Source: an optimization exercise on an open RTL-to-GDS flow (aim: small area, a short achievable clock period and few clock cycles per item). Production flows keep margins and buffers that such runs may drop. At most, simulation tests tie the RTL to the original design; equivalence was not proved. Some runs may be left out. An edit can pass the tests and still lose a function that they never use. No functional check of the RTL was part of runs 2 and 6 to 11. Power is estimated from default activity; no workload was simulated.

**Run 1: the metal 1 layer**

Bar = 100 microns.
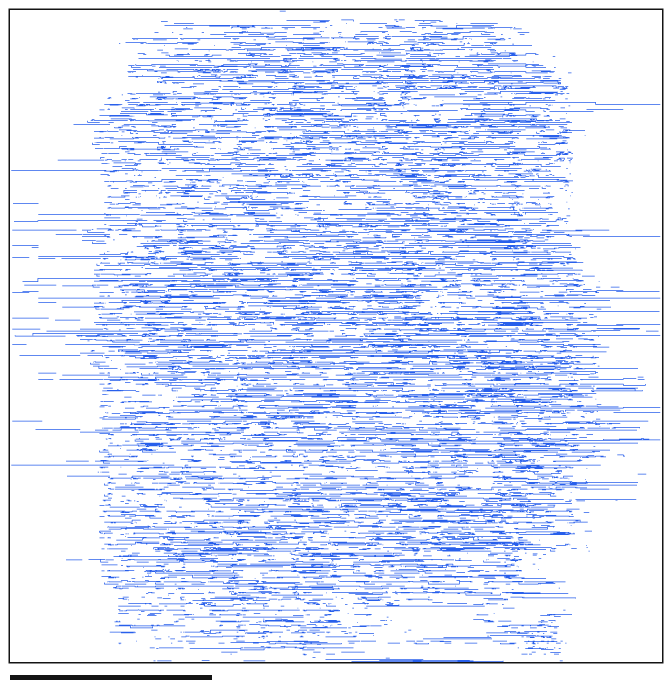
**Run 1: the metal 3 layer**

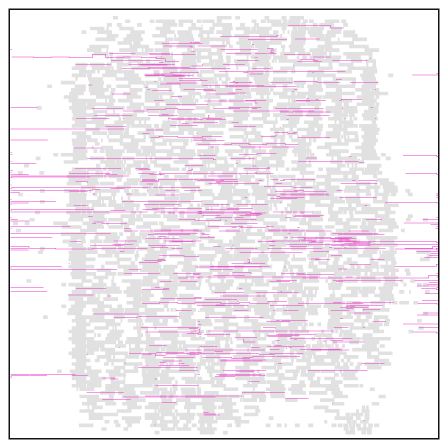
**Run 1: nets reached from selected ports**

Bar = 100 microns.
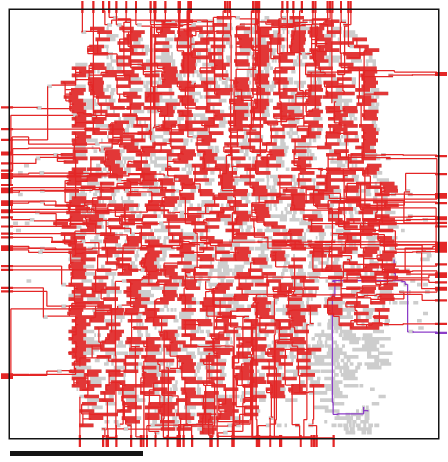
==> flow/run.sh <==
#!/bin/bash
# synth_recipe.tcl (not shown) runs the flow's synth.tcl, then flattens the netlist and writes it again
# the make line also repeats each setting of config.mk as NAME=value (left out here)
make -C /OpenROAD-flow-scripts/flow DESIGN_CONFIG=/design/flow/config.mk WORK_HOME=/design/flow/orfs CLKGATE_MAP_FILE= SYNTH_SCRIPT=/design/flow/synth_recipe.tcl finish
==> flow/config.mk <==
export PLATFORM = sky130hd
export DESIGN_NAME = cache_controller
export DESIGN_NICKNAME = cache_controller
export VERILOG_FILES = /design/flow/design.v
export SDC_FILE = /design/flow/constraint.sdc
export NUM_CORES = 4
export LEC_CHECK = 0
export CAP_MARGIN = 20
export CORE_MARGIN = 2
export CORE_UTILIZATION = 40
export PLACE_DENSITY = 0.6
export SLEW_MARGIN = 20
==> flow/constraint.sdc <==
create_clock -name core_clock -period 6.5 [get_ports {clock}]
set_input_delay 1.3000 -clock core_clock [delete_from_list [all_inputs] [get_ports {clock}]]
set_output_delay 1.3000 -clock core_clock [all_outputs]
set_load 0.01 [all_outputs]
==> flow/design.v <==
`timescale 1ns/100ps
module cache_controller(
    input [31:0] current_instruction,
    input clock,
    input reset,
    input [127:0] inst_readdata,
    input inst_BUSY,
    output reg inst_read,
    output [31:0] output_instr,
    output reg [5:0] inst_address,
    output reg BUSY
);
    reg cache_VALID [7:0];
    reg [2:0] cache_TAG [7:0];
    reg [127:0] cache_DATA [7:0];
    wire [9:0] address;
    wire VALID;
    wire [2:0] TAG;
    reg [127:0] DATA;
    wire compare;
    wire HIT;
    integer i;
    assign address = current_instruction[9:0];
    always @ (*) begin
        DATA = cache_DATA[address[6:4]];
    end
    assign VALID = cache_VALID[address[6:4]];
    assign TAG = cache_TAG[address[6:4]];
    assign compare = (TAG == address[9:7]) ? 1 : 0;
    assign HIT = compare && VALID;
    always @(posedge clock) begin  
        if ( (current_instruction == 32'd0) || (HIT) ) begin
            BUSY <= 1'b0;
        end 
        else begin
            BUSY <= 1'b1;
        end
    end
    assign output_instr = ((address[3:2] == 2'b01) && HIT) ? DATA[63:32] :
                          ((address[3:2] == 2'b10) && HIT) ? DATA[95:64] :
                          ((address[3:2] == 2'b11) && HIT) ? DATA[127:96] : DATA[31:0];
    parameter IDLE = 2'b00, MEM_READ = 2'b01, CACHE_UPDATE = 2'b10;
    reg [1:0] state, next_state;
    always @(*) begin
        case (state)
            IDLE:
                if ((current_instruction != 32'd0) && !HIT)
                    next_state = MEM_READ;
                else
                    next_state = IDLE;
            MEM_READ:
                if (inst_BUSY)
                    next_state = MEM_READ;
                else
                    next_state = CACHE_UPDATE;
            CACHE_UPDATE:
                next_state = IDLE;
            default:
                next_state = IDLE;
        endcase
    end
    always @(*) begin
        case(state)
            MEM_READ: begin
                inst_read = 1;
                inst_address = {address[9:4]};
            end
            default: begin
                inst_read = 0;
                inst_address = 6'd0;
            end
        endcase
    end
    always @(posedge clock or posedge reset) begin
        if (reset) begin
            for(i = 0; i < 8; i = i + 1) begin
                cache_VALID[i] <= 1'd0;
            end
        end
        else if (state == MEM_READ && !inst_BUSY) begin
            cache_VALID[address[6:4]] <= 1'b1;
        end
    end
    always @(posedge clock) begin
        if (state == MEM_READ && !inst_BUSY) begin
            cache_DATA[address[6:4]] <= inst_readdata;
            cache_TAG[address[6:4]] <= address[9:7];
        end
    end
always @(posedge clock or posedge reset) begin
    if (reset)
        state <= IDLE;
    else
        state <= next_state;
end
endmodule
==> impl_metrics.tcl, run 1 <==
set metrics [dict create \
    dieArea_sq_um 104100 \
    antenna_found_initial 23 \
    ys_warn_count 2 \
    ys_async_sr_fraction_pct 0.9443 \
    ctsHtreeMaxLevel 3 \
    cp_cell_sequence "buf_8, mux4_2, mux2i_1, xnor2_1, a2111oi_4, nand2_1, mux2_2, a21oi_1, clkdlybuf4s50_1" \
    clock-root-buffer "clkbuf_16" \
    netlist_area_sq_um 40620 \
    grt_max_degree 133 \
    synthSimpleGateAreaFrac_pct 2.818 \
    min_to "state[0]" \
    synth_edf_count 1048 \
    yosysUniqueCellTypes 60 \
    min-delay-start "state[1]" \
    fin_worst_skew_ns 0.02942 \
    wirelength_microns 117500 \
    drt-pass1-iter-count 5 \
    finalCritPeriodShare_pct 94.52 \
    slowest_delay_ns 0.64 \
    worstPathArrival_ns 4.84 \
    reg2reg_slack_ns 2.49 \
    grt_pass1_wl_microns 167600 \
    period_needed_ns 6.144 \
    cts_hold_buf 0 \
    yosysSeqAreaShare_pct 78.14 \
    fmax_mhz 162.8 \
    cts_buffer_depth 3 \
    p_total_mw 15.09 \
    grt_usage_pct 22.54 \
    synth_top_family_by_area "compound AO/OA/AOI/OAI gates" \
    nets 2620 \
    vias_per_cell 5.876 \
    dp_hpwl_microns 66780 \
    reg2reg_from "state[0]" \
    syn_area_per_cell_sq_um 18.42 \
    maxCapViolCount 0 \
    grt_pass1_vias 22640 \
    num_vias 22900 \
    nFillCells 8353 \
    core-area_sq_um 100400 \
    setup_viol 0 \
    start_kind "primary input" \
    area_delta_synth_final_pct 18.47 \
    numPortBuffers 202 \
    drtIter0Drc 2590 \
    worstReg2RegEnd "cache_DATA[6][43]" \
    p_leak_nw 15.42 \
    cts_tree "yes" \
    cts_inserted_buffers 102 \
    clkLatencyLatePin_ns 0.68 \
    synth_xor_area_share_pct 0.06468 \
    slew_viol_final 0 \
    final_hold_viol_count 0 \
    crit_path_end_kind "output pin" \
    row_count 116 \
    die_w_microns 322.7 \
    synth-compound-area-share_pct 8.708 \
    critPathKind "primary input to output pin" \
    drc 0 \
    chipHeight_microns 322.7 \
    start_util_pct 40.44 \
    worstMarginPinSlew_ns 1.014 \
    syn_nets 2368 \
    critPathMaxFanout 30 \
    holdPathStages 1 \
    io_pins 203 \
    syn_inst 2205 \
    drive_above_1_share_pct 16.71 \
    cp.required_ns 5.20 \
    ys.flop_type "edfxtp_1" \
    rsz0062_at_grt "no" \
    clk_pin_slew_ns 0.06 \
    slew_headroom_pct 32.38 \
    peakVddDrop_v 0.0001956 \
    ys_seq_elements 1059 \
    min_path_type "register to register" \
    cts-resized-gates 0 \
    power_density_nw_per_um2 313.5 \
    synth_mux_area_share_pct 8.618 \
    ant_nets 0 \
    grt_overflow 0 \
    synthAdderAreaFrac_pct 0 \
    post-cts-setup-buffer-count 0 \
    gp_congestion 0.7822 \
    routedWlPerCell_microns 30.15 \
    worstRegToRegCells 5 \
    slowest_stage "clkdlybuf4s50_1" \
    clock_sinks 1059 \
    status "complete, no violations" \
    final_core_util_pct 47.92 \
]
Testbench counts for the RTL of run 1, summed over its fixed seeds: cycles 18,253, requests 6,400.
## Picture notes: 'the metal 1 layer'
wire length on this layer: 48.2 mm
main direction: horizontal

## Picture notes: 'the metal 3 layer'
longest straight run: 114 microns
share of all routed wire: 8.8%
wire length on this layer: 10,400 microns

## Picture notes: 'nets reached from selected ports'
| colour | port | bits | direction | edge | end cells | buffers | wire |
|---|---|---|---|---|---|---|---|
| red | `inst_readdata` | 128 | input | 36 north, 33 west, 32 south, 27 east | 1,024 | 128 | 18,000 microns |
| purple | `inst_read` | 1 | output | east | 1 | 1 | 269 microns |

run 1: cell usage after synthesis (all sizes together), types with 32 or more instances:
cell type	number	area, sq um
nand2	77	289.0
mux2i	118	1181
buf	71	364.1
a221oi	122	1069
o21ai	45	225.2
a22oi	63	473.0
nor2	94	360.3
mux2	76	855.8
clkbuf	76	285.3
a221o	39	390.4
edfxtp	1048	31470
mux4	65	1464
a21oi	102	510.5
a22o	32	280.3
run 1: where the power goes:
part / internal [mW] / switching, mW / total (mW)
sequential: 7.76 / 0.0546 / 7.82
clock: 3.54 / 2.48 / 6.03
combinational: 0.461 / 0.781 / 1.24
run 1: cell type report:
type                       instances  area [sq um]  area share [%]
sequential                      1059         31740           65.95
tap                             1357          1698           3.528
antenna                            3         7.507         0.01560
multi-input combinational        993          8338           17.33
clock inverter                    63         694.4           1.443
timing repair buffer             295          2927           6.081
inverter                           6         22.52         0.04680
clock buffer                     121          2698           5.605
run 1: metrics by stage:
stage          instance area [sq um]  cells  setup slack (ns)  setup TNS (ns)  hold WS, ns
2_1_floorplan                  40650   2205            -1.810        -1342.16       0.4039
3_3_place_gp                   44730   3710            0.3920               0       0.4171
3_5_place_dp                   44730   3710            0.3336               0       0.4324
4_1_cts                        48120   3894            0.3550               0       0.4339
5_1_grt                        48120   3895            0.3018               0       0.4534
6_report                       48120   3897            0.3561               0       0.4388
run 1: placed cells by master (no fill, tap or decap), drive strengths merged, types with 3 or more instances in the layout:
cell type	n
a31o	3
a22o	32
nand2	77
or2	10
clkdlybuf4s50	198
and4	3
o211ai	7
clkinv	42
and3	3
nand4	5
a221o	39
bufinv	15
nand3	6
nor4	6
o221ai	5
a31oi	14
dfrtp	10
nor2b	7
buf	97
clkbuf	121
mux2i	118
a221oi	122
inv	9
o22ai	17
diode	3
mux2	76
nor3	19
a22oi	63
edfxtp	1048
nor2	94
nand2b	3
and2	12
a211oi	11
mux4	65
o22a	4
a21oi	102
clkinvlp	3
o21ai	45
run 1: sequential cells by signal, indices dropped and copies added (netlist names):
signal,flops
cache_DATA,1024
cache_TAG,24
cache_VALID,8
state,2
BUSY,1
run 1: cell families (layout without fill, tap and decap cells):
group,after synthesis,in the layout
compound gates,479,479
other cells,0,3
simple gates,252,252
xor+xnor,3,3
mux,259,259
buf+inv,153,485
flops,1059,1059
run 1: how the worst max path moves through the flow:
stage	slack, ns	from	to
floorplan	-1.81	current_instruction[6]	cache_VALID[0]
global placement	0.39	current_instruction[4]	output_instr[3]
detailed placement	0.33	current_instruction[4]	output_instr[3]
CTS	0.36	current_instruction[4]	output_instr[3]
global route	0.30	current_instruction[4]	output_instr[12]
finish	0.36	current_instruction[5]	output_instr[12]
run 1: critical path: cells and delay by family:
| kind | cells | cell delay [ns] |
|---|---|---|
| muxes | 3 | 1.13 |
| AOI/OAI and AO/OA | 2 | 0.94 |
| xor gates and xnor gates | 1 | 0.14 |
| and+or+nand+nor | 1 | 0.45 |
| buffers and inverters | 2 | 0.87 |
run 1: layer usage:
layer  up-vias  track usage, %  part of all wire (%)
li1       9606               -                     -
met1     12060           31.28                    41
met2      1009           36.15                    48
met3       188           5.199                   8.8
met4        38           5.426                   1.9
met5         -               0                  0.22
**Run 1: track usage over the die**

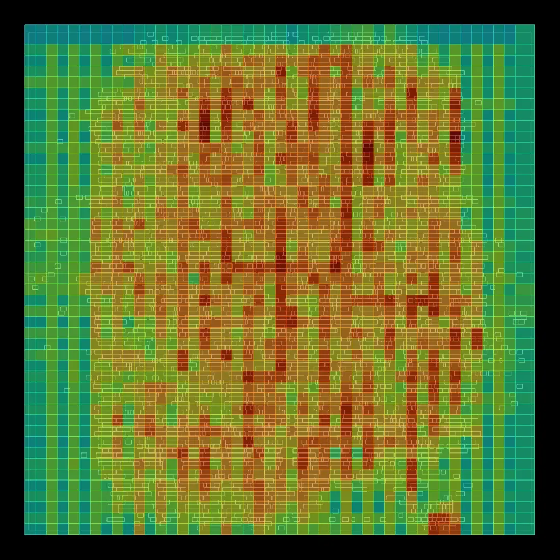

==> run 2, diff against run 1 <==
==> flow/design.v (replaced) <==
`timescale 1ns/100ps
module cache_controller(
    input [31:0] current_instruction,
    input clock,
    input reset,
    input [127:0] inst_readdata,
    input inst_BUSY,
    output reg inst_read,
    output [31:0] output_instr,
    output reg [5:0] inst_address,
    output reg BUSY
);
    reg         cache_VALID [7:0];
    reg [2:0]   cache_TAG   [7:0];
    reg [127:0] cache_DATA  [7:0];
    reg         done;
    reg [31:0]  out_q;
    wire [9:0] address = current_instruction[9:0];
    wire       fetch   = |current_instruction;
    wire       HIT     = cache_VALID[address[6:4]] && (cache_TAG[address[6:4]] == address[9:7]);
    wire       ready   = !inst_read && !done;
    reg [31:0] out_d;
    integer l, w;
    always @(*) begin
        out_d = 32'd0;
        for (l = 0; l < 8; l = l + 1)
            for (w = 0; w < 4; w = w + 1)
                out_d = out_d | ({32{!inst_read && address[6:4] == l && address[3:2] == w}}
                                 & cache_DATA[l][32*w +: 32]);
        for (w = 0; w < 4; w = w + 1)
            out_d = out_d | ({32{inst_read && address[3:2] == w}} & inst_readdata[32*w +: 32]);
    end
    wire read_d = inst_read ? inst_BUSY : (ready && fetch && !HIT);
    wire done_d = inst_read ? !inst_BUSY : (ready && fetch && HIT);
    always @(posedge clock or posedge reset) begin
        if (reset) begin
            inst_read <= 1'b0;
            done      <= 1'b0;
        end else begin
            inst_read <= read_d;
            done      <= done_d;
        end
    end
    always @(posedge clock) begin
        BUSY         <= !done_d;
        inst_address <= address[9:4];
        out_q        <= out_d;
    end
    assign output_instr = out_q;
    integer i;
    always @(posedge clock or posedge reset) begin
        if (reset) begin
            for (i = 0; i < 8; i = i + 1)
                cache_VALID[i] <= 1'b0;
        end else if (inst_read) begin
            cache_VALID[inst_address[2:0]] <= 1'b1;
        end
    end
    always @(posedge clock) begin
        if (inst_read) begin
            cache_DATA[inst_address[2:0]] <= inst_readdata;
            cache_TAG[inst_address[2:0]]  <= inst_address[5:3];
        end
    end
endmodule
--- a/flow/config.mk
+++ b/flow/config.mk
@@ -9,4 +9,5 @@
 export CORE_MARGIN = 2
 export CORE_UTILIZATION = 40
 export PLACE_DENSITY = 0.6
+export SETUP_SLACK_MARGIN = 3.8
 export SLEW_MARGIN = 20
**Run 2: track usage over the die**

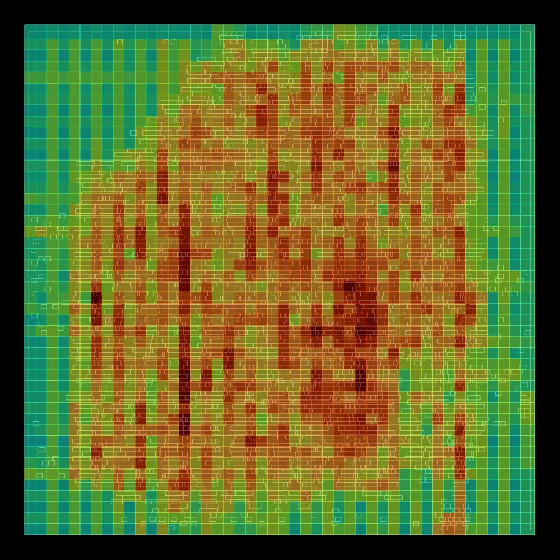
met2 global-route usage: 40.49%
Wirelength per Cell: 33.46 microns
Most Crowded Layer GR: met2

**Run 2: the metal 1 layer**

Bar = 100 microns.
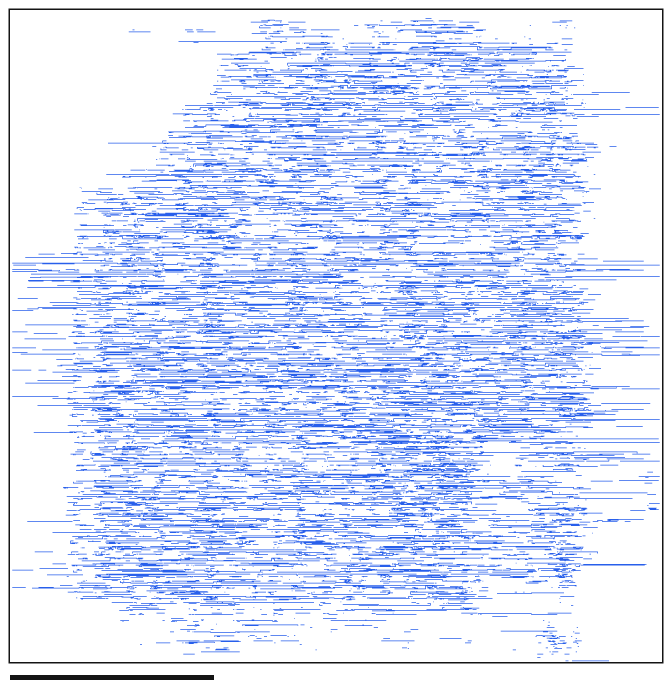
nets with wire on the layer: 2,540
longest straight run: 73.6 microns
main direction: horizontal

==> impl_metrics.tcl, run 2 <==
set metrics [dict create \
    p_int_mw 12.36 \
    drtIter0Drc 3357 \
    final_hold_viol_count 0 \
    area_delta_synth_final_pct 22.29 \
    numPortBuffers 202 \
    cp_cell_sequence "buf_16, buf_6" \
    grt_pass1_vias 23920 \
    drc 0 \
    wirelength_microns 129700 \
    drive_above_1_share_pct 17.41 \
    clkPwrFrac_pct 37.8 \
    largest_reg_flops 1024 \
    switching_share_pct 23.40 \
    grt_usage_pct 25.06 \
    grt_overflow 0 \
    ys.flop_type "edfxtp_1" \
    reg2reg_slack_ns 3.91 \
    min_path_type "register to register" \
    slowest_stage "dfrtp_4" \
    power.share.combinational_pct 9.6 \
    io_pins 203 \
    maxCapViolCount 0 \
    chipHeight_microns 319.3 \
    drt-pass1-iter-count 7 \
    setup_tns_ns 0 \
    status "complete, no violations" \
    rsz0062_at_grt "yes" \
    worst_hold_slack_ns 0.4655 \
    period_needed_ns 2.736 \
    dp_hpwl_microns 68280 \
    syn_inst 2137 \
    cp.buffers_inverters 2 \
    nets 2654 \
    vias_per_cell 6.233 \
    yosysSeqAreaShare_pct 81.74 \
    cts_tree "yes" \
    slowest_delay_ns 0.51 \
    slew_headroom_pct 28.93 \
    ys_seq_elements 1097 \
    syn_area_per_cell_sq_um 18.61 \
    start_kind "register" \
    netlist_area_sq_um 39760 \
    ys_warn_count 2 \
    synth_edf_count 1048 \
    yosysTopAreaCell "edfxtp_1" \
    core-area_sq_um 98420 \
    power_switching_mw 3.775 \
    final_common_cell "edfxtp_1" \
    power_density_nw_per_um2 331.8 \
    grt_max_degree 133 \
    crit_path_end_kind "output pin" \
    grt_pass1_wl_microns 182100 \
    peakVddDrop_v 0.0002138 \
    p_leak_nw 15.74 \
    finalCritPeriodShare_pct 42.09 \
    worstReg2RegEnd "cache_DATA[5][19]" \
    min_to "cache_VALID[7]" \
    antenna_found_initial 16 \
    reg2reg_from "inst_read" \
    fin_worst_skew_ns 0.01765 \
    ys_async_sr_fraction_pct 0.9116 \
    start_util_pct 40.40 \
    cp.required_ns 5.20 \
    min-delay-start "cache_VALID[7]" \
    synth_top_area_share_pct 79.14 \
    worstMarginPinSlew_ns 1.066 \
    cp.depth 2 \
    crit_path_start "inst_read" \
    yosysMostFrequentCell "edfxtp_1" \
    synth_common_cells "edfxtp_1, a22oi_1, nand2_1, nand4_1, buf_2" \
    ctsHtreeMaxLevel 3 \
    yosysUniqueCellTypes 41 \
    clk_pin_slew_ns 0.06 \
    slew_viol_final 0 \
    gp_congestion 0.7968 \
    syn_nets 2300 \
    holdPathStages 1 \
    worstRegToRegCells 6 \
    setup_viol 0 \
    die_w_microns 319.3 \
    critPathKind "register to output pin" \
    cp_top_family "flip-flops" \
    clkLatencyLatePin_ns 0.67 \
    final_cell_mix "edfxtp_1, a22oi_1, clkdlybuf4s50_1" \
    dieArea_sq_um 101900 \
    num_vias 24170 \
]
**Run 2: CTS result over the die**

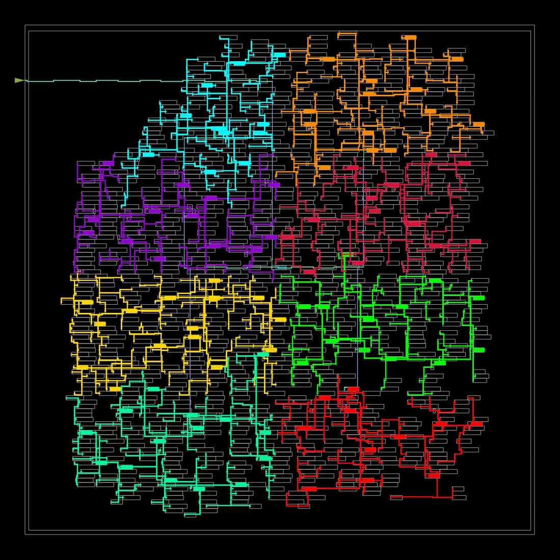
final sequential cell count: 1,097
cts bufs inserted: 106
clk sink count: 1,097
clk root buf: clkbuf_16

[run 2: cell types whose count changed after synthesis, sizes merged, moves of 38 or more]
cell	delta
mux2i	-114
dfxtp	+38
a221o	-38
nand4	+88
mux2	-74
a22oi	+417
o21ai	-41
a21oi	-102
nand2	+38
a221oi	-122
[run 2: power groups by stage]
stage	Sequential (mW)	Clock (mW)	Combinational, mW
detailed placement	8.66	0	1.40
floorplan	8.62	0	0.545
global placement	8.65	0	1.39
finish	8.49	6.10	1.55
global route	8.53	6.40	1.61
CTS	8.49	6.15	1.53
[run 2: metal layers]
metal / part of all wire [%] / up-vias / routed length, microns / global-route usage, %
met3: 11 / 304 / 14190 / 5.017
met2: 48 / 1659 / 61820 / 40.49
met1: 38 / 12480 / 48940 / 33.74
met5: 0.081 / - / 105 / 0
met4: 3.6 / 16 / 4679 / 9.182
li1: - / 9710 / - / -
[run 2: how the worst max path moves through the flow]
stage | end
after floorplan | cache_DATA[0][0]
after global placement | out_q[1]
after detailed placement | out_q[18]
after CTS | inst_read
after global routing | inst_read
final | inst_read
[run 2: cells by family after synthesis]
family / share of synthesized area (%)
DFF: 81.74
AOI/OAI and AO/OA: 10.08
and+or+nand+nor: 4.566
buffers and inverters: 1.375
muxes: 2.196
xor gates and xnor gates: 0.04406
[run 2: layout make-up]
cell class	instances	area, sq um
tap	1287	1610
sequential	1097	32530
multi-input combinational	921	7107
antenna	6	15.01
clock buffer	158	3029
inverter	3	11.26
clock inverter	43	429.2
fill	7976	49790
timing repair buffer	362	3894
[run 2: timing repair]
action	CTS	global route
pin swaps	32	13
gates cloned	5	0
gates resized for setup	142	19
setup buffers	83	0
hold endpoints to repair	0	0
endpoints found under the setup margin	1121	38
[run 2: metrics by stage]
step | utilization (%) | std cells | setup WS [ns] | area, sq um | total power, mW
after CTS | 49.31 | 3871 | 3.742 | 48530 | 16.18
after floorplan | - | 2137 | 2.167 | 39860 | 9.168
after detailed placement | 44.51 | 3582 | 1.607 | 43810 | 10.06
after global placement | 44.42 | 3578 | 1.524 | 43720 | 10.04
final | 49.41 | 3877 | 3.764 | 48630 | 16.14
after global routing | 49.40 | 3874 | 3.752 | 48620 | 16.54
**Run 2: nets reached from selected ports**

Bar = 100 microns.
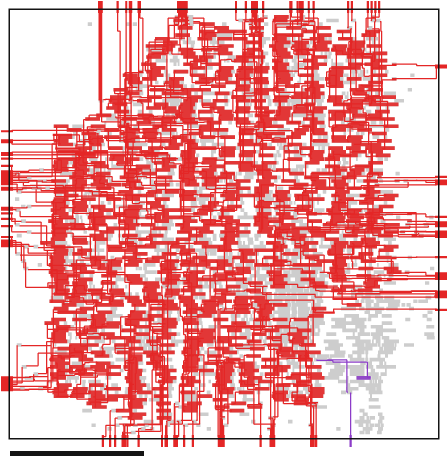

==> run 3, diff against run 2 <==
==> flow/design.v (replaced) <==
`timescale 1ns/100ps
module cache_controller(
    input [31:0] current_instruction,
    input clock,
    input reset,
    input [127:0] inst_readdata,
    input inst_BUSY,
    output reg inst_read,
    output [31:0] output_instr,
    output reg [5:0] inst_address,
    output reg BUSY
);
    reg         cache_VALID [7:0];
    reg [2:0]   cache_TAG   [7:0];
    reg [127:0] cache_DATA  [7:0];
    reg         idle_rd;         
    reg         done;            
    reg [7:0]   line_we;         
    reg [3:0]   word_rd;         
    reg [31:0]  out_q;
    wire [9:0] address = current_instruction[9:0];
    wire       fetch   = |current_instruction;
    wire       HIT     = cache_VALID[address[6:4]] && (cache_TAG[address[6:4]] == address[9:7]);
    wire       ready   = idle_rd && !done;
    wire read_d = idle_rd ? (ready && fetch && !HIT) : inst_BUSY;
    wire done_d = idle_rd ? (ready && fetch && HIT) : !inst_BUSY;
    reg [31:0] out_d;
    integer l, w;
    always @(*) begin
        out_d = 32'd0;
        for (l = 0; l < 8; l = l + 1)
            for (w = 0; w < 4; w = w + 1)
                out_d = out_d | ({32{idle_rd && address[6:4] == l && address[3:2] == w}}
                                 & cache_DATA[l][32*w +: 32]);
        for (w = 0; w < 4; w = w + 1)
            out_d = out_d | ({32{word_rd[w]}} & inst_readdata[32*w +: 32]);
    end
    integer i;
    always @(posedge clock or posedge reset) begin
        if (reset) begin
            idle_rd   <= 1'b1;
            done      <= 1'b0;
            inst_read <= 1'b0;
            line_we   <= 8'd0;
        end else begin
            idle_rd   <= !read_d;
            done      <= done_d;
            inst_read <= read_d;
            for (i = 0; i < 8; i = i + 1)
                line_we[i] <= read_d && address[6:4] == i;
        end
    end
    always @(posedge clock) begin
        for (i = 0; i < 4; i = i + 1)
            word_rd[i] <= read_d && address[3:2] == i;
        BUSY         <= !done_d;
        inst_address <= address[9:4];
        out_q        <= out_d;
    end
    assign output_instr = out_q;
    always @(posedge clock or posedge reset) begin
        if (reset) begin
            for (i = 0; i < 8; i = i + 1)
                cache_VALID[i] <= 1'b0;
        end else begin
            for (i = 0; i < 8; i = i + 1)
                if (line_we[i]) cache_VALID[i] <= 1'b1;
        end
    end
    always @(posedge clock) begin
        for (i = 0; i < 8; i = i + 1)
            if (line_we[i]) begin
                cache_DATA[i] <= inst_readdata;
                cache_TAG[i]  <= address[9:7];
            end
    end
endmodule
==> flow/flow/run.sh (new file) <==
#!/bin/bash
# The standard layout, with plain buffers on the ports instead of the
# delay cells buffer_ports picks by default. make's output goes to
# make_finish.log; each ORFS step logs under orfs/logs/.
set -euo pipefail
bash standard.sh \
    BUFFER_PORTS_ARGS="-buffer_cell sky130_fd_sc_hd__buf_2" \
    finish > make_finish.log 2>&1
==> flow/standard.sh (new file) <==
#!/bin/bash
# synth_recipe.tcl (not shown) runs the flow's synth.tcl, then flattens the netlist and writes it again
# the make line also repeats each setting of config.mk as NAME=value (left out here)
make -C /OpenROAD-flow-scripts/flow DESIGN_CONFIG=/design/flow/config.mk WORK_HOME=/design/flow/orfs CLKGATE_MAP_FILE= SYNTH_SCRIPT=/design/flow/synth_recipe.tcl "${@:-finish}"
--- a/flow/config.mk
+++ b/flow/config.mk
@@ -9,5 +9,5 @@
 export CORE_MARGIN = 2
 export CORE_UTILIZATION = 40
 export PLACE_DENSITY = 0.6
-export SETUP_SLACK_MARGIN = 3.8
+export SETUP_SLACK_MARGIN = 4.0
 export SLEW_MARGIN = 20
removed: flow/run.sh
**Run 3: nets reached from selected ports**

Bar = 100 microns.
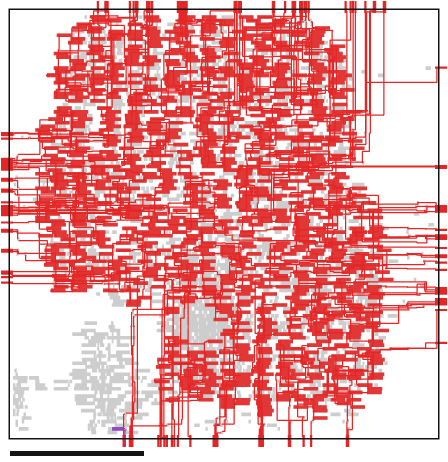
| colour | port | bits | direction | edge | end cells | buffers | wire |
|---|---|---|---|---|---|---|---|
| purple | `inst_read` | 1 | output | south | 1 | 1 | 7.80 microns |
| red | `inst_readdata` | 128 | input | 46 north, 30 west, 26 east, 26 south | 1,088 | 128 | 23.4 mm |

**Run 3: CTS result over the die**

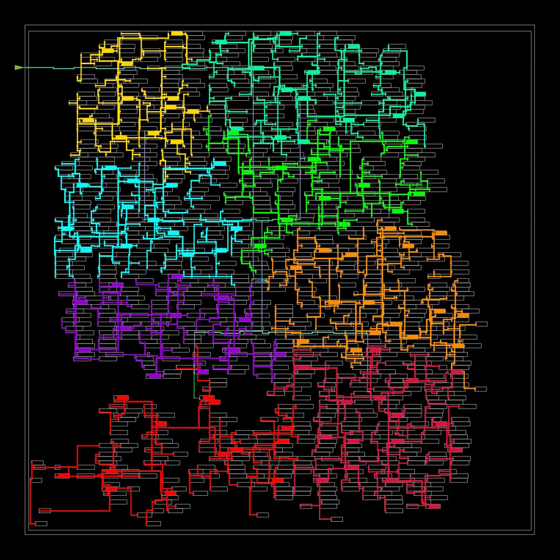
clk sink count: 1,110
final sequential cell count: 1,110

**Run 3: register map, names as in the netlist**

Bar = 100 microns.
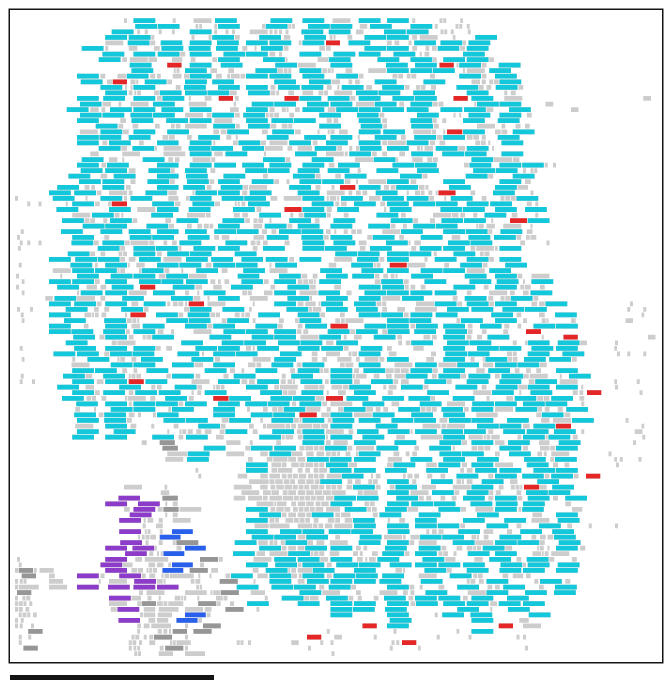
| colour | signal | sequential cells | where |
|---|---|---|---|
| red | `out_q` | 32 | spread over the die |
| blue | `line_we` | 8 | south-west |
| purple | `cache_TAG` | 24 | south-west |
| cyan | `cache_DATA` | 1,024 | spread over the die |

==> impl_metrics.tcl, run 3 <==
set metrics [dict create \
    setup_viol 0 \
    chipHeight_microns 319.4 \
    final_cell_mix "edfxtp_1, a22oi_1, buf_2" \
    crit_path_end_kind "register" \
    yosysTopAreaCell "edfxtp_1" \
    p_total_mw 16.57 \
    nFillCells 7946 \
    setup_tns_ns 0 \
    drive_above_1_share_pct 26.29 \
    cts_tree "yes" \
    yosysMostFrequentCell "edfxtp_1" \
    cts_hold_buf 0 \
    grt_pass1_wl_microns 190100 \
    gp_congestion 0.8358 \
    drt-pass1-iter-count 6 \
    ys_async_sr_fraction_pct 1.712 \
    grt_max_degree 88 \
    nets 2669 \
    peakVddDrop_v 0.0002116 \
    routedWlPerCell_microns 35.06 \
    clk_pin_slew_ns 0.06 \
    maxCapViolCount 0 \
    synth_edf_count 1048 \
    path_common_cell "buf_4" \
    drc 0 \
    status "complete, no violations" \
    slowest_stage "nor2_4" \
    final_common_cell "edfxtp_1" \
    slew_viol_final 0 \
    yosysSeqAreaShare_pct 82.44 \
    cp.required_ns 7.11 \
    ctsHtreeMaxLevel 3 \
    drtIter0Drc 3867 \
    synth_common_cells "edfxtp_1, a22oi_1, nand4_1, nand2_1, clkbuf_1" \
    fin_worst_skew_ns 0.03707 \
    num_vias 25050 \
    syn_inst 2143 \
    grt_overflow 0 \
    p_leak_nw 15.53 \
    row_count 115 \
    fmax_mhz 382.4 \
    io_pins 203 \
    synth_top_area_share_pct 79.08 \
    die_w_microns 319.4 \
    grt_usage_pct 26.16 \
    period_needed_ns 2.615 \
    cts_buffer_depth 3 \
    start_util_pct 40.37 \
    reg2reg_from "idle_rd" \
    slew_headroom_pct 22.54 \
    core-area_sq_um 98560 \
    ys_warn_count 4 \
    synth_area_leaders "edfxtp_1, a22oi_1, dfxtp_1, nand4_1, dfrtp_1" \
    numPortBuffers 202 \
    crit_path_start "current_instruction[6]" \
    final_hold_viol_count 0 \
    power_density_nw_per_um2 344.1 \
    dp_hpwl_microns 70590 \
    min-delay-start "cache_VALID[6]" \
    largest_reg_flops 1024 \
    syn_area_per_cell_sq_um 18.57 \
    critPathKind "primary input to register" \
    worstMarginPinSlew_ns 1.162 \
    antenna_found_initial 23 \
    yosysUniqueCellTypes 51 \
    worstPathArrival_ns 3.23 \
    rsz0062_at_grt "yes" \
    seq_area_sq_um 32890 \
    min_path_type "register to register" \
    clkLatencyLatePin_ns 0.69 \
    start_kind "primary input" \
    slowest_delay_ns 0.64 \
    grt_pass1_vias 24840 \
    area_delta_synth_final_pct 21.04 \
    wirelength_microns 136500 \
    syn_nets 2306 \
    vias_per_cell 6.435 \
    ant_nets 0 \
    multi_input_area_sq_um 7146 \
    ys_seq_elements 1110 \
    clock-root-buffer "clkbuf_16" \
    critPathMaxFanout 12 \
    netlist_area_sq_um 39790 \
    cp_cell_sequence "buf_16, nand2b_4, buf_4, buf_4, nor2_4, a22oi_1, nand4_1, nor4_2, nand2_1" \
    dieArea_sq_um 102000 \
    finalCritPeriodShare_pct 40.24 \
    cts_inserted_buffers 110 \
    ys.flop_type "edfxtp_1" \
]
Testbench counts for the RTL of run 3, summed over its fixed seeds: cycles 16,611, requests 6,400.
[run 3: where the power goes]
| group | switching (mW) | total [mW] | internal (mW) |
|---|---|---|---|
| clock | 2.72 | 6.23 | 3.51 |
| combinational | 0.981 | 1.51 | 0.526 |
| sequential | 0.357 | 8.83 | 8.48 |
| total | 4.06 | 16.6 | 12.5 |
[run 3: layout make-up]
| cell class | instances | area share, % |
|---|---|---|
| antenna | 3 | 0.01559 |
| clock buffer | 146 | 6.182 |
| clock inverter | 62 | 1.184 |
| inverter | 4 | 0.03117 |
| multi-input combinational | 912 | 14.83 |
| sequential | 1110 | 68.27 |
| tap | 1287 | 3.343 |
| timing repair buffer | 368 | 6.135 |
[run 3: per-layer routing]
metal | GRT usage, % | part of all wire [%] | up-vias
li1 | - | - | 9860
met4 | 9.874 | 3.9 | 24
met1 | 34.69 | 36 | 12820
met3 | 6.636 | 12 | 369
met5 | 0 | 0.11 | -
met2 | 41.66 | 47 | 1978
[run 3: worst paths after layout]
kind	slack, ns	cells after the start	endpoint
worst max-delay path	3.88	9	out_q[5]
worst min-delay path	0.47	1	cache_VALID[6]
worst max register to register	4.00	8	out_q[5]
worst min register to register	0.47	1	cache_VALID[6]
max in group asynchronous	5.21	2	line_we[2]
min in group asynchronous	0.74	2	done
[run 3: worst max-delay path: cells and delay by family]
kind	cells	cell delay [ns]
compound gates	1	0.18
buf+inv	3	0.48
simple gates	5	1.22
[run 3: metrics by stage]
stage	hold slack [ns]	instance area [sq um]	instances	worst slack, ns	utilization (%)
after floorplan	0.4308	40130	2143	3.562	-
after global placement	0.4482	42650	3570	2.227	43.27
after detailed placement	0.4550	42710	3573	2.192	43.34
after CTS	0.4665	47600	3867	3.968	48.29
after global routing	0.4814	48170	3891	3.903	48.87
final	0.4676	48170	3892	3.885	48.87
[run 3: cell families (layout without fill, tap and decap cells)]
group | Yosys count | count (layout) | share of synthesized area [%]
compound gates | 564 | 564 | 11.29
xor+xnor | 2 | 2 | 0.06290
buf+inv | 128 | 580 | 1.509
flops | 1110 | 1110 | 82.44
mux | 9 | 9 | 0.2264
other cells | 0 | 3 | 0
simple gates | 330 | 337 | 4.471
[run 3: timing repair]
action	in CTS	in global routing
pin swaps	35	20
endpoints found under the setup margin	66	52
gates cloned	9	1
gates resized for setup	125	76
setup buffers	77	21
**Run 3: the metal 3 layer**

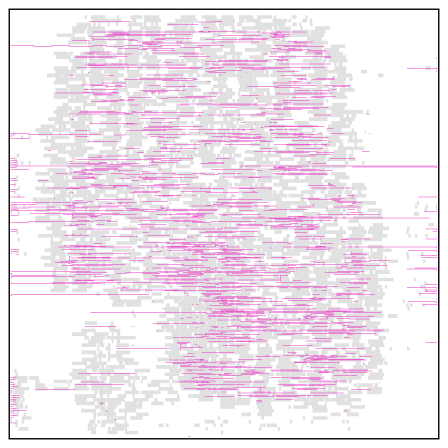

==> run 4, diff against run 3 <==
--- a/flow/config.mk
+++ b/flow/config.mk
@@ -7,7 +7,9 @@
 export LEC_CHECK = 0
 export CAP_MARGIN = 20
 export CORE_MARGIN = 2
-export CORE_UTILIZATION = 40
-export PLACE_DENSITY = 0.6
+export CORE_UTILIZATION = 55
+export CTS_CLUSTER_DIAMETER = 80
+export CTS_CLUSTER_SIZE = 25
+export PLACE_DENSITY = 0.7
 export SETUP_SLACK_MARGIN = 4.0
 export SLEW_MARGIN = 20
**Run 4: the metal 3 layer**

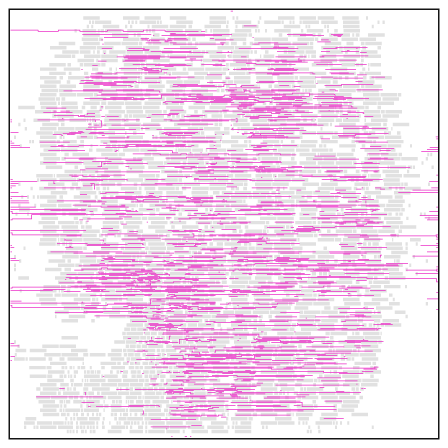
share of all routed wire: 14%
longest straight run: 91.5 microns
wire length on this layer: 18,100 microns
nets with wire on the layer: 478
main direction: horizontal

**Run 4: nets reached from selected ports**

Bar = 100 microns.
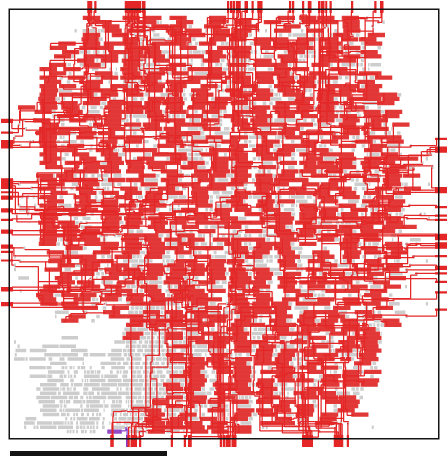
| colour | port | bits | direction | edge | end cells | buffers | wire |
|---|---|---|---|---|---|---|---|
| purple | `inst_read` | 1 | output | south | 1 | 1 | 10.8 microns |
| red | `inst_readdata` | 128 | input | 43 north, 34 south, 28 west, 23 east | 1,088 | 128 | 20.4 mm |

**Run 4: register map, names as in the netlist**

Bar = 100 microns.
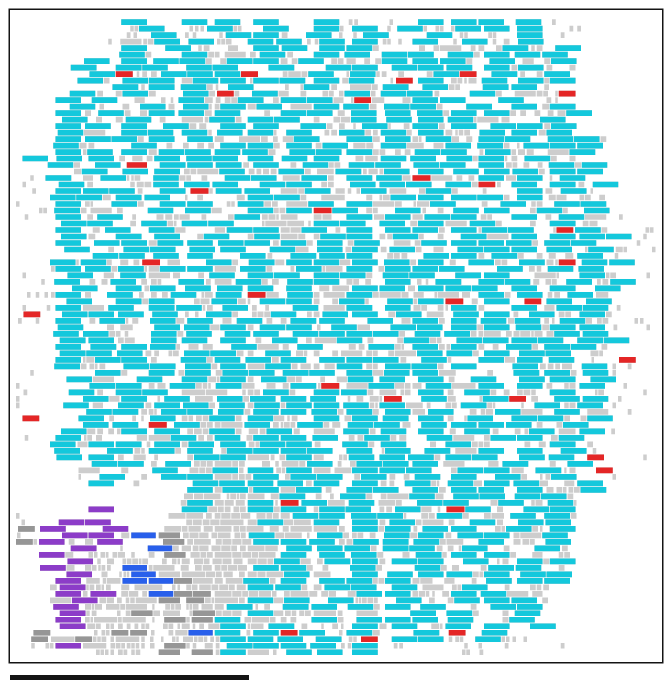
| colour | signal | sequential cells | where |
|---|---|---|---|
| red | `out_q` | 32 | spread over the die |
| cyan | `cache_DATA` | 1,024 | spread over the die |
| blue | `line_we` | 8 | south-west |
| purple | `cache_TAG` | 24 | south-west |

==> impl_metrics.tcl, run 4 <==
set metrics [dict create \
    status "complete, no violations" \
    multi_input_area_sq_um 7218 \
    worstReg2RegEnd "out_q[10]" \
    min_path_type "register to register" \
    yosysSeqAreaShare_pct 82.44 \
    clock-root-buffer "clkbuf_16" \
    io_pins 203 \
    grt_max_degree 67 \
    dieArea_sq_um 74520 \
    fin_worst_skew_ns 0.02413 \
    cp_top_family "simple AND/OR/NAND/NOR gates" \
    power_density_nw_per_um2 298.8 \
    syn_inst 2143 \
    crit_path_end_kind "register" \
    p_leak_nw 14.85 \
    antenna_found_initial 19 \
    setup_ws_ns 3.954 \
    drtIter0Drc 4197 \
    maxCapViolCount 0 \
    largest_reg_flops 1024 \
    seq_area_sq_um 32860 \
    worstMarginPinSlew_ns 1.119 \
    routedWlPerCell_microns 36.97 \
    start_util_pct 55.57 \
    netlist_area_sq_um 39790 \
    yosysTopAreaCell "edfxtp_1" \
    critPathKind "primary input to register" \
    worstPathArrival_ns 3.13 \
    peakVddDrop_v 0.0002032 \
    finalCritPeriodShare_pct 39.17 \
    yosysMostFrequentCell "edfxtp_1" \
    start_kind "primary input" \
    vias_per_cell 7.139 \
    ant_nets 0 \
    power.share.combinational_pct 10.9 \
    crit_path_start "current_instruction[4]" \
    seqPwrFrac_pct 63.1 \
    clk_pin_slew_ns 0.10 \
    chipHeight_microns 273.0 \
    setup_tns_ns 0 \
    power_switching_mw 3.405 \
    rsz0062_at_grt "yes" \
    synth_top_area_share_pct 79.08 \
    gp_congestion 0.8236 \
    nFillCells 4753 \
    num_vias 24860 \
    wirelength_microns 128800 \
    setup_viol 0 \
    yosysUniqueCellTypes 51 \
    clkLatencyLatePin_ns 0.65 \
    grt_pass1_wl_microns 177400 \
    cp.required_ns 7.08 \
    slowest_delay_ns 0.63 \
    period_needed_ns 2.546 \
    clock_sinks 1110 \
    grt_overflow 0 \
    cts_hold_buf 0 \
    row_count 98 \
    slowest_stage "or4b_4" \
    area_delta_synth_final_pct 16.53 \
    ctsHtreeMaxLevel 2 \
    ys_seq_elements 1110 \
    design_area_sq_um 46370 \
    cp.buffers_inverters 2 \
    drc 0 \
    critPathCapture "out_q[10]" \
    critPathMaxFanout 15 \
    fmax_mhz 392.8 \
    switching_share_pct 24.58 \
    cts_tree "yes" \
    syn_area_per_cell_sq_um 18.57 \
    cts_buffer_depth 3 \
    ys_async_sr_fraction_pct 1.712 \
    grt_pass1_vias 23890 \
    drt-pass1-iter-count 8 \
    die_w_microns 273.0 \
    dp_hpwl_microns 64360 \
    reg2reg_slack_ns 4.01 \
    p_int_mw 10.45 \
    clkPwrFrac_pct 26.0 \
    drive_above_1_share_pct 24.84 \
    worstRegToRegCells 7 \
    cp_cell_sequence "buf_16, or4b_4, nor2_4, clkbuf_16, a22oi_1, nand4_1, nor4_2, nand2_1" \
    synth_common_cells "edfxtp_1, a22oi_1, nand4_1, nand2_1, clkbuf_1" \
    dp_slack_ns 2.164 \
    final_hold_viol_count 0 \
    ys.flop_type "edfxtp_1" \
    slew_viol_final 0 \
    reg2reg_from "idle_rd" \
    placed_area_sq_um 42260 \
    synth_edf_count 1048 \
    p_total_mw 13.85 \
    final_common_cell "edfxtp_1" \
    cts_inserted_buffers 50 \
    synth_area_leaders "edfxtp_1, a22oi_1, dfxtp_1, nand4_1, dfrtp_1" \
    core-area_sq_um 71610 \
    grt_usage_pct 33.66 \
    slew_headroom_pct 25.39 \
    final_cell_mix "edfxtp_1, a22oi_1, buf_2" \
    nets 2651 \
    cp.depth 8 \
    numPortBuffers 202 \
    syn_nets 2306 \
    ys_warn_count 4 \
]
## run 4: cell counts after synthesis
Identical to the previous run, type by type.
## run 4: what timing repair did
item / 4_1_cts / 5_1_grt
buffers inserted: 101 / 38
setup endpoints to repair: 58 / 88
resized for setup: 100 / 111
pin swaps: 47 / 47
endpoints found under the hold margin: 0 / 0
cloned: 8 / 7
## run 4: power groups by stage
stage               Sequential, mW  Combinational (mW)  Clock, mW
floorplan                     8.94               0.482          0
global placement              8.86                1.25          0
detailed placement            8.88                1.27          0
CTS                           8.73                1.39       3.58
global route                  8.78                1.57       3.81
finish                        8.74                1.51       3.60
## run 4: stage by stage
step                      utilization (%)  hold slack [ns]  cells
after floorplan                         -           0.4308   2143
after global placement              58.91           0.4515   3228
after detailed placement            59.01           0.4483   3231
after CTS                           63.19           0.4686   3424
after global routing                64.74           0.4927   3479
final                               64.76           0.4701   3483
## run 4: cell families (layout without fill, tap and decap cells)
kind of cell	count (synthesis)	count (layout)	synth area share, %
AOI/OAI and AO/OA	564	564	11.29
xor gates and xnor gates	2	2	0.06290
buffers and inverters	128	499	1.509
DFF	1110	1110	82.44
muxes	9	9	0.2264
other	0	13	0
and+or+nand+nor	330	336	4.471
## run 4: routing by layer
layer / track usage (%) / part of all wire (%)
met5: 0 / 0.071
met4: 18.08 / 6.0
met3: 6.397 / 14
met2: 52.44 / 47
met1: 45.54 / 33
## run 4: final cells by class
cell class	instances	area share (%)
Timing Repair Buffer	411	7.841
Inverter	4	0.03238
Tap cell	950	2.563
Sequential cell	1110	70.86
Clock inverter	3	0.04857
Clock buffer	81	3.017
Multi-Input combinational cell	911	15.57
Antenna cell	13	0.07015
## run 4: worst min-delay path: cells and delay by family (launching register included)
kind,cells,cell delay (ns)
AO/OA/AOI/OAI,1,0.06
AND/OR/NAND/NOR,1,0.06
flip-flops,1,0.33
## run 4: how the worst min path moves through the flow
stage	from	to	slack, ns	cells after the start
2_1_floorplan	cache_DATA[3][74]	out_q[10]	0.43	2
3_3_place_gp	cache_DATA[0][86]	out_q[22]	0.45	2
3_5_place_dp	cache_DATA[0][86]	out_q[22]	0.45	2
4_1_cts	cache_DATA[0][86]	out_q[22]	0.47	2
5_1_grt	cache_DATA[3][83]	out_q[19]	0.49	2
6_report	cache_DATA[0][86]	out_q[22]	0.47	2
**Run 4: CTS result over the die**

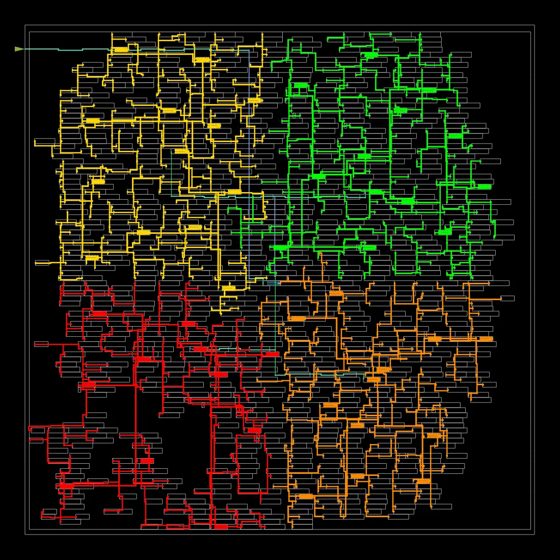

==> run 5, diff against run 4 <==
--- a/flow/config.mk
+++ b/flow/config.mk
@@ -11,5 +11,5 @@
 export CTS_CLUSTER_DIAMETER = 80
 export CTS_CLUSTER_SIZE = 25
 export PLACE_DENSITY = 0.7
-export SETUP_SLACK_MARGIN = 4.0
+export SETUP_SLACK_MARGIN = 4.4
 export SLEW_MARGIN = 20
**Run 5: CTS result over the die**

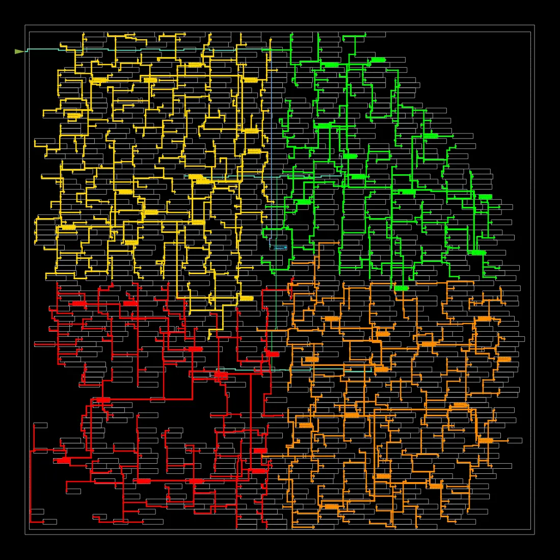
Max H-tree Level: 2
cts bufs inserted: 52

**Run 5: the metal 1 layer**

Bar = 100 microns.
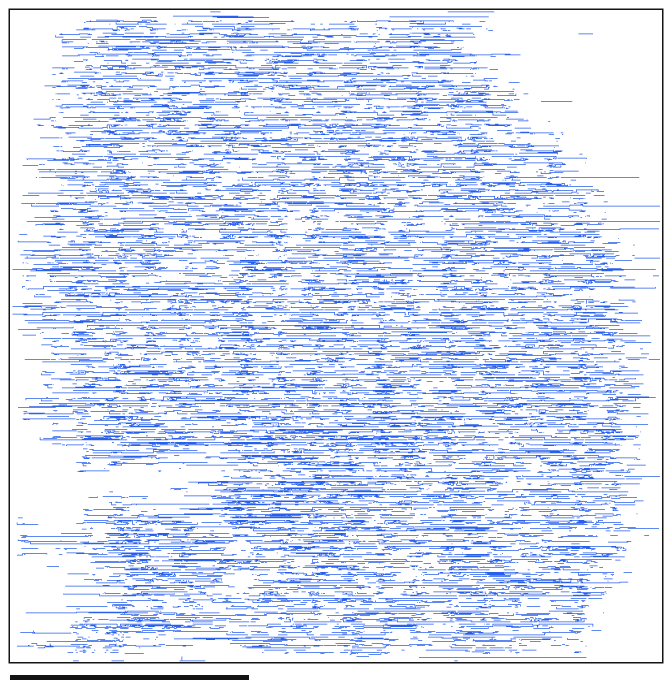
share of all routed wire: 32%
longest straight run: 69.9 microns

**Run 5: nets reached from selected ports**

Bar = 100 microns.
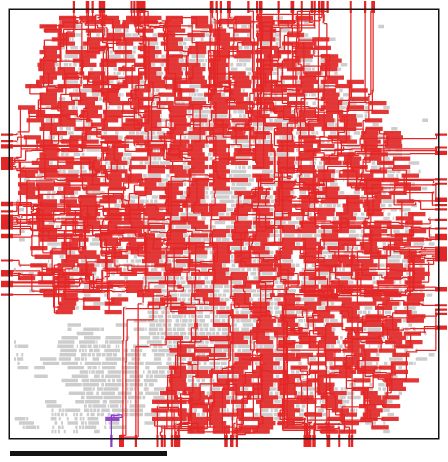
| colour | port | bits | direction | edge | end cells | buffers | wire |
|---|---|---|---|---|---|---|---|
| red | `inst_readdata` | 128 | input | 40 north, 30 west, 29 south, 29 east | 1,088 | 128 | 20.7 mm |
| purple | `inst_read` | 1 | output | south | 1 | 1 | 27.2 microns |

==> impl_metrics.tcl, run 5 <==
set metrics [dict create \
    status "complete, no violations" \
    synth_area_leaders "edfxtp_1, a22oi_1, dfxtp_1, nand4_1, dfrtp_1" \
    ant_nets 0 \
    synth_common_cells "edfxtp_1, a22oi_1, nand4_1, nand2_1, clkbuf_1" \
    start_util_pct 55.57 \
    slowest_delay_ns 0.31 \
    area_delta_synth_final_pct 22.86 \
    clock-root-buffer "clkbuf_16" \
    crit_path_end_kind "register" \
    worstMarginPinSlew_ns 1.102 \
    cp.buffers_inverters 4 \
    grt_overflow 0 \
    power_switching_mw 3.648 \
    clkLatencyLatePin_ns 0.67 \
    ys.flop_type "edfxtp_1" \
    switching_share_pct 25.31 \
    grt_usage_pct 36.92 \
    cp.depth 11 \
    yosysSeqAreaShare_pct 82.44 \
    maxCapViolCount 0 \
    critPathMaxFanout 5 \
    power.share.combinational_pct 12.4 \
    power_density_nw_per_um2 294.8 \
    syn_area_per_cell_sq_um 18.57 \
    vias_per_cell 7.392 \
    min-delay-start "cache_VALID[3]" \
    synth-compound-area-share_pct 11.29 \
    setup_viol 0 \
    grt_pass1_vias 25280 \
    chipHeight_microns 273.0 \
    worstRegToRegCells 9 \
    post_layout_nonfiller_instances 3565 \
    fin_worst_skew_ns 0.03137 \
    synth_mux_area_share_pct 0.2264 \
    setup_tns_ns 0 \
    ys_async_sr_fraction_pct 1.712 \
    holdPathStages 1 \
    min_path_type "register to register" \
    final_hold_viol_count 0 \
    largest_reg_flops 1024 \
    numPortBuffers 202 \
    gp_congestion 0.8335 \
    synthSimpleGateAreaFrac_pct 4.471 \
    final_common_cell "edfxtp_1" \
    critPathKind "primary input to register" \
    cts_tree "yes" \
    io_pins 203 \
    period_needed_ns 2.580 \
    drive_above_1_share_pct 32.51 \
    core-area_sq_um 71610 \
    yosysTopAreaCell "edfxtp_1" \
    ys_seq_elements 1110 \
    cp_top_family "simple AND/OR/NAND/NOR gates" \
    p_leak_nw 15.75 \
    grt_pass1_wl_microns 192100 \
    worstPathArrival_ns 3.10 \
    seqPwrFrac_pct 61.1 \
    synth_top_area_share_pct 79.08 \
    synth_xor_area_share_pct 0.06288 \
    nFillCells 4384 \
    start_kind "primary input" \
    drt-pass1-iter-count 10 \
    reg2reg_from "idle_rd" \
    min_to "cache_VALID[3]" \
    routedWlPerCell_microns 39.40 \
    slew_headroom_pct 26.51 \
    dp_hpwl_microns 63600 \
    peakVddDrop_v 0.0002438 \
    p_int_mw 10.76 \
    dieArea_sq_um 74520 \
    clk_pin_slew_ns 0.11 \
    dpl.cell_count 3225 \
    synth_edf_count 1048 \
    yosysUniqueCellTypes 51 \
    reg2reg_slack_ns 4.00 \
    syn_nets 2306 \
    row_count 98 \
    wirelength_microns 140400 \
    syn_inst 2143 \
    synth_top_family_by_area "compound AO/OA/AOI/OAI gates" \
    clock_sinks 1110 \
    slew_viol_final 0 \
    clkPwrFrac_pct 26.5 \
    final_cell_mix "edfxtp_1, a22oi_1, buf_2" \
    cp_cell_sequence "buf_16, buf_12, nand2b_4, nor2_4, buf_12, buf_12, a22oi_2, nand4_1, a221o_1, nor4_2, nand2_1" \
    fmax_mhz 387.6 \
    slowest_stage "a221o_1" \
]
run 5: cell counts after synthesis:
No cell type changed its count.
run 5: per-stage QoR:
step	worst slack, ns	instance area, sq um	hold WS, ns	power [mW]	utilization [%]
after CTS	4.019	47940	0.4756	14.16	66.95
final	3.920	48890	0.4753	14.41	68.27
after global placement	2.092	42230	0.4410	10.12	58.97
after floorplan	3.556	40340	0.4308	9.414	-
after global routing	3.941	48870	0.4971	14.72	68.24
after detailed placement	1.984	42290	0.4521	10.16	59.06
run 5: repair_timing:
| item | 4_1_cts | 5_1_grt |
|---|---|---|
| pin swaps | 147 | 92 |
| hold buffers | 0 | 0 |
| resized for setup | 339 | 138 |
| setup endpoints to repair | 354 | 88 |
| gates cloned | 34 | 4 |
| setup buffers | 174 | 19 |
run 5: worst max path at each step:
stage	slack, ns	end
global placement	2.09	out_q[17]
detailed placement	1.98	out_q[8]
global route	3.94	out_q[5]
CTS	4.02	inst_read
floorplan	3.56	line_we[1]
finish	3.92	out_q[7]
run 5: cell families (layout without fill, tap and decap cells):
| logic type | after synthesis | in the layout |
|---|---|---|
| AOI/OAI and AO/OA | 564 | 564 |
| xor gates and xnor gates | 2 | 2 |
| buffers and inverters | 128 | 581 |
| DFF | 1110 | 1110 |
| muxes | 9 | 9 |
| other | 0 | 13 |
| and+or+nand+nor | 330 | 336 |
run 5: cell type report:
| type | instances | area (sq um) | area share [%] |
|---|---|---|---|
| tap | 950 | 1189 | 2.431 |
| timing repair buffer | 481 | 5280 | 10.80 |
| clock buffer | 84 | 1463 | 2.992 |
| inverter | 4 | 17.52 | 0.03583 |
| clock inverter | 12 | 118.9 | 0.2431 |
| multi-input combinational | 911 | 7891 | 16.14 |
| antenna | 13 | 32.53 | 0.06654 |
| sequential | 1110 | 32900 | 67.29 |
run 5: power by group through the flow:
stage                     clock (mW)  combinational [mW]  sequential, mW
after floorplan                    0               0.491            8.92
final                           3.82                1.79            8.80
after global placement             0                1.24            8.87
after CTS                       3.78                1.61            8.77
after detailed placement           0                1.27            8.89
after global routing            4.04                1.84            8.84
run 5: per-layer routing:
layer,vias up,routed length (microns),GRT usage [%],share of wire [%]
li1,9925,-,-,-
met1,13110,45360,49.31,32
met5,-,153,0,0.11
met4,20,9448,18.33,6.7
met3,641,22600,11.11,16
met2,2661,62890,55.75,45
**Run 5: the metal 3 layer**

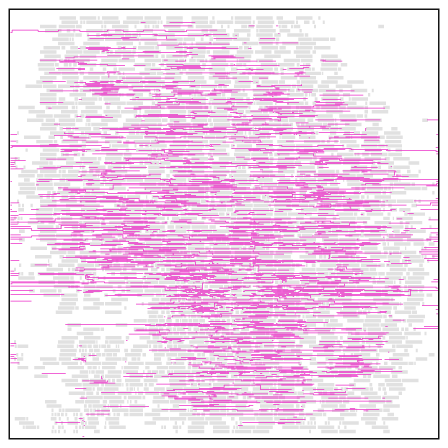

==> run 6, diff against run 5 <==
--- a/flow/design.v
+++ b/flow/design.v
@@ -24,14 +24,18 @@
     wire       ready   = idle_rd && !done;
     wire read_d = idle_rd ? (ready && fetch && !HIT) : inst_BUSY;
     wire done_d = idle_rd ? (ready && fetch && HIT) : !inst_BUSY;
+    wire [31:0] sel;
+    cache_word_select u_select (
+        .index(address[6:4]), .word(address[3:2]), .enable(idle_rd),
+        .sel(sel)
+    );
     reg [31:0] out_d;
     integer l, w;
     always @(*) begin
         out_d = 32'd0;
         for (l = 0; l < 8; l = l + 1)
             for (w = 0; w < 4; w = w + 1)
-                out_d = out_d | ({32{idle_rd && address[6:4] == l && address[3:2] == w}}
-                                 & cache_DATA[l][32*w +: 32]);
+                out_d = out_d | ({32{sel[4*l+w]}} & cache_DATA[l][32*w +: 32]);
         for (w = 0; w < 4; w = w + 1)
             out_d = out_d | ({32{word_rd[w]}} & inst_readdata[32*w +: 32]);
     end
@@ -75,3 +79,18 @@
             end
     end
 endmodule
+module cache_word_select (
+    input  [2:0]  index,
+    input  [1:0]  word,
+    input         enable,
+    output [31:0] sel
+);
+    genvar l, w;
+    generate
+        for (l = 0; l < 8; l = l + 1) begin : g_l
+            for (w = 0; w < 4; w = w + 1) begin : g_w
+                assign sel[4*l+w] = enable && index == l && word == w;
+            end
+        end
+    endgenerate
+endmodule
--- a/flow/config.mk
+++ b/flow/config.mk
@@ -11,5 +11,7 @@
 export CTS_CLUSTER_DIAMETER = 80
 export CTS_CLUSTER_SIZE = 25
 export PLACE_DENSITY = 0.7
-export SETUP_SLACK_MARGIN = 4.4
+export SETUP_SLACK_MARGIN = 4.0
 export SLEW_MARGIN = 20
+export SYNTH_HIERARCHICAL = 1
+export SYNTH_MINIMUM_KEEP_SIZE = 0
**Run 6: the metal 3 layer**

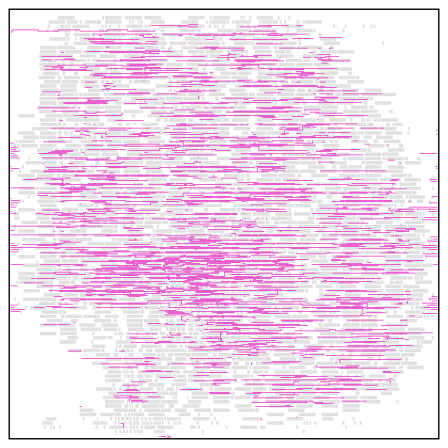
share of all routed wire: 14%
wire length on this layer: 18,200 microns

**Run 6: register map, names as in the netlist**

Bar = 100 microns.
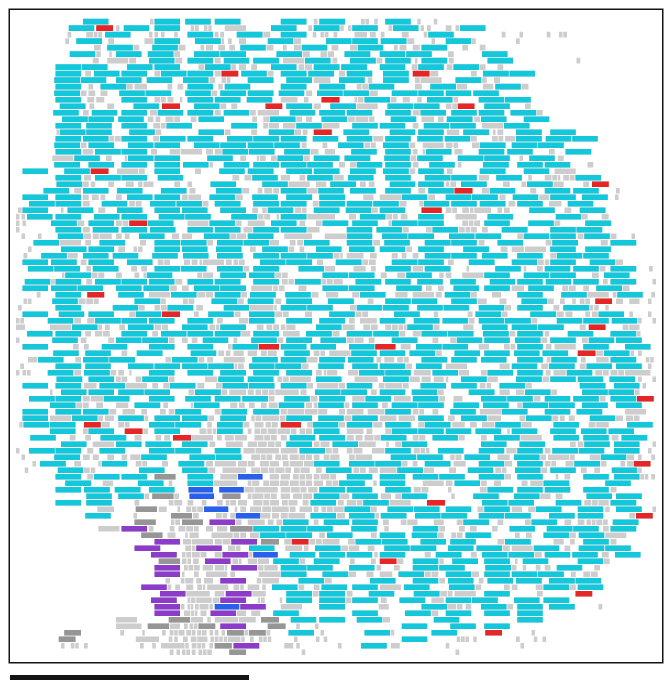
| colour | signal | sequential cells |
|---|---|---|
| blue | `line_we` | 8 |
| purple | `cache_TAG` | 24 |
| cyan | `cache_DATA` | 1,024 |
| red | `out_q` | 32 |
not coloured: 22

**Run 6: nets reached from selected ports**

Bar = 100 microns.
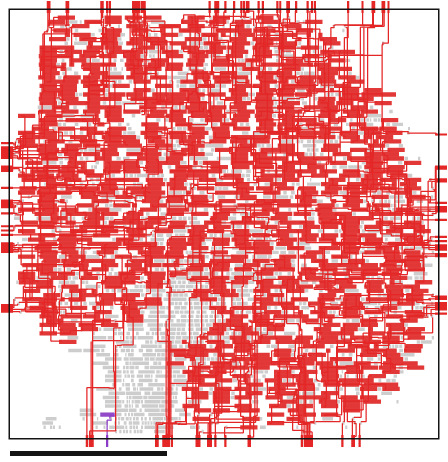
| colour | port | bits | direction | edge | end cells | buffers | wire |
|---|---|---|---|---|---|---|---|
| red | `inst_readdata` | 128 | input | 43 north, 33 south, 28 west, 24 east | 1,148 | 128 | 21.1 mm |
| purple | `inst_read` | 1 | output | south | 1 | 1 | 18.3 microns |

==> impl_metrics.tcl, run 6 <==
set metrics [dict create \
    status "complete, no violations" \
    chipHeight_microns 272.8 \
    synth_mux_area_share_pct 0.1857 \
    ctsHtreeMaxLevel 2 \
    dieArea_sq_um 74430 \
    grt_pass1_vias 24350 \
    synth_top_area_share_pct 79.18 \
    nFillCells 4705 \
    cts_tree "yes" \
    vias_per_cell 7.279 \
    critPathKind "primary input to register" \
    ys_async_sr_fraction_pct 1.712 \
    cp.buffers_inverters 2 \
    cts_hold_buf 0 \
    design_area_sq_um 46370 \
    slew_viol_final 0 \
    synth_common_cells "edfxtp_1, a22oi_1, nand4_1, clkbuf_1, a221oi_1" \
    critPathMaxFanout 17 \
    yosysSeqAreaShare_pct 82.54 \
    grt_usage_pct 34.12 \
    p_leak_nw 14.62 \
    slowest_delay_ns 0.64 \
    yosysUniqueCellTypes 50 \
    syn_inst 2109 \
    drt-pass1-iter-count 6 \
    io_pins 203 \
    worst_hold_slack_ns 0.4764 \
    final_hold_viol_count 0 \
    start_kind "primary input" \
    drive_above_1_share_pct 26.50 \
    synth_top_family_by_area "compound AO/OA/AOI/OAI gates" \
    setup_viol 0 \
    maxCapViolCount 0 \
    worstPathArrival_ns 3.10 \
    slew_headroom_pct 23.62 \
    power_density_nw_per_um2 302.5 \
    synth_area_leaders "edfxtp_1, a22oi_1, dfxtp_1, a221oi_1, a22o_1" \
    cp_cell_sequence "buf_16, or4b_4, nor2_4, buf_8, a22oi_1, nand4_1, nor3_2, nand4_1" \
    dp_hpwl_microns 66020 \
    syn_nets 2272 \
    grt_pass1_wl_microns 179500 \
    peakVddDrop_v 0.0002305 \
    clock-root-buffer "clkbuf_16" \
    clock_sinks 1110 \
    placed_area_sq_um 42650 \
    cp_top_family "simple AND/OR/NAND/NOR gates" \
    core-area_sq_um 71490 \
    syn_area_per_cell_sq_um 18.85 \
    ant_nets 0 \
    min_path_type "register to register" \
    worstMarginPinSlew_ns 1.146 \
]
## run 6: cell types whose count changed in the layout (fill, tap and decap cells not counted), sizes merged, moves of 28 or more
cell / change
buf: -84
nand2: -69
a221oi: +48
a22o: +46
nor4: -34
a222oi: -32
nor3: +28
## run 6: layout make-up
| cell class | instances | area, sq um | share of cell area (%) |
|---|---|---|---|
| Tap cell | 950 | 1189 | 2.563 |
| Sequential cell | 1110 | 32870 | 70.89 |
| Clock inverter | 8 | 150.1 | 0.3238 |
| Timing Repair Buffer | 390 | 3226 | 6.956 |
| Multi-Input combinational cell | 884 | 7466 | 16.10 |
| Antenna cell | 9 | 22.52 | 0.04857 |
| Clock buffer | 87 | 1433 | 3.089 |
| Inverter | 4 | 15.01 | 0.03238 |
## run 6: cells by family after synthesis
logic type | Yosys count
flops | 1110
compound gates | 618
simple gates | 252
buf+inv | 122
mux | 7
## run 6: layer usage
metal | global-route usage [%] | vias to the layer above | part of all wire (%)
li1 | - | 9716 | -
met1 | 46.27 | 12620 | 34
met2 | 52.62 | 2298 | 47
met3 | 8.189 | 414 | 14
met4 | 16.40 | 2 | 5.4
met5 | 0 | - | 0.010
## run 6: worst paths after layout
kind / start / end / slack [ns] / depth (start not counted)
min in group asynchronous: reset / line_we[0] / 0.80 / 2
min reg2reg: cache_VALID[1] / cache_VALID[1] / 0.48 / 1
max in group asynchronous: reset / line_we[4] / 5.09 / 2
max: current_instruction[6] / out_q[3] / 3.99 / 8
max reg2reg: line_we[4] / cache_DATA[4][52] / 3.99 / 1
min: cache_VALID[1] / cache_VALID[1] / 0.48 / 1
## run 6: power by group
part | switching [mW] | internal (mW)
Clock | 2.20 | 1.60
Sequential | 0.331 | 8.45
Combinational | 0.965 | 0.485
## run 6: modules after synthesis (local to each module, per instance)
module	cell area (sq um)	copies in the design	cells inside	flops+latches
cache_controller	39510	1	2062	1110
cache_word_select	234.0	1	47	0
## run 6: timing repair
item / CTS / global route
cloned: 9 / 3
buffers inserted: 90 / 32
pin swaps: 40 / 29
gates resized for setup: 105 / 69
endpoints found under the setup margin: 61 / 52
**Run 6: CTS result over the die**

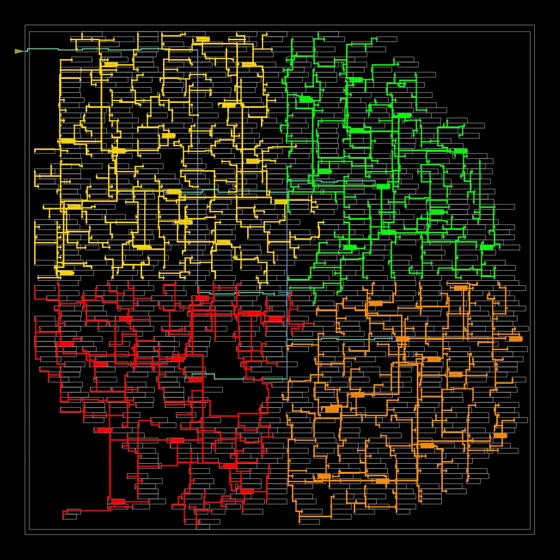

==> run 7, diff against run 6 <==
--- a/flow/design.v
+++ b/flow/design.v
@@ -85,12 +85,26 @@
     input         enable,
     output [31:0] sel
 );
+    wire [3:0] pa, pq;
+    wire [1:0] pb;
+    sel_dec2 u_pa (.a(index[1:0]), .y(pa));
+    sel_dec2 u_pq (.a(word), .y(pq));
+    sel_dec1 u_pb (.a(index[2]), .en(enable), .y(pb));
     genvar l, w;
     generate
         for (l = 0; l < 8; l = l + 1) begin : g_l
             for (w = 0; w < 4; w = w + 1) begin : g_w
-                assign sel[4*l+w] = enable && index == l && word == w;
+                sel_and3 u_and (.a(pa[l % 4]), .b(pb[l / 4]), .c(pq[w]), .y(sel[4*l+w]));
             end
         end
     endgenerate
 endmodule
+module sel_dec2 (input [1:0] a, output [3:0] y);
+    assign y = {a[1] & a[0], a[1] & !a[0], !a[1] & a[0], !a[1] & !a[0]};
+endmodule
+module sel_dec1 (input a, input en, output [1:0] y);
+    assign y = {en & a, en & !a};
+endmodule
+module sel_and3 (input a, input b, input c, output y);
+    assign y = a & b & c;
+endmodule
**Run 7: CTS result over the die**

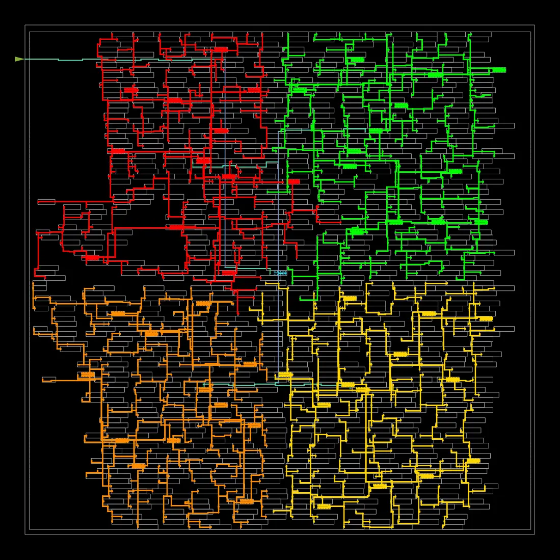
cts bufs inserted: 51

**Run 7: nets reached from selected ports**

Bar = 100 microns.
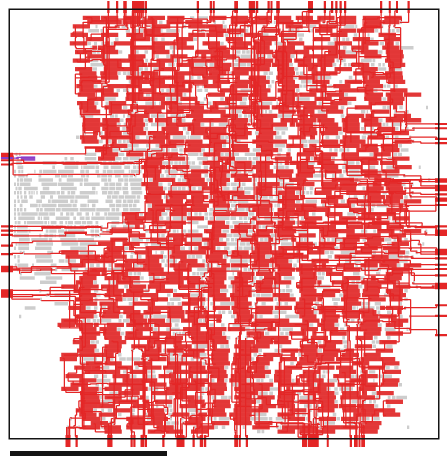
| colour | port | bits | direction | edge | end cells | buffers | wire |
|---|---|---|---|---|---|---|---|
| purple | `inst_read` | 1 | output | west | 1 | 1 | 17.5 microns |
| red | `inst_readdata` | 128 | input | 43 south, 39 north, 30 east, 16 west | 1,148 | 128 | 19,900 microns |

==> impl_metrics.tcl, run 7 <==
set metrics [dict create \
    cts_tree "yes" \
    post_layout_nonfiller_instances 3480 \
    synth_top_area_share_pct 79.11 \
    grt_usage_pct 36.47 \
    clock-root-buffer "clkbuf_16" \
    min_path_type "register to register" \
    ant_nets 0 \
    row_count 98 \
    cts_hold_buf 0 \
    drt-pass1-iter-count 8 \
    drive_above_1_share_pct 28.55 \
    final_common_cell "edfxtp_1" \
    slew_headroom_pct 24.67 \
    power_density_nw_per_um2 299.5 \
    worstMarginPinSlew_ns 1.130 \
    synth_top_family_by_area "compound AO/OA/AOI/OAI gates" \
    start_kind "primary input" \
    worstPathArrival_ns 3.21 \
    core-area_sq_um 71610 \
    p_leak_nw 15.01 \
    slew_viol_final 0 \
    dp_hpwl_microns 56100 \
    power.share.combinational_pct 11.3 \
    ys_async_sr_fraction_pct 1.712 \
    die_w_microns 272.9 \
    grt_pass1_vias 24430 \
    area_delta_synth_final_pct 17.94 \
    synth_area_leaders "edfxtp_1, a22oi_1, dfxtp_1, a221oi_1, a22o_1" \
    maxCapViolCount 0 \
    yosysSeqAreaShare_pct 82.47 \
    peakVddDrop_v 0.0002139 \
    grt_pass1_wl_microns 188400 \
    syn_inst 2104 \
    switching_share_pct 25.01 \
    power_switching_mw 3.515 \
    critPathKind "primary input to register" \
    nFillCells 4728 \
    seqPwrFrac_pct 62.1 \
    ys_warn_count 10 \
    syn_area_per_cell_sq_um 18.91 \
    routedWlPerCell_microns 40.22 \
    status "complete, no violations" \
    clkPwrFrac_pct 26.6 \
    clock_sinks 1110 \
    syn_nets 2267 \
    p_int_mw 10.54 \
    chipHeight_microns 272.9 \
    synth_mux_area_share_pct 0.1856 \
    ctsHtreeMaxLevel 2 \
    dieArea_sq_um 74500 \
    critPathMaxFanout 23 \
    vias_per_cell 7.499 \
    synth_common_cells "edfxtp_1, a22oi_1, nand4_1, a221oi_1, clkbuf_1" \
    reg2reg_slack_ns 4.12 \
    io_pins 203 \
    final_hold_viol_count 0 \
    setup_viol 0 \
    rsz0062_at_grt "yes" \
]
**Run 7: the metal 3 layer**

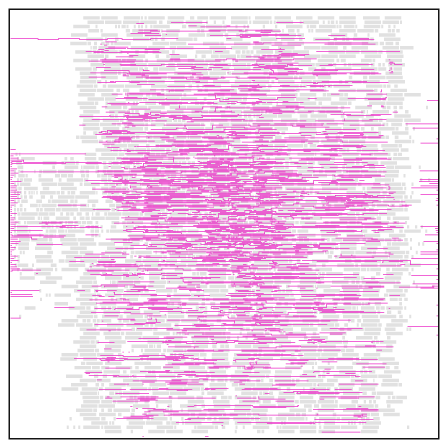
share of all routed wire: 17%
longest straight run: 125 microns
main direction: horizontal
wire length on this layer: 23.8 mm

[run 7: through the flow]
step	power, mW	cell area (sq um)	hold WS [ns]	setup WS [ns]
finish	14.05	46920	0.4811	3.868
global route	14.34	46910	0.5031	3.933
floorplan	9.420	40900	0.4389	3.587
global placement	10.07	42360	0.4489	2.557
detailed placement	10.12	42360	0.4536	2.593
CTS	13.84	45890	0.4853	3.944
[run 7: worst paths after layout]
path                                        start        endpoint  depth (start not counted)
setup / recovery           current_instruction[4]        out_q[7]                          7
hold / removal                     cache_VALID[1]  cache_VALID[1]                          1
setup reg to reg                          idle_rd        out_q[7]                          6
hold reg to reg                    cache_VALID[1]  cache_VALID[1]                          1
max in group asynchronous                   reset      line_we[7]                          2
min in group asynchronous                   reset  cache_VALID[1]                          2
[run 7: timing repair]
item / 4_1_cts / 5_1_grt
gates resized for setup: 82 / 64
pin swaps: 12 / 37
gates cloned: 37 / 9
endpoints found under the setup margin: 53 / 48
setup buffers: 116 / 56
[run 7: cells by family after synthesis]
family          count (synthesis)
flops                        1110
simple gates                  250
buf+inv                       119
mux                             7
compound gates                618
[run 7: power groups by stage]
stage	logic, mW	clock network (mW)	registers, mW
finish	1.59	3.74	8.72
global route	1.63	3.95	8.76
CTS	1.42	3.71	8.71
detailed placement	1.25	0	8.86
global placement	1.23	0	8.84
floorplan	0.486	0	8.93
[run 7: per-layer routing]
metal	vias to the layer above	wire, microns	global-route usage (%)	part of all wire (%)
met2	2618	61950	54.38	44
met5	-	149	0	0.11
li1	9860	-	-	-
met4	22	8913	17.95	6.4
met3	560	23780	12.17	17
met1	13040	45160	48.57	32
[run 7: layout make-up]
| type | instances | area (sq um) | share of cell area [%] |
|---|---|---|---|
| inverters | 4 | 15.01 | 0.03200 |
| diodes | 5 | 12.51 | 0.02667 |
| clock buffers | 86 | 1450 | 3.091 |
| well taps | 950 | 1189 | 2.533 |
| multi-input cells | 914 | 7839 | 16.71 |
| repair buffers | 406 | 3491 | 7.440 |
| clock inverters | 5 | 70.07 | 0.1493 |
| flip-flops and latches | 1110 | 32850 | 70.02 |
[run 7: worst max-delay path, stage by stage]
cell and delay [ns]:
buf_12 0.14, nor2_4 0.44, and3_4 0.67, a22oi_1 0.21, nand4_1 0.23, nor3_2 0.09, nand4_1 0.11
[run 7: modules after synthesis, one instance, submodules excluded, excerpt]
module	copies in the design	cell area, sq um	flip-flops and latches
sel_and3	32	6.256	0
sel_dec1	1	16.27	0
sel_dec2	2	26.28	0
cache_controller	1	39510	1110
**Run 7: the metal 1 layer**

Bar = 100 microns.
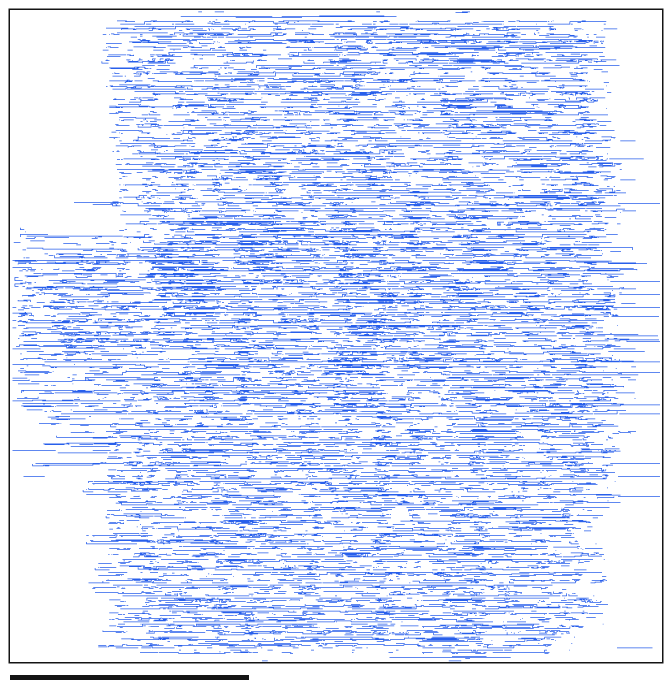

==> run 8, diff against run 7 <==
--- a/flow/design.v
+++ b/flow/design.v
@@ -24,20 +24,30 @@
     wire       ready   = idle_rd && !done;
     wire read_d = idle_rd ? (ready && fetch && !HIT) : inst_BUSY;
     wire done_d = idle_rd ? (ready && fetch && HIT) : !inst_BUSY;
-    wire [31:0] sel;
-    cache_word_select u_select (
-        .index(address[6:4]), .word(address[3:2]), .enable(idle_rd),
-        .sel(sel)
-    );
+    wire [7:0] line_sel;
+    wire [3:0] word_sel;
+    genvar g;
+    generate
+        for (g = 0; g < 8; g = g + 1) begin : g_line
+            assign line_sel[g] = address[6:4] == g;
+        end
+        for (g = 0; g < 4; g = g + 1) begin : g_word
+            assign word_sel[g] = idle_rd && address[3:2] == g;
+        end
+    endgenerate
+    reg [31:0] pos_word [3:0];
     reg [31:0] out_d;
     integer l, w;
     always @(*) begin
+        for (w = 0; w < 4; w = w + 1) begin
+            pos_word[w] = 32'd0;
+            for (l = 0; l < 8; l = l + 1)
+                pos_word[w] = pos_word[w] | ({32{line_sel[l]}} & cache_DATA[l][32*w +: 32]);
+        end
         out_d = 32'd0;
-        for (l = 0; l < 8; l = l + 1)
-            for (w = 0; w < 4; w = w + 1)
-                out_d = out_d | ({32{sel[4*l+w]}} & cache_DATA[l][32*w +: 32]);
         for (w = 0; w < 4; w = w + 1)
-            out_d = out_d | ({32{word_rd[w]}} & inst_readdata[32*w +: 32]);
+            out_d = out_d | ({32{word_sel[w]}} & pos_word[w])
+                          | ({32{word_rd[w]}} & inst_readdata[32*w +: 32]);
     end
     integer i;
     always @(posedge clock or posedge reset) begin
@@ -79,32 +89,3 @@
             end
     end
 endmodule
-module cache_word_select (
-    input  [2:0]  index,
-    input  [1:0]  word,
-    input         enable,
-    output [31:0] sel
-);
-    wire [3:0] pa, pq;
-    wire [1:0] pb;
-    sel_dec2 u_pa (.a(index[1:0]), .y(pa));
-    sel_dec2 u_pq (.a(word), .y(pq));
-    sel_dec1 u_pb (.a(index[2]), .en(enable), .y(pb));
-    genvar l, w;
-    generate
-        for (l = 0; l < 8; l = l + 1) begin : g_l
-            for (w = 0; w < 4; w = w + 1) begin : g_w
-                sel_and3 u_and (.a(pa[l % 4]), .b(pb[l / 4]), .c(pq[w]), .y(sel[4*l+w]));
-            end
-        end
-    endgenerate
-endmodule
-module sel_dec2 (input [1:0] a, output [3:0] y);
-    assign y = {a[1] & a[0], a[1] & !a[0], !a[1] & a[0], !a[1] & !a[0]};
-endmodule
-module sel_dec1 (input a, input en, output [1:0] y);
-    assign y = {en & a, en & !a};
-endmodule
-module sel_and3 (input a, input b, input c, output y);
-    assign y = a & b & c;
-endmodule
--- a/flow/config.mk
+++ b/flow/config.mk
@@ -13,5 +13,3 @@
 export PLACE_DENSITY = 0.7
 export SETUP_SLACK_MARGIN = 4.0
 export SLEW_MARGIN = 20
-export SYNTH_HIERARCHICAL = 1
-export SYNTH_MINIMUM_KEEP_SIZE = 0
**Run 8: the metal 1 layer**

Bar = 100 microns.
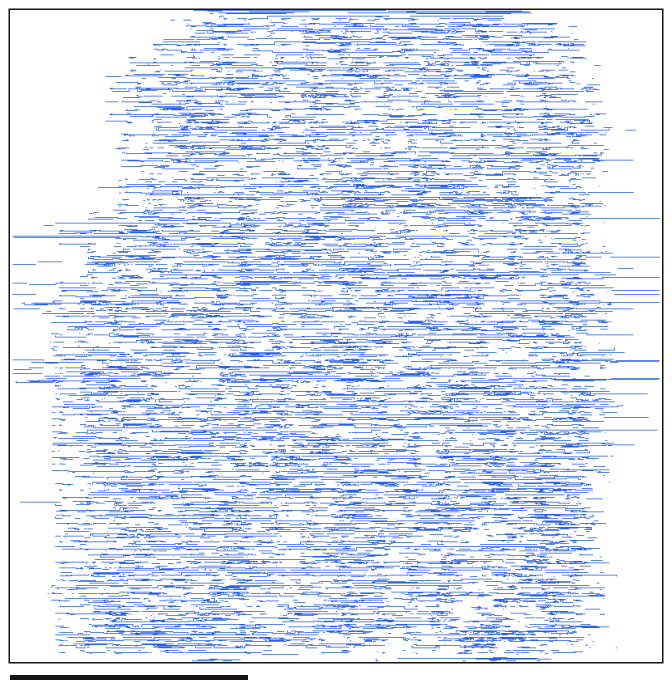
main direction: horizontal
longest straight run: 107 microns
nets with wire on the layer: 2,414
wire length on this layer: 42.7 mm

**Run 8: track usage over the die**

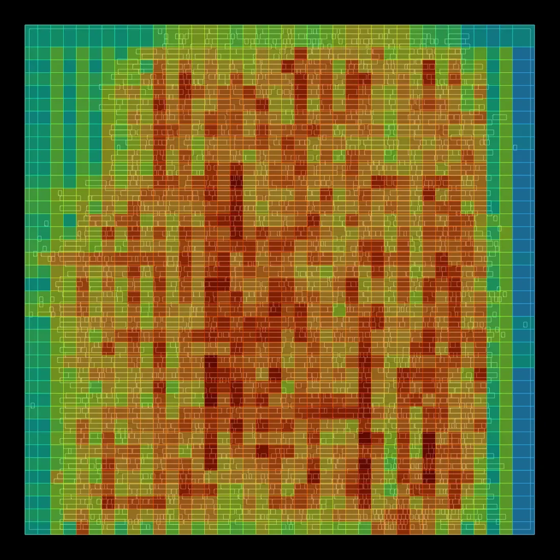
final design utilization: 63.00%
total track usage: 30.12%
Wirelength per Cell: 35.10 microns
met1 usage: 40.38%
met3 usage: 7.899%

**Run 8: nets reached from selected ports**

Bar = 100 microns.
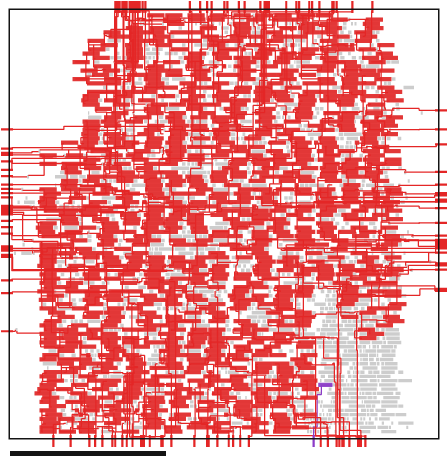
| colour | port | bits | direction | edge | end cells | buffers | wire |
|---|---|---|---|---|---|---|---|
| purple | `inst_read` | 1 | output | south | 1 | 1 | 45.4 microns |
| red | `inst_readdata` | 128 | input | 42 north, 36 south, 27 west, 23 east | 1,088 | 128 | 17,300 microns |

==> impl_metrics.tcl, run 8 <==
set metrics [dict create \
    status "complete, no violations" \
    syn_inst 2131 \
    clock-root-buffer "clkbuf_16" \
    row_count 99 \
    syn_nets 2294 \
    rsz0062_at_grt "yes" \
    peakVddDrop_v 0.0002042 \
    ys_async_sr_fraction_pct 1.712 \
    vias_per_cell 7.067 \
    start_kind "primary input" \
    clock_sinks 1110 \
    final_cell_mix "edfxtp_1, a22oi_1, buf_2" \
    chipHeight_microns 274.0 \
    critPathKind "primary input to register" \
    die_w_microns 274.0 \
    synth_area_leaders "edfxtp_1, a22oi_1, dfxtp_1, a22o_1, a221oi_1" \
    clkLatencyLatePin_ns 0.65 \
    worstPathArrival_ns 3.24 \
    dp_hpwl_microns 49560 \
    min_path_type "register to register" \
    drive_above_1_share_pct 20.86 \
    core-area_sq_um 72590 \
    ctsHtreeMaxLevel 2 \
    io_pins 203 \
    syn_area_per_cell_sq_um 18.82 \
    holdPathStages 1 \
    final_hold_viol_count 0 \
    critPathMaxFanout 7 \
    worstRegToRegCells 1 \
    maxCapViolCount 0 \
    final_common_cell "edfxtp_1" \
    yosysSeqAreaShare_pct 81.81 \
    slew_viol_final 0 \
    grt_pass1_vias 22830 \
    nFillCells 4951 \
    synth_top_area_share_pct 78.47 \
    cts_tree "yes" \
    worstMarginPinSlew_ns 1.093 \
    ant_nets 0 \
    power_density_nw_per_um2 302.7 \
    synth_common_cells "edfxtp_1, a22oi_1, a31oi_1, a22o_1, a221oi_1" \
    p_leak_nw 14.18 \
    cts_inserted_buffers 50 \
    area_delta_synth_final_pct 14.03 \
    dieArea_sq_um 75090 \
    slew_headroom_pct 27.13 \
    grt_pass1_wl_microns 161300 \
]
run 8: cell count changes after synthesis, moves of 9 or more:
cell,before,now
nand4_1,129,1
a31oi_1,0,91
buf_2,1,50
clkbuf_1,98,53
a41oi_1,1,40
and3_1,34,0
nand3_1,1,35
nor4_1,7,38
nor3_1,33,3
a221oi_1,98,80
buf_1,11,28
a22oi_1,384,398
a221oi_2,0,9
run 8: layer usage:
metal	vias up	track usage [%]	wire length [microns]
li1	9621	-	-
met1	12200	40.38	42720
met2	1770	48.39	56260
met3	272	7.899	15280
met4	26	10.15	4187
met5	-	0	172
run 8: power breakdown:
part,total [mW],switching (mW),internal [mW]
logic,1.51,1.01,0.497
clock network,3.58,2.09,1.49
registers,8.75,0.320,8.43
run 8: through the flow:
step	setup WS (ns)	hold slack (ns)	power [mW]	std cells	area [sq um]
6_report	3.743	0.4703	13.84	3380	45730
5_1_grt	3.732	0.4874	14.18	3372	45710
4_1_cts	3.952	0.4745	13.70	3322	44770
3_5_place_dp	2.443	0.4516	10.15	3184	42230
3_3_place_gp	2.430	0.4507	10.12	3184	42230
2_1_floorplan	3.576	0.4304	9.422	2131	40260
run 8: area by class of cell:
cell class                 count  area (sq um)  share of cell area (%)
antenna                       14         35.03                 0.07661
timing repair buffer         326          3084                   6.744
clock inverter                 4         30.03                 0.06566
clock buffer                  85          1404                   3.070
multi-input combinational    879          7098                   15.52
sequential                  1110         32860                   71.85
inverter                       3         23.77                 0.05198
tap                          959          1200                   2.624
run 8: kinds of logic (layout without fill, tap and decap cells):
family                 count (synthesis)  after routing  synth area share (%)
other                                  0             14                     0
and+or+nand+nor                      127            132                 1.834
AOI/OAI and AO/OA                    742            742                 14.47
DFF                                 1110           1110                 81.81
buffers and inverters                147            418                 1.738
muxes                                  5              5                0.1560
run 8: path summary, 6_finish.rpt:
kind                       slack, ns            endpoint                   start
setup reg to reg                4.14  cache_DATA[7][126]              line_we[7]
hold reg to reg                 0.47      cache_VALID[2]          cache_VALID[2]
max in group asynchronous       5.16          line_we[6]                   reset
min in group asynchronous       0.78                done                   reset
setup / recovery                3.74           out_q[13]  current_instruction[4]
hold / removal                  0.47      cache_VALID[2]          cache_VALID[2]
run 8: timing repair:
item                       CTS  global route
hold endpoints to repair     0             0
setup endpoints to repair   57            47
hold buffers                 0             0
pin swaps                   34            51
cloned                      23            13
gates resized for setup     72            65
buffers inserted            26            31
run 8: worst max-delay path: stages:
cell and delay (ns):
clkbuf_16 0.14, and3_4 0.27, buf_4 0.20, a22o_1 0.23, a221oi_2 0.22, a31oi_2 0.23
nor4_4 0.46, nand3_1 0.17
**Run 8: the metal 3 layer**

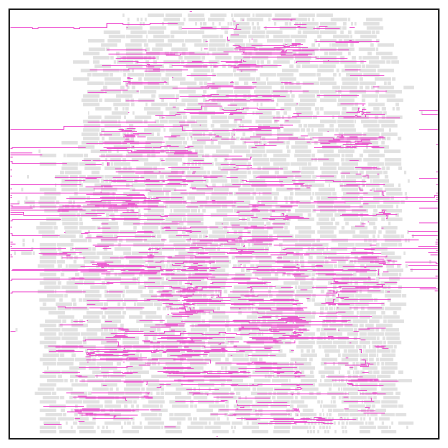

==> run 9, diff against run 8 <==
==> flow/design.v (replaced) <==
`timescale 1ns/100ps
module cache_controller(
    input [31:0] current_instruction,
    input clock,
    input reset,
    input [127:0] inst_readdata,
    input inst_BUSY,
    output reg inst_read,
    output [31:0] output_instr,
    output reg [5:0] inst_address,
    output reg BUSY
);
    reg         cache_VALID [7:0];
    reg [2:0]   cache_TAG   [7:0];
    reg [127:0] ring        [7:0];
    reg  [2:0]  ptr;             
    reg         pend;            
    reg  [2:0]  pend_line;       
    reg         idle_rd;         
    reg         done;            
    reg         waiting;         
    reg [3:0]   word_rd;         
    reg [31:0]  out_q;
    wire [9:0] address = current_instruction[9:0];
    wire [2:0] index   = address[6:4];
    wire       fetch   = |current_instruction;
    wire       HIT     = cache_VALID[index] && (cache_TAG[index] == address[9:7]);
    wire       ready   = idle_rd && !done && !waiting;
    wire       enter0 = pend && (pend_line == 3'd7 - ptr);
    wire       enter4 = pend && (pend_line == 3'd3 - ptr);
    wire       enter   = enter0 || enter4;
    wire       go      = !pend || enter || (pend_line == index);
    wire miss   = ready && fetch && !HIT;
    wire read_d = idle_rd ? ((miss || waiting) && go) : inst_BUSY;
    wire wait_d = (miss || waiting) && !go;
    wire done_d = idle_rd ? (ready && fetch && HIT) : !inst_BUSY;
    wire last   = !idle_rd && !inst_BUSY;    
    wire pend_d = last || (pend && !enter && !read_d);
    wire       pend_hit = pend && (pend_line == index);
    reg [31:0] out_d;
    integer s, w;
    always @(*) begin
        out_d = 32'd0;
        for (s = 0; s < 8; s = s + 1)
            for (w = 0; w < 4; w = w + 1)
                out_d = out_d | ({32{idle_rd && !(pend && pend_line == s[2:0] - ptr)
                                     && index == s[2:0] - ptr && address[3:2] == w}}
                                 & ring[s][32*w +: 32]);
        for (w = 0; w < 4; w = w + 1)
            out_d = out_d | ({32{word_rd[w] || (idle_rd && pend_hit && address[3:2] == w)}}
                             & inst_readdata[32*w +: 32]);
    end
    integer i;
    always @(posedge clock or posedge reset) begin
        if (reset) begin
            idle_rd   <= 1'b1;
            done      <= 1'b0;
            waiting   <= 1'b0;
            inst_read <= 1'b0;
            ptr       <= 3'd0;
            pend      <= 1'b0;
        end else begin
            idle_rd   <= !read_d;
            done      <= done_d;
            waiting   <= wait_d;
            inst_read <= read_d;
            ptr       <= ptr + 3'd1;
            pend      <= pend_d;
        end
    end
    always @(posedge clock) begin
        for (i = 0; i < 4; i = i + 1)
            word_rd[i] <= read_d && address[3:2] == i;
        BUSY         <= !done_d;
        inst_address <= address[9:4];
        out_q        <= out_d;
        if (last)
            pend_line <= index;
    end
    assign output_instr = out_q;
    always @(posedge clock or posedge reset) begin
        if (reset) begin
            for (i = 0; i < 8; i = i + 1)
                cache_VALID[i] <= 1'b0;
        end else if (last) begin
            cache_VALID[index] <= 1'b1;
        end
    end
    always @(posedge clock) begin
        if (last)
            cache_TAG[index] <= address[9:7];
    end
    always @(posedge clock) begin
        ring[0] <= enter0 ? inst_readdata : ring[7];
        ring[4] <= enter4 ? inst_readdata : ring[3];
        for (i = 1; i < 8; i = i + 1)
            if (i != 4) ring[i] <= ring[i-1];
    end
endmodule
**Run 9: the metal 3 layer**

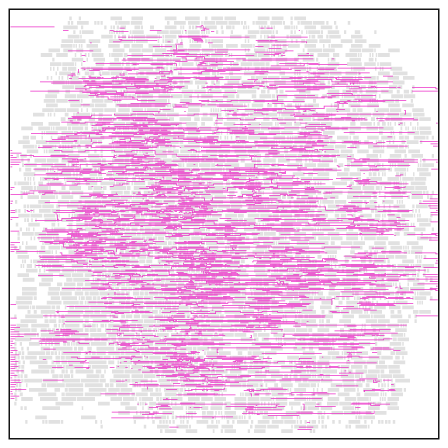
longest straight run: 130 microns
wire length on this layer: 23.3 mm
main direction: horizontal

**Run 9: register map, names as in the netlist**

Bar = 100 microns.
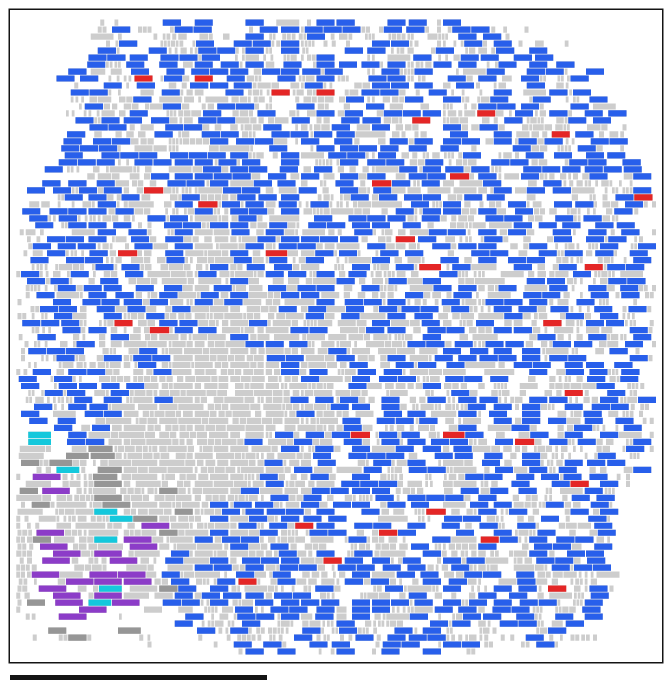
| colour | signal | sequential cells | where |
|---|---|---|---|
| blue | `ring` | 1,024 | spread over the die |
| cyan | `cache_VALID` | 8 | south-west |
| red | `out_q` | 32 | spread over the die |
| purple | `cache_TAG` | 24 | south-west |
not coloured: 22

==> impl_metrics.tcl, run 9 <==
set metrics [dict create \
    status "complete, no violations" \
    slowest_stage "nor2_4" \
    slew_viol_final 0 \
    power_density_nw_per_um2 417.9 \
    row_count 91 \
    yosysUniqueCellTypes 79 \
    rsz0062_at_grt "yes" \
    reg2reg_slack_ns 3.15 \
    drt-pass1-iter-count 8 \
    clock-root-buffer "clkbuf_16" \
    antenna_found_initial 8 \
    cts_tree "yes" \
    path_common_cell "buf_4" \
    drc 0 \
    synth_area_leaders "dfxtp_1, nand2_1, a22oi_1, edfxtp_1, a22o_1" \
    core-area_sq_um 61710 \
    wl_met2_microns 62040 \
    final_hold_viol_count 0 \
    finalCritPeriodShare_pct 51.55 \
    min_path_type "register to register" \
    dpl.cell_count 4101 \
    dp_hpwl_microns 78180 \
    numPortBuffers 202 \
    setup_tns_ns 0 \
    slew_headroom_pct 29.46 \
    final_cell_mix "dfxtp_1, nand2_1, a22oi_1" \
    syn_area_per_cell_sq_um 10.83 \
    highest_layer "met5" \
    worstPathArrival_ns 3.98 \
    cts_inserted_buffers 51 \
    ant_nets 0 \
    nFillCells 4176 \
    ys.flop_type "dfxtp_1" \
    start_kind "register" \
    cp_top_family "simple AND/OR/NAND/NOR gates" \
    grt_usage_pct 43.79 \
    p_leak_nw 18.57 \
    routedLengthMet1_microns 51000 \
    peakVddDrop_v 0.0002948 \
    clock_sinks 1110 \
    syn_inst 3169 \
    routedWlPerCell_microns 33.46 \
    maxCapViolCount 0 \
    synth_top_area_share_pct 62.24 \
    syn_nets 3334 \
    netlist_area_sq_um 34320 \
    placed_area_sq_um 36980 \
    critPathKind "register to register" \
    final_common_cell "dfxtp_1" \
    dieArea_sq_um 64410 \
    fin_worst_skew_ns 0.04114 \
    yosysSeqAreaShare_pct 65.77 \
    period_needed_ns 3.351 \
    grt_pass1_wl_microns 202100 \
    post_layout_nonfiller_instances 4490 \
    clkLatencyLatePin_ns 0.69 \
    largest_reg_flops 1024 \
    clk_pin_slew_ns 0.11 \
    wirelength_microns 150200 \
    area_delta_synth_final_pct 28.30 \
    critPathMaxFanout 7 \
    io_pins 203 \
    slowest_delay_ns 0.49 \
    vias_per_cell 6.852 \
    cts_buffer_depth 3 \
    worst_hold_slack_ns 0.3457 \
    drive_above_1_share_pct 26.04 \
    ys_warn_count 3 \
    synth_common_cells "dfxtp_1, nand2_1, a22oi_1, clkbuf_1, a22o_1" \
    gp_congestion 0.9516 \
    cp_cell_sequence "buf_8, ha_4, xor3_2, o41ai_2, buf_4, or3_4, buf_4, nor2_4, a22oi_1, o2111ai_2, or4_1" \
    ctsHtreeMaxLevel 2 \
    num_vias 30770 \
    worstMarginPinSlew_ns 1.058 \
    grt_pass1_vias 29410 \
    design_area_sq_um 44030 \
    ys_seq_elements 1110 \
    p_total_mw 18.40 \
    chipHeight_microns 253.8 \
    wl_met3_microns 23340 \
    cp.buffers_inverters 3 \
    ys_async_sr_fraction_pct 1.441 \
    die_w_microns 253.8 \
]
**Run 9: CTS result over the die**

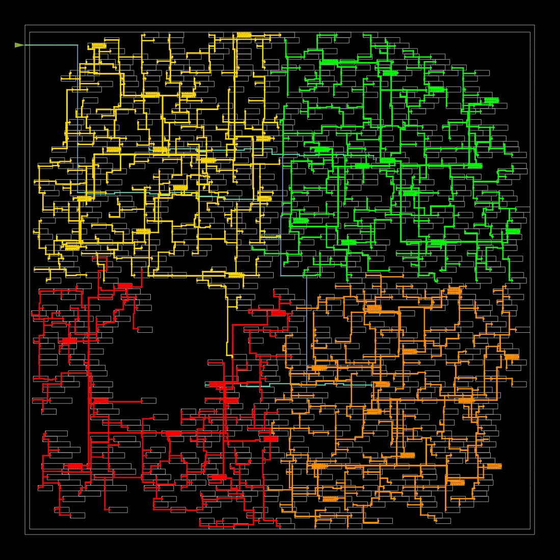

run 9: changes by cell type in the layout (fill, tap and decap cells not counted), moves of 40 or more:
cell,before,now
a22oi_1,393,227
a31oi_1,89,4
a41oi_1,40,0
buf_12,25,81
buf_4,58,201
buf_6,5,89
dfxtp_1,31,1054
edfxtp_1,1048,27
nand2_1,7,839
nand4_1,1,47
run 9: timing repair:
item	in CTS	in global routing
resized for setup	347	152
buffers inserted	227	72
cloned	19	5
endpoints found under the setup margin	252	170
pin swaps	137	116
hold buffers	0	0
run 9: through the flow:
step / utilization [%] / setup slack [ns]
2_1_floorplan: - / 3.127
3_3_place_gp: 59.89 / 1.483
3_5_place_dp: 59.92 / 1.361
4_1_cts: 69.00 / 3.513
5_1_grt: 71.35 / 3.193
6_report: 71.35 / 3.149
run 9: cell families (layout without fill, tap and decap cells):
group | count (synthesis) | count (layout) | share of synthesized area (%)
muxes | 60 | 60 | 1.987
buffers and inverters | 206 | 689 | 2.348
and+or+nand+nor | 1172 | 1172 | 15.07
xor gates and xnor gates | 23 | 23 | 0.8787
adders and majority gates | 2 | 2 | 0.07290
other | 0 | 1 | 0
AOI/OAI and AO/OA | 596 | 596 | 13.87
DFF | 1110 | 1110 | 65.77
run 9: layer usage:
layer / GRT usage (%) / vias to the layer above
li1: - / 12200
met1: 53.99 / 14620
met2: 63.76 / 2964
met3: 16.08 / 966
met4: 30.12 / 16
met5: 0.6178 / -
run 9: layout make-up:
class,count,area [sq um],share of cell area (%)
flip-flops and latches,1110,22600,51.33
multi-input cells,1853,12650,28.73
repair buffers,609,6197,14.07
clock buffers,59,1369,3.109
well taps,837,1047,2.378
inverters,14,78.83,0.1790
clock inverters,6,66.31,0.1506
repair inverters,1,16.27,0.03694
diodes,1,2.502,0.005683
run 9: final timing paths:
check | start | endpoint | cells after the start
setup / recovery | ptr[1] | out_q[18] | 11
hold / removal | ring[6][69] | ring[7][69] | 0
setup reg to reg | ptr[1] | out_q[18] | 11
hold reg to reg | ring[6][69] | ring[7][69] | 0
max in group asynchronous | reset | ptr[2] | 2
min in group asynchronous | reset | inst_read | 2
run 9: where the power goes:
group | switching [mW] | leakage (nW) | total [mW] | internal, mW
sequential | 1.94 | 9.39 | 11.6 | 9.66
combinational | 1.78 | 8.48 | 3.10 | 1.32
clock | 2.18 | 0.702 | 3.70 | 1.51
total | 5.90 | 18.6 | 18.4 | 12.5
**Run 9: nets reached from selected ports**

Bar = 100 microns.
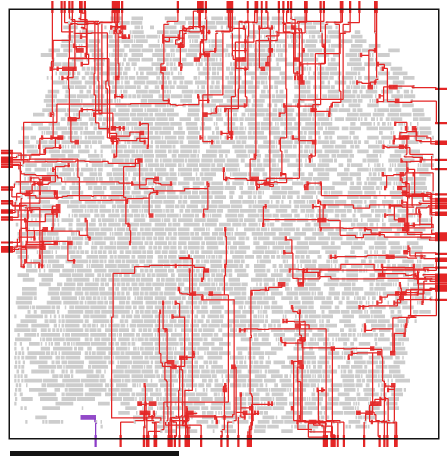

==> run 10, diff against run 9 <==
--- a/flow/design.v
+++ b/flow/design.v
@@ -13,7 +13,7 @@
     reg         cache_VALID [7:0];
     reg [2:0]   cache_TAG   [7:0];
     reg [127:0] ring        [7:0];
-    reg  [2:0]  ptr;             
+    reg  [2:0]  label       [7:0];   
     reg         pend;            
     reg  [2:0]  pend_line;       
     reg         idle_rd;         
@@ -26,8 +26,8 @@
     wire       fetch   = |current_instruction;
     wire       HIT     = cache_VALID[index] && (cache_TAG[index] == address[9:7]);
     wire       ready   = idle_rd && !done && !waiting;
-    wire       enter0 = pend && (pend_line == 3'd7 - ptr);
-    wire       enter4 = pend && (pend_line == 3'd3 - ptr);
+    wire       enter0 = pend && (pend_line == label[7]);
+    wire       enter4 = pend && (pend_line == label[3]);
     wire       enter   = enter0 || enter4;
     wire       go      = !pend || enter || (pend_line == index);
     wire miss   = ready && fetch && !HIT;
@@ -43,8 +43,8 @@
         out_d = 32'd0;
         for (s = 0; s < 8; s = s + 1)
             for (w = 0; w < 4; w = w + 1)
-                out_d = out_d | ({32{idle_rd && !(pend && pend_line == s[2:0] - ptr)
-                                     && index == s[2:0] - ptr && address[3:2] == w}}
+                out_d = out_d | ({32{idle_rd && !(pend && pend_line == label[s])
+                                     && index == label[s] && address[3:2] == w}}
                                  & ring[s][32*w +: 32]);
         for (w = 0; w < 4; w = w + 1)
             out_d = out_d | ({32{word_rd[w] || (idle_rd && pend_hit && address[3:2] == w)}}
@@ -57,14 +57,17 @@
             done      <= 1'b0;
             waiting   <= 1'b0;
             inst_read <= 1'b0;
-            ptr       <= 3'd0;
+            for (i = 0; i < 8; i = i + 1)
+                label[i] <= i;
             pend      <= 1'b0;
         end else begin
             idle_rd   <= !read_d;
             done      <= done_d;
             waiting   <= wait_d;
             inst_read <= read_d;
-            ptr       <= ptr + 3'd1;
+            label[0]  <= label[7];
+            for (i = 1; i < 8; i = i + 1)
+                label[i] <= label[i-1];
             pend      <= pend_d;
         end
     end
**Run 10: nets reached from selected ports**

Bar = 100 microns.
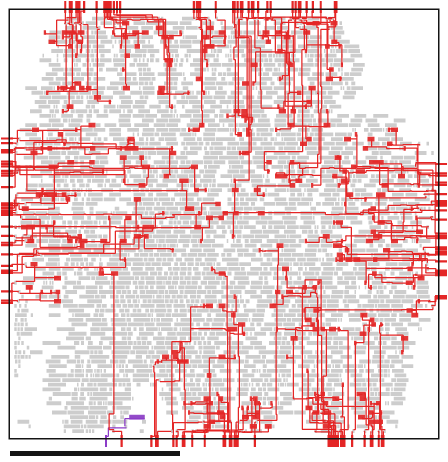
| colour | port | bits | direction | edge | end cells | buffers | wire |
|---|---|---|---|---|---|---|---|
| red | `inst_readdata` | 128 | input | 41 north, 35 south, 28 west, 24 east | 366 | 128 | 9,780 microns |
| purple | `inst_read` | 1 | output | south | 1 | 1 | 33.5 microns |

**Run 10: the metal 1 layer**

Bar = 100 microns.
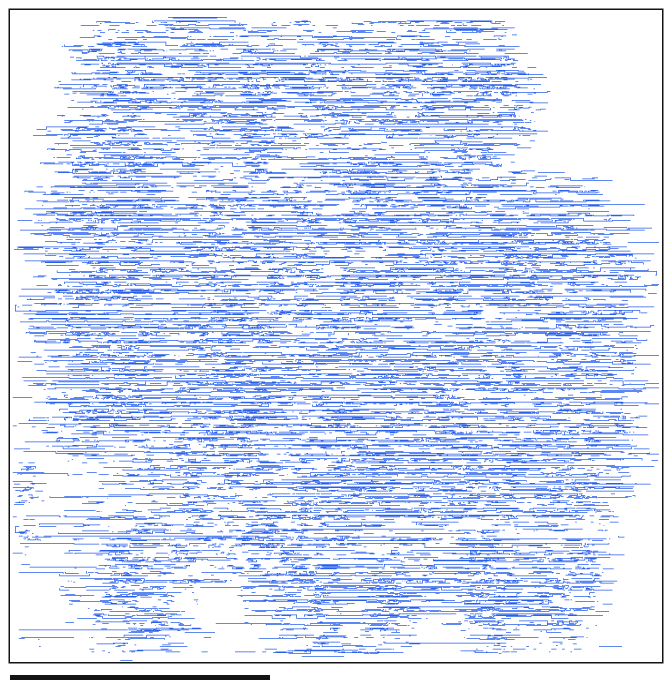
wire length on this layer: 45.6 mm
longest straight run: 69.5 microns

==> impl_metrics.tcl, run 10 <==
set metrics [dict create \
    status "complete, no violations" \
    synth_top_area_share_pct 63.56 \
    syn_area_per_cell_sq_um 12.22 \
    final_cell_mix "dfxtp_1, nand2_1, a22oi_1" \
    netlist_area_sq_um 33610 \
    gp_congestion 0.9281 \
    power_switching_mw 5.056 \
    peakVddDrop_v 0.0002563 \
    ys_seq_elements 1131 \
    slew_headroom_pct 27.53 \
    routedWlPerCell_microns 31.73 \
    final_hold_viol_count 0 \
    drt-pass1-iter-count 7 \
    fin_worst_skew_ns 0.02096 \
    syn_nets 2914 \
    grt_overflow 0 \
    critPathMaxFanout 11 \
    clkLatencyLatePin_ns 0.66 \
    finalCritPeriodShare_pct 49.20 \
    period_needed_ns 3.198 \
    ctsHtreeMaxLevel 2 \
    ys.flop_type "dfxtp_1" \
    start_util_pct 55.68 \
    drtIter0Drc 4397 \
    start_kind "primary input" \
    maxCapViolCount 0 \
    final_common_cell "dfxtp_1" \
    syn_inst 2751 \
    largest_reg_flops 1024 \
    row_count 90 \
    worstPathArrival_ns 3.72 \
    vias_per_cell 6.829 \
    reg2reg_slack_ns 3.36 \
    global_route.peak_usage_layer "met2" \
    antenna_found_initial 3 \
    gr-usage-met1_pct 49.88 \
    rsz0062_at_grt "yes" \
    drive_above_1_share_pct 25.82 \
    die_w_microns 251.2 \
    clkPwrFrac_pct 20.9 \
    worstMarginPinSlew_ns 1.087 \
    final_core_util_pct 66.41 \
    numPortBuffers 202 \
    seqPwrFrac_pct 66.8 \
    switching_share_pct 29.37 \
    grt_pass1_vias 26110 \
    crit_path_end_kind "register" \
    min_path_type "register to register" \
    fmax_mhz 312.7 \
    synth_area_leaders "dfxtp_1, a22oi_1, nand2_1, mux2_2, a221oi_1" \
    grt_use_met2_pct 56.01 \
    clk_pin_slew_ns 0.10 \
    ys_warn_count 4 \
    num_vias 26430 \
    setup_tns_ns 0 \
    cp.required_ns 7.02 \
    cts_tree "yes" \
    nFillCells 4332 \
    grt_max_degree 74 \
    grt_util_met3_pct 9.961 \
    critPathKind "primary input to register" \
    area_delta_synth_final_pct 19.27 \
    wirelength_microns 122800 \
    dp_hpwl_microns 67180 \
    core-area_sq_um 60360 \
    slew_viol_final 0 \
    ant_nets 0 \
    power_density_nw_per_um2 429.5 \
    nets 3241 \
    p_int_mw 12.16 \
    yosysMostFrequentCell "dfxtp_1" \
    setup_viol 0 \
    yosysTopAreaCell "dfxtp_1" \
    power.share.combinational_pct 12.2 \
    grt_pass1_wl_microns 173900 \
    drc 0 \
    io_pins 203 \
    cts_inserted_buffers 51 \
    grt_usage_pct 37.63 \
    synth_common_cells "dfxtp_1, nand2_1, a22oi_1, mux2_2, clkbuf_1" \
    synth_edf_count 27 \
    cts_buffer_depth 3 \
    chipHeight_microns 251.2 \
    ys_async_sr_fraction_pct 3.271 \
    dieArea_sq_um 63100 \
    yosysUniqueCellTypes 50 \
    clock-root-buffer "clkbuf_16" \
    p_leak_nw 16.62 \
    yosysSeqAreaShare_pct 68.78 \
]
**Run 10: CTS result over the die**

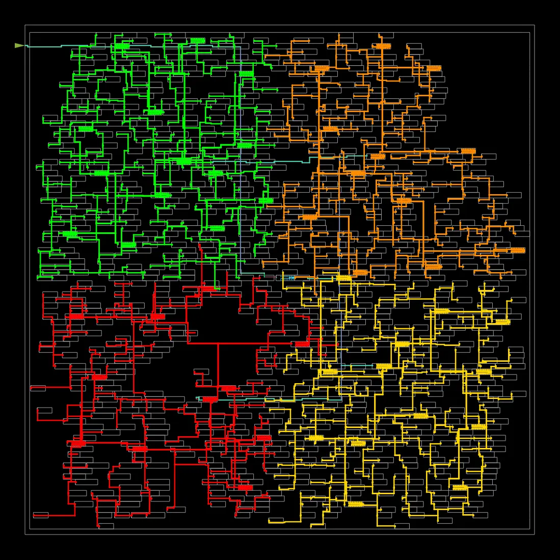
clk sink count: 1,131
final sequential cell count: 1,131

-- run 10: logic make-up (layout without fill, tap and decap cells) --
family	after synthesis	count (layout)	share of synthesized area, %
buf+inv	174	506	2.055
flops	1131	1131	68.78
xor+xnor	42	42	1.095
simple gates	699	701	9.509
mux	139	139	4.643
compound gates	566	568	13.92
other cells	0	2	0
-- run 10: layout make-up --
| cell class | count | area (sq um) | share of cell area, % |
|---|---|---|---|
| Multi-Input combinational cell | 1450 | 10780 | 26.89 |
| Antenna cell | 2 | 5.005 | 0.01249 |
| Sequential cell | 1131 | 23130 | 57.71 |
| Clock inverter | 5 | 53.80 | 0.1342 |
| Timing Repair Buffer | 437 | 3791 | 9.458 |
| Clock buffer | 57 | 1320 | 3.293 |
| Tap cell | 782 | 978.4 | 2.441 |
| Inverter | 7 | 26.28 | 0.06555 |
-- run 10: per-layer routing --
layer,wire length (microns),part of all wire (%),vias to the layer above
met4,8249,6.7,0
met3,16700,14,537
li1,-,-,10740
met5,0,0,-
met1,45650,37,12810
met2,52250,43,2349
-- run 10: timing repair --
item	CTS	global route
hold buffers	0	0
gates cloned	24	1
setup endpoints to repair	224	173
pin swaps	77	32
setup buffers	120	20
gates resized for setup	212	56
-- run 10: final timing paths --
kind | start | endpoint | depth (start not counted)
min in group asynchronous | reset | label[0][1] | 3
max | current_instruction[4] | out_q[0] | 13
min reg2reg | ring[1][2] | ring[2][2] | 0
max in group asynchronous | reset | label[3][0] | 3
max reg2reg | pend_line[2] | out_q[0] | 13
min | ring[1][2] | ring[2][2] | 0
-- run 10: metrics by stage --
| step | area, sq um | setup slack (ns) | hold slack [ns] | instances | total power [mW] |
|---|---|---|---|---|---|
| after detailed placement | 35760 | 1.890 | 0.3364 | 3642 | 13.17 |
| after global routing | 40080 | 3.256 | 0.3467 | 3870 | 17.70 |
| after CTS | 39660 | 3.502 | 0.3511 | 3848 | 16.90 |
| after global placement | 35750 | 1.973 | 0.3330 | 3642 | 13.07 |
| after floorplan | 33760 | 3.090 | 0.3269 | 2751 | 11.92 |
| final | 40080 | 3.302 | 0.3460 | 3871 | 17.21 |
-- run 10: power groups by stage --
stage / combinational [mW] / clock (mW) / sequential [mW]
final: 2.11 / 3.60 / 11.5
after global placement: 1.72 / 0 / 11.3
after floorplan: 1.14 / 0 / 10.8
after detailed placement: 1.77 / 0 / 11.4
after global routing: 2.22 / 3.82 / 11.7
after CTS: 1.99 / 3.58 / 11.3
-- run 10: critical path, cell delays in order --
cell	delay, ns
buf_16	0.13
xor2_4	0.16
nor4b_4	0.38
buf_4	0.18
buf_4	0.10
buf_6	0.12
buf_4	0.12
nor2_4	0.05
buf_12	0.17
a22oi_1	0.20
and3_1	0.22
nand4_1	0.11
or4_1	0.46
**Run 10: track usage over the die**

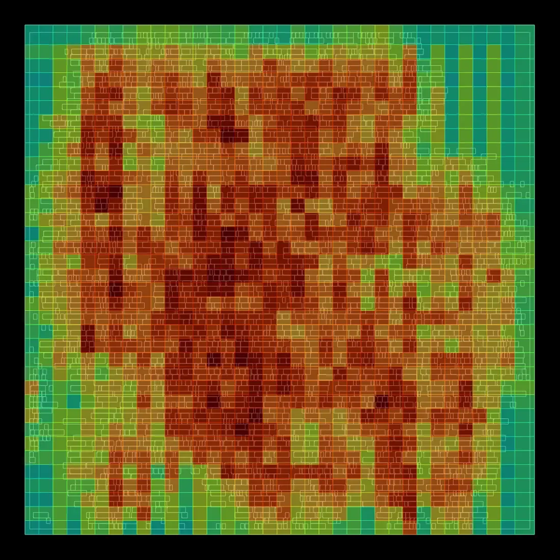

==> run 11, diff against run 10 <==
--- a/flow/design.v
+++ b/flow/design.v
@@ -13,7 +13,7 @@
     reg         cache_VALID [7:0];
     reg [2:0]   cache_TAG   [7:0];
     reg [127:0] ring        [7:0];
-    reg  [2:0]  label       [7:0];   
+    reg [2:0]   label       [7:0];   
     reg         pend;            
     reg  [2:0]  pend_line;       
     reg         idle_rd;         
@@ -26,8 +26,8 @@
     wire       fetch   = |current_instruction;
     wire       HIT     = cache_VALID[index] && (cache_TAG[index] == address[9:7]);
     wire       ready   = idle_rd && !done && !waiting;
-    wire       enter0 = pend && (pend_line == label[7]);
-    wire       enter4 = pend && (pend_line == label[3]);
+    wire       enter0  = pend && (pend_line == label[7]);
+    wire       enter4  = pend && (pend_line == label[3]);
     wire       enter   = enter0 || enter4;
     wire       go      = !pend || enter || (pend_line == index);
     wire miss   = ready && fetch && !HIT;
@@ -36,19 +36,33 @@
     wire done_d = idle_rd ? (ready && fetch && HIT) : !inst_BUSY;
     wire last   = !idle_rd && !inst_BUSY;    
     wire pend_d = last || (pend && !enter && !read_d);
-    wire       pend_hit = pend && (pend_line == index);
+    wire [23:0] labels;
+    wire [8:0]  slot_ok;
+    wire [31:0] sel;
+    wire [3:0]  fsel;
+    genvar g;
+    generate
+        for (g = 0; g < 8; g = g + 1) begin : g_slot
+            assign labels[3*g +: 3] = label[g];
+            assign slot_ok[g] = idle_rd && !(pend && pend_line == label[g]);
+        end
+    endgenerate
+    assign slot_ok[8] = idle_rd && pend;
+    cache_word_select u_select (
+        .index(index), .word(address[3:2]),
+        .labels({pend_line, labels}), .slot_ok(slot_ok),
+        .sel({fsel, sel})
+    );
+    wire [3:0] rsel = word_rd | fsel;
     reg [31:0] out_d;
     integer s, w;
     always @(*) begin
         out_d = 32'd0;
         for (s = 0; s < 8; s = s + 1)
             for (w = 0; w < 4; w = w + 1)
-                out_d = out_d | ({32{idle_rd && !(pend && pend_line == label[s])
-                                     && index == label[s] && address[3:2] == w}}
-                                 & ring[s][32*w +: 32]);
+                out_d = out_d | ({32{sel[4*s+w]}} & ring[s][32*w +: 32]);
         for (w = 0; w < 4; w = w + 1)
-            out_d = out_d | ({32{word_rd[w] || (idle_rd && pend_hit && address[3:2] == w)}}
-                             & inst_readdata[32*w +: 32]);
+            out_d = out_d | ({32{rsel[w]}} & inst_readdata[32*w +: 32]);
     end
     integer i;
     always @(posedge clock or posedge reset) begin
@@ -57,18 +71,18 @@
             done      <= 1'b0;
             waiting   <= 1'b0;
             inst_read <= 1'b0;
+            pend      <= 1'b0;
             for (i = 0; i < 8; i = i + 1)
                 label[i] <= i;
-            pend      <= 1'b0;
         end else begin
             idle_rd   <= !read_d;
             done      <= done_d;
             waiting   <= wait_d;
             inst_read <= read_d;
+            pend      <= pend_d;
             label[0]  <= label[7];
             for (i = 1; i < 8; i = i + 1)
                 label[i] <= label[i-1];
-            pend      <= pend_d;
         end
     end
     always @(posedge clock) begin
@@ -100,3 +114,20 @@
             if (i != 4) ring[i] <= ring[i-1];
     end
 endmodule
+module cache_word_select (
+    input  [2:0]  index,
+    input  [1:0]  word,
+    input  [26:0] labels,
+    input  [8:0]  slot_ok,
+    output [35:0] sel
+);
+    genvar s, w;
+    generate
+        for (s = 0; s < 9; s = s + 1) begin : g_s
+            wire hit = slot_ok[s] && index == labels[3*s +: 3];
+            for (w = 0; w < 4; w = w + 1) begin : g_w
+                assign sel[4*s+w] = hit && word == w;
+            end
+        end
+    endgenerate
+endmodule
--- a/flow/config.mk
+++ b/flow/config.mk
@@ -13,3 +13,5 @@
 export PLACE_DENSITY = 0.7
 export SETUP_SLACK_MARGIN = 4.0
 export SLEW_MARGIN = 20
+export SYNTH_HIERARCHICAL = 1
+export SYNTH_MINIMUM_KEEP_SIZE = 0
**Run 11: track usage over the die**

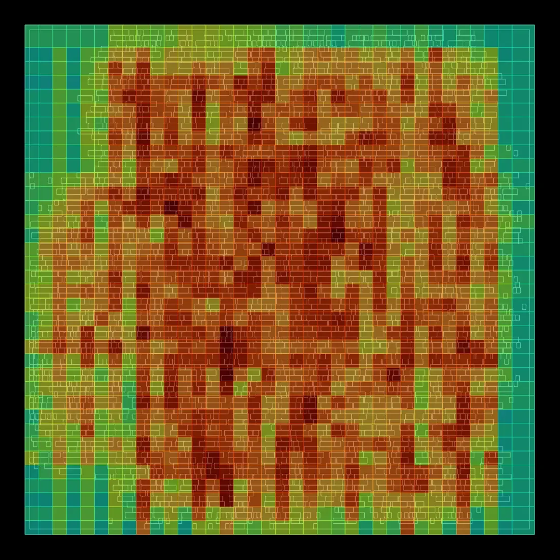
total track usage: 37.13%
Wirelength per Cell: 33.61 microns
final design utilization: 67.39%
met2 global-route usage: 56.41%

**Run 11: nets reached from selected ports**

Bar = 100 microns.
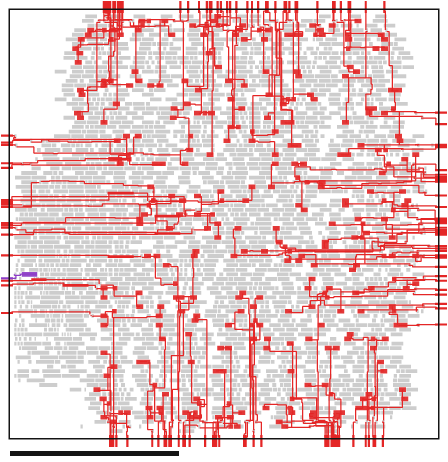
| colour | port | bits | direction | edge | end cells | buffers | wire |
|---|---|---|---|---|---|---|---|
| red | `inst_readdata` | 128 | input | 41 north, 39 south, 31 east, 17 west | 320 | 128 | 9,390 microns |
| purple | `inst_read` | 1 | output | west | 1 | 1 | 18.9 microns |

**Run 11: CTS result over the die**

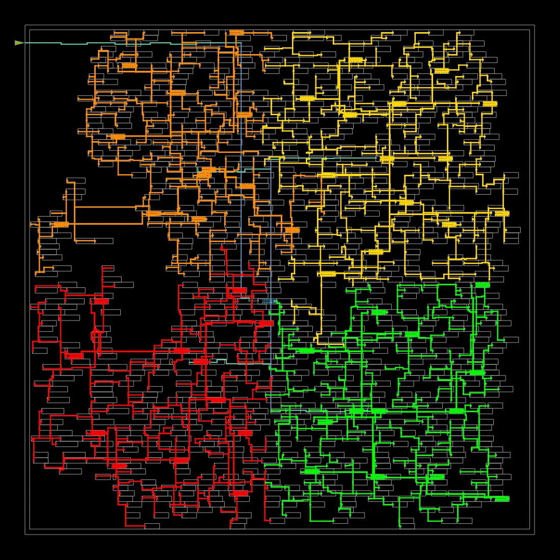
cts bufs inserted: 52

==> impl_metrics.tcl, run 11 <==
set metrics [dict create \
    ys_seq_elements 1131 \
    grt_overflow 0 \
    fin_worst_skew_ns 0.01896 \
    period_needed_ns 2.854 \
    clk_pin_slew_ns 0.10 \
    synth_area_leaders "dfxtp_1, a22oi_1, mux2_2, nand4_1, edfxtp_1" \
    worstRegToRegCells 12 \
    critPathMaxFanout 16 \
    cp.buffers_inverters 4 \
    drt-pass1-iter-count 8 \
    cts_buffer_depth 3 \
    cp.depth 12 \
    ys.flop_type "dfxtp_1" \
    netlist_area_sq_um 34000 \
    post_layout_nonfiller_instances 3646 \
    slowest_stage "edfxtp_1" \
    dp_hpwl_microns 59240 \
    num_vias 24950 \
    slowest_delay_ns 0.44 \
    final_common_cell "dfxtp_1" \
    cp_top_family "simple AND/OR/NAND/NOR gates" \
    cp_cell_sequence "buf_4, buf_6, xnor2_1, a41oi_2, or3b_2, nor4_4, buf_4, buf_16, a22oi_1, nand4_1, nor4_2, nand3_1" \
    syn_inst 2559 \
    ctsHtreeMaxLevel 2 \
    yosysTopAreaCell "dfxtp_1" \
    crit_path_end_kind "register" \
    peakVddDrop_v 0.0002700 \
    ys_async_sr_fraction_pct 3.271 \
    dpl.cell_count 3440 \
    setup_viol 0 \
    cp.required_ns 7.02 \
    drive_above_1_share_pct 34.19 \
    path_common_cell "buf_4" \
    yosysSeqAreaShare_pct 67.99 \
    clock_sinks 1131 \
    grt_max_degree 83 \
    status "complete, no violations" \
    rsz0062_at_grt "yes" \
    start_kind "register" \
    die_w_microns 252.6 \
    wirelength_microns 122500 \
    multi_input_area_sq_um 12170 \
    area_delta_synth_final_pct 21.64 \
    clkLatencyLatePin_ns 0.65 \
    worstPathArrival_ns 3.37 \
    fmax_mhz 350.4 \
    synth_top_area_share_pct 62.83 \
    nets 3003 \
    synth_common_cells "dfxtp_1, a22oi_1, mux2_2, nand4_1, clkbuf_1" \
    drc 0 \
    cts_tree "yes" \
    slew_headroom_pct 47.01 \
    crit_path_start "pend_line[2]" \
    critPathCapture "out_q[1]" \
    critPathKind "register to register" \
    ys_warn_count 10 \
    seq_area_sq_um 23130 \
    worstMarginPinSlew_ns 0.7890 \
    row_count 91 \
    setup_tns_ns 0 \
    drtIter0Drc 3556 \
    grt_pass1_vias 24780 \
    chipHeight_microns 252.6 \
    yosysMostFrequentCell "dfxtp_1" \
    reg2reg_from "pend_line[2]" \
    antenna_found_initial 10 \
    core-area_sq_um 61370 \
    p_leak_nw 15.94 \
    nFillCells 4174 \
    maxCapViolCount 0 \
    vias_per_cell 6.844 \
    io_pins 203 \
    ant_nets 0 \
    start_util_pct 55.40 \
    slew_viol_final 0 \
    holdPathStages 0 \
    yosysUniqueCellTypes 48 \
    min_path_type "register to register" \
    syn_nets 2722 \
    synth_edf_count 27 \
    dieArea_sq_um 63820 \
    final_hold_viol_count 0 \
    power_density_nw_per_um2 415.1 \
]
-- run 11: cell types whose count changed after synthesis, moves of 55 or more --
cell / previous run / this run
nor4_1: 9 / 67
nand4_1: 75 / 130
nand2_1: 426 / 10
a22o_1: 104 / 0
a221oi_1: 114 / 2
a22oi_1: 247 / 576
mux2_2: 135 / 258
-- run 11: cell type report --
cell class	instances	area share (%)
Antenna cell	7	0.04236
Clock buffer	57	3.243
Clock inverter	6	0.2330
Inverter	5	0.04538
Multi-Input combinational cell	1268	29.42
Sequential cell	1131	55.92
Tap cell	790	2.390
Timing Repair Buffer	382	8.707
-- run 11: power by group --
group | switching (mW) | leakage (nW) | internal [mW]
combinational | 1.16 | 5.66 | 1.11
clock | 2.16 | 0.703 | 1.53
sequential | 1.63 | 9.58 | 9.58
total | 4.95 | 15.9 | 12.2
-- run 11: cells by family after synthesis --
kind of cell	count (synthesis)	synth area share [%]
flip-flops	1131	67.99
AO/OA/AOI/OAI	608	13.50
AND/OR/NAND/NOR	330	6.050
multiplexers	269	8.914
buffers and inverters	164	2.087
XOR/XNOR	57	1.468
-- run 11: worst min-delay path by stage --
stage | end | slack, ns
after floorplan | ring[1][126] | 0.33
after global placement | ring[2][46] | 0.33
after detailed placement | ring[2][45] | 0.34
after CTS | ring[3][64] | 0.35
after global routing | ring[6][91] | 0.35
final | ring[3][64] | 0.35
-- run 11: routing by layer --
layer | share of wire, % | up-vias | track usage [%]
met4 | 5.9 | 14 | 19.05
met1 | 38 | 12410 | 48.55
met3 | 12 | 470 | 10.43
met5 | 0.073 | - | 0
met2 | 44 | 1820 | 56.41
li1 | - | 10240 | -
-- run 11: stage by stage --
step                total power, mW  area [sq um]  hold slack, ns  worst slack [ns]
floorplan                     11.84         35250          0.3311             3.659
global placement              12.88         36890          0.3337             2.301
detailed placement            12.98         36900          0.3364             2.310
CTS                           16.86         40740          0.3470             3.886
global route                  17.65         41340          0.3539             3.587
finish                        17.17         41360          0.3475             3.646
-- run 11: timing repair --
item	in CTS	in global routing
pin swaps	83	28
buffers inserted	77	25
hold buffers	0	0
resized for setup	235	60
setup endpoints to repair	332	125
cloned	30	4
-- run 11: per-module statistics from Yosys, one instance, submodules excluded --
module	cell area [sq um]	flip-flops and latches
cache_word_select	833.3	0
cache_controller	33160	1131

-- separate check: timing with driven ports --
In the flow no input, the clock included, has a driving cell. The finished layouts below were timed again as built, in two steps. Step 1: set_driving_cell puts a clkbuf_16 on clock and a buf_2 on each other input, an assumption about the parent block. Step 2, shift: input delay + t, output delay - t, t = (earliest + latest rising clock arrival at the registers) / 2. This alone moves slack from input paths to output paths. Slacks: no drivers / after step 1 / after step 2; pairs: no drivers / after step 1.
run | t (ns) | slack for setup (ns) | hold WS [ns] | worst setup path at the end | clock arrival spread, ns
run 1 | 0.740 | 0.356 / 0.293 / 0.293 | 0.439 / 0.439 / 0.439 | input to output | 0.032 / 0.032
run 2 | 0.735 | 3.764 / 3.697 / 2.976 | 0.466 / 0.466 / 0.466 | input to register | 0.025 / 0.024
run 3 | 0.750 | 3.885 / 3.828 / 3.078 | 0.468 / 0.468 / 0.468 | input to register | 0.043 / 0.043
run 4 | 0.706 | 3.954 / 3.848 / 3.142 | 0.470 / 0.470 / 0.470 | input to register | 0.029 / 0.029
run 5 | 0.724 | 3.920 / 3.739 / 3.015 | 0.475 / 0.475 / 0.475 | input to register | 0.042 / 0.041
run 6 | 0.731 | 3.990 / 3.927 / 3.196 | 0.476 / 0.476 / 0.476 | input to register | 0.046 / 0.046
run 7 | 0.704 | 3.868 / 3.816 / 3.112 | 0.481 / 0.481 / 0.481 | input to register | 0.029 / 0.029
run 8 | 0.702 | 3.743 / 3.584 / 2.882 | 0.470 / 0.470 / 0.470 | input to register | 0.036 / 0.036
run 9 | 0.734 | 3.149 / 3.149 / 2.436 | 0.346 / 0.346 / 0.346 | input to register | 0.050 / 0.050
run 10 | 0.714 | 3.302 / 3.274 / 2.560 | 0.346 / 0.346 / 0.346 | input to register | 0.025 / 0.024
run 11 | 0.701 | 3.646 / 3.637 / 2.936 | 0.347 / 0.347 / 0.347 | input to register | 0.020 / 0.020
After both steps every run listed still meets setup and hold. The setup slack of run 5, which loses most, moves by -0.181 ns with the drivers and by -0.905 ns with both steps.
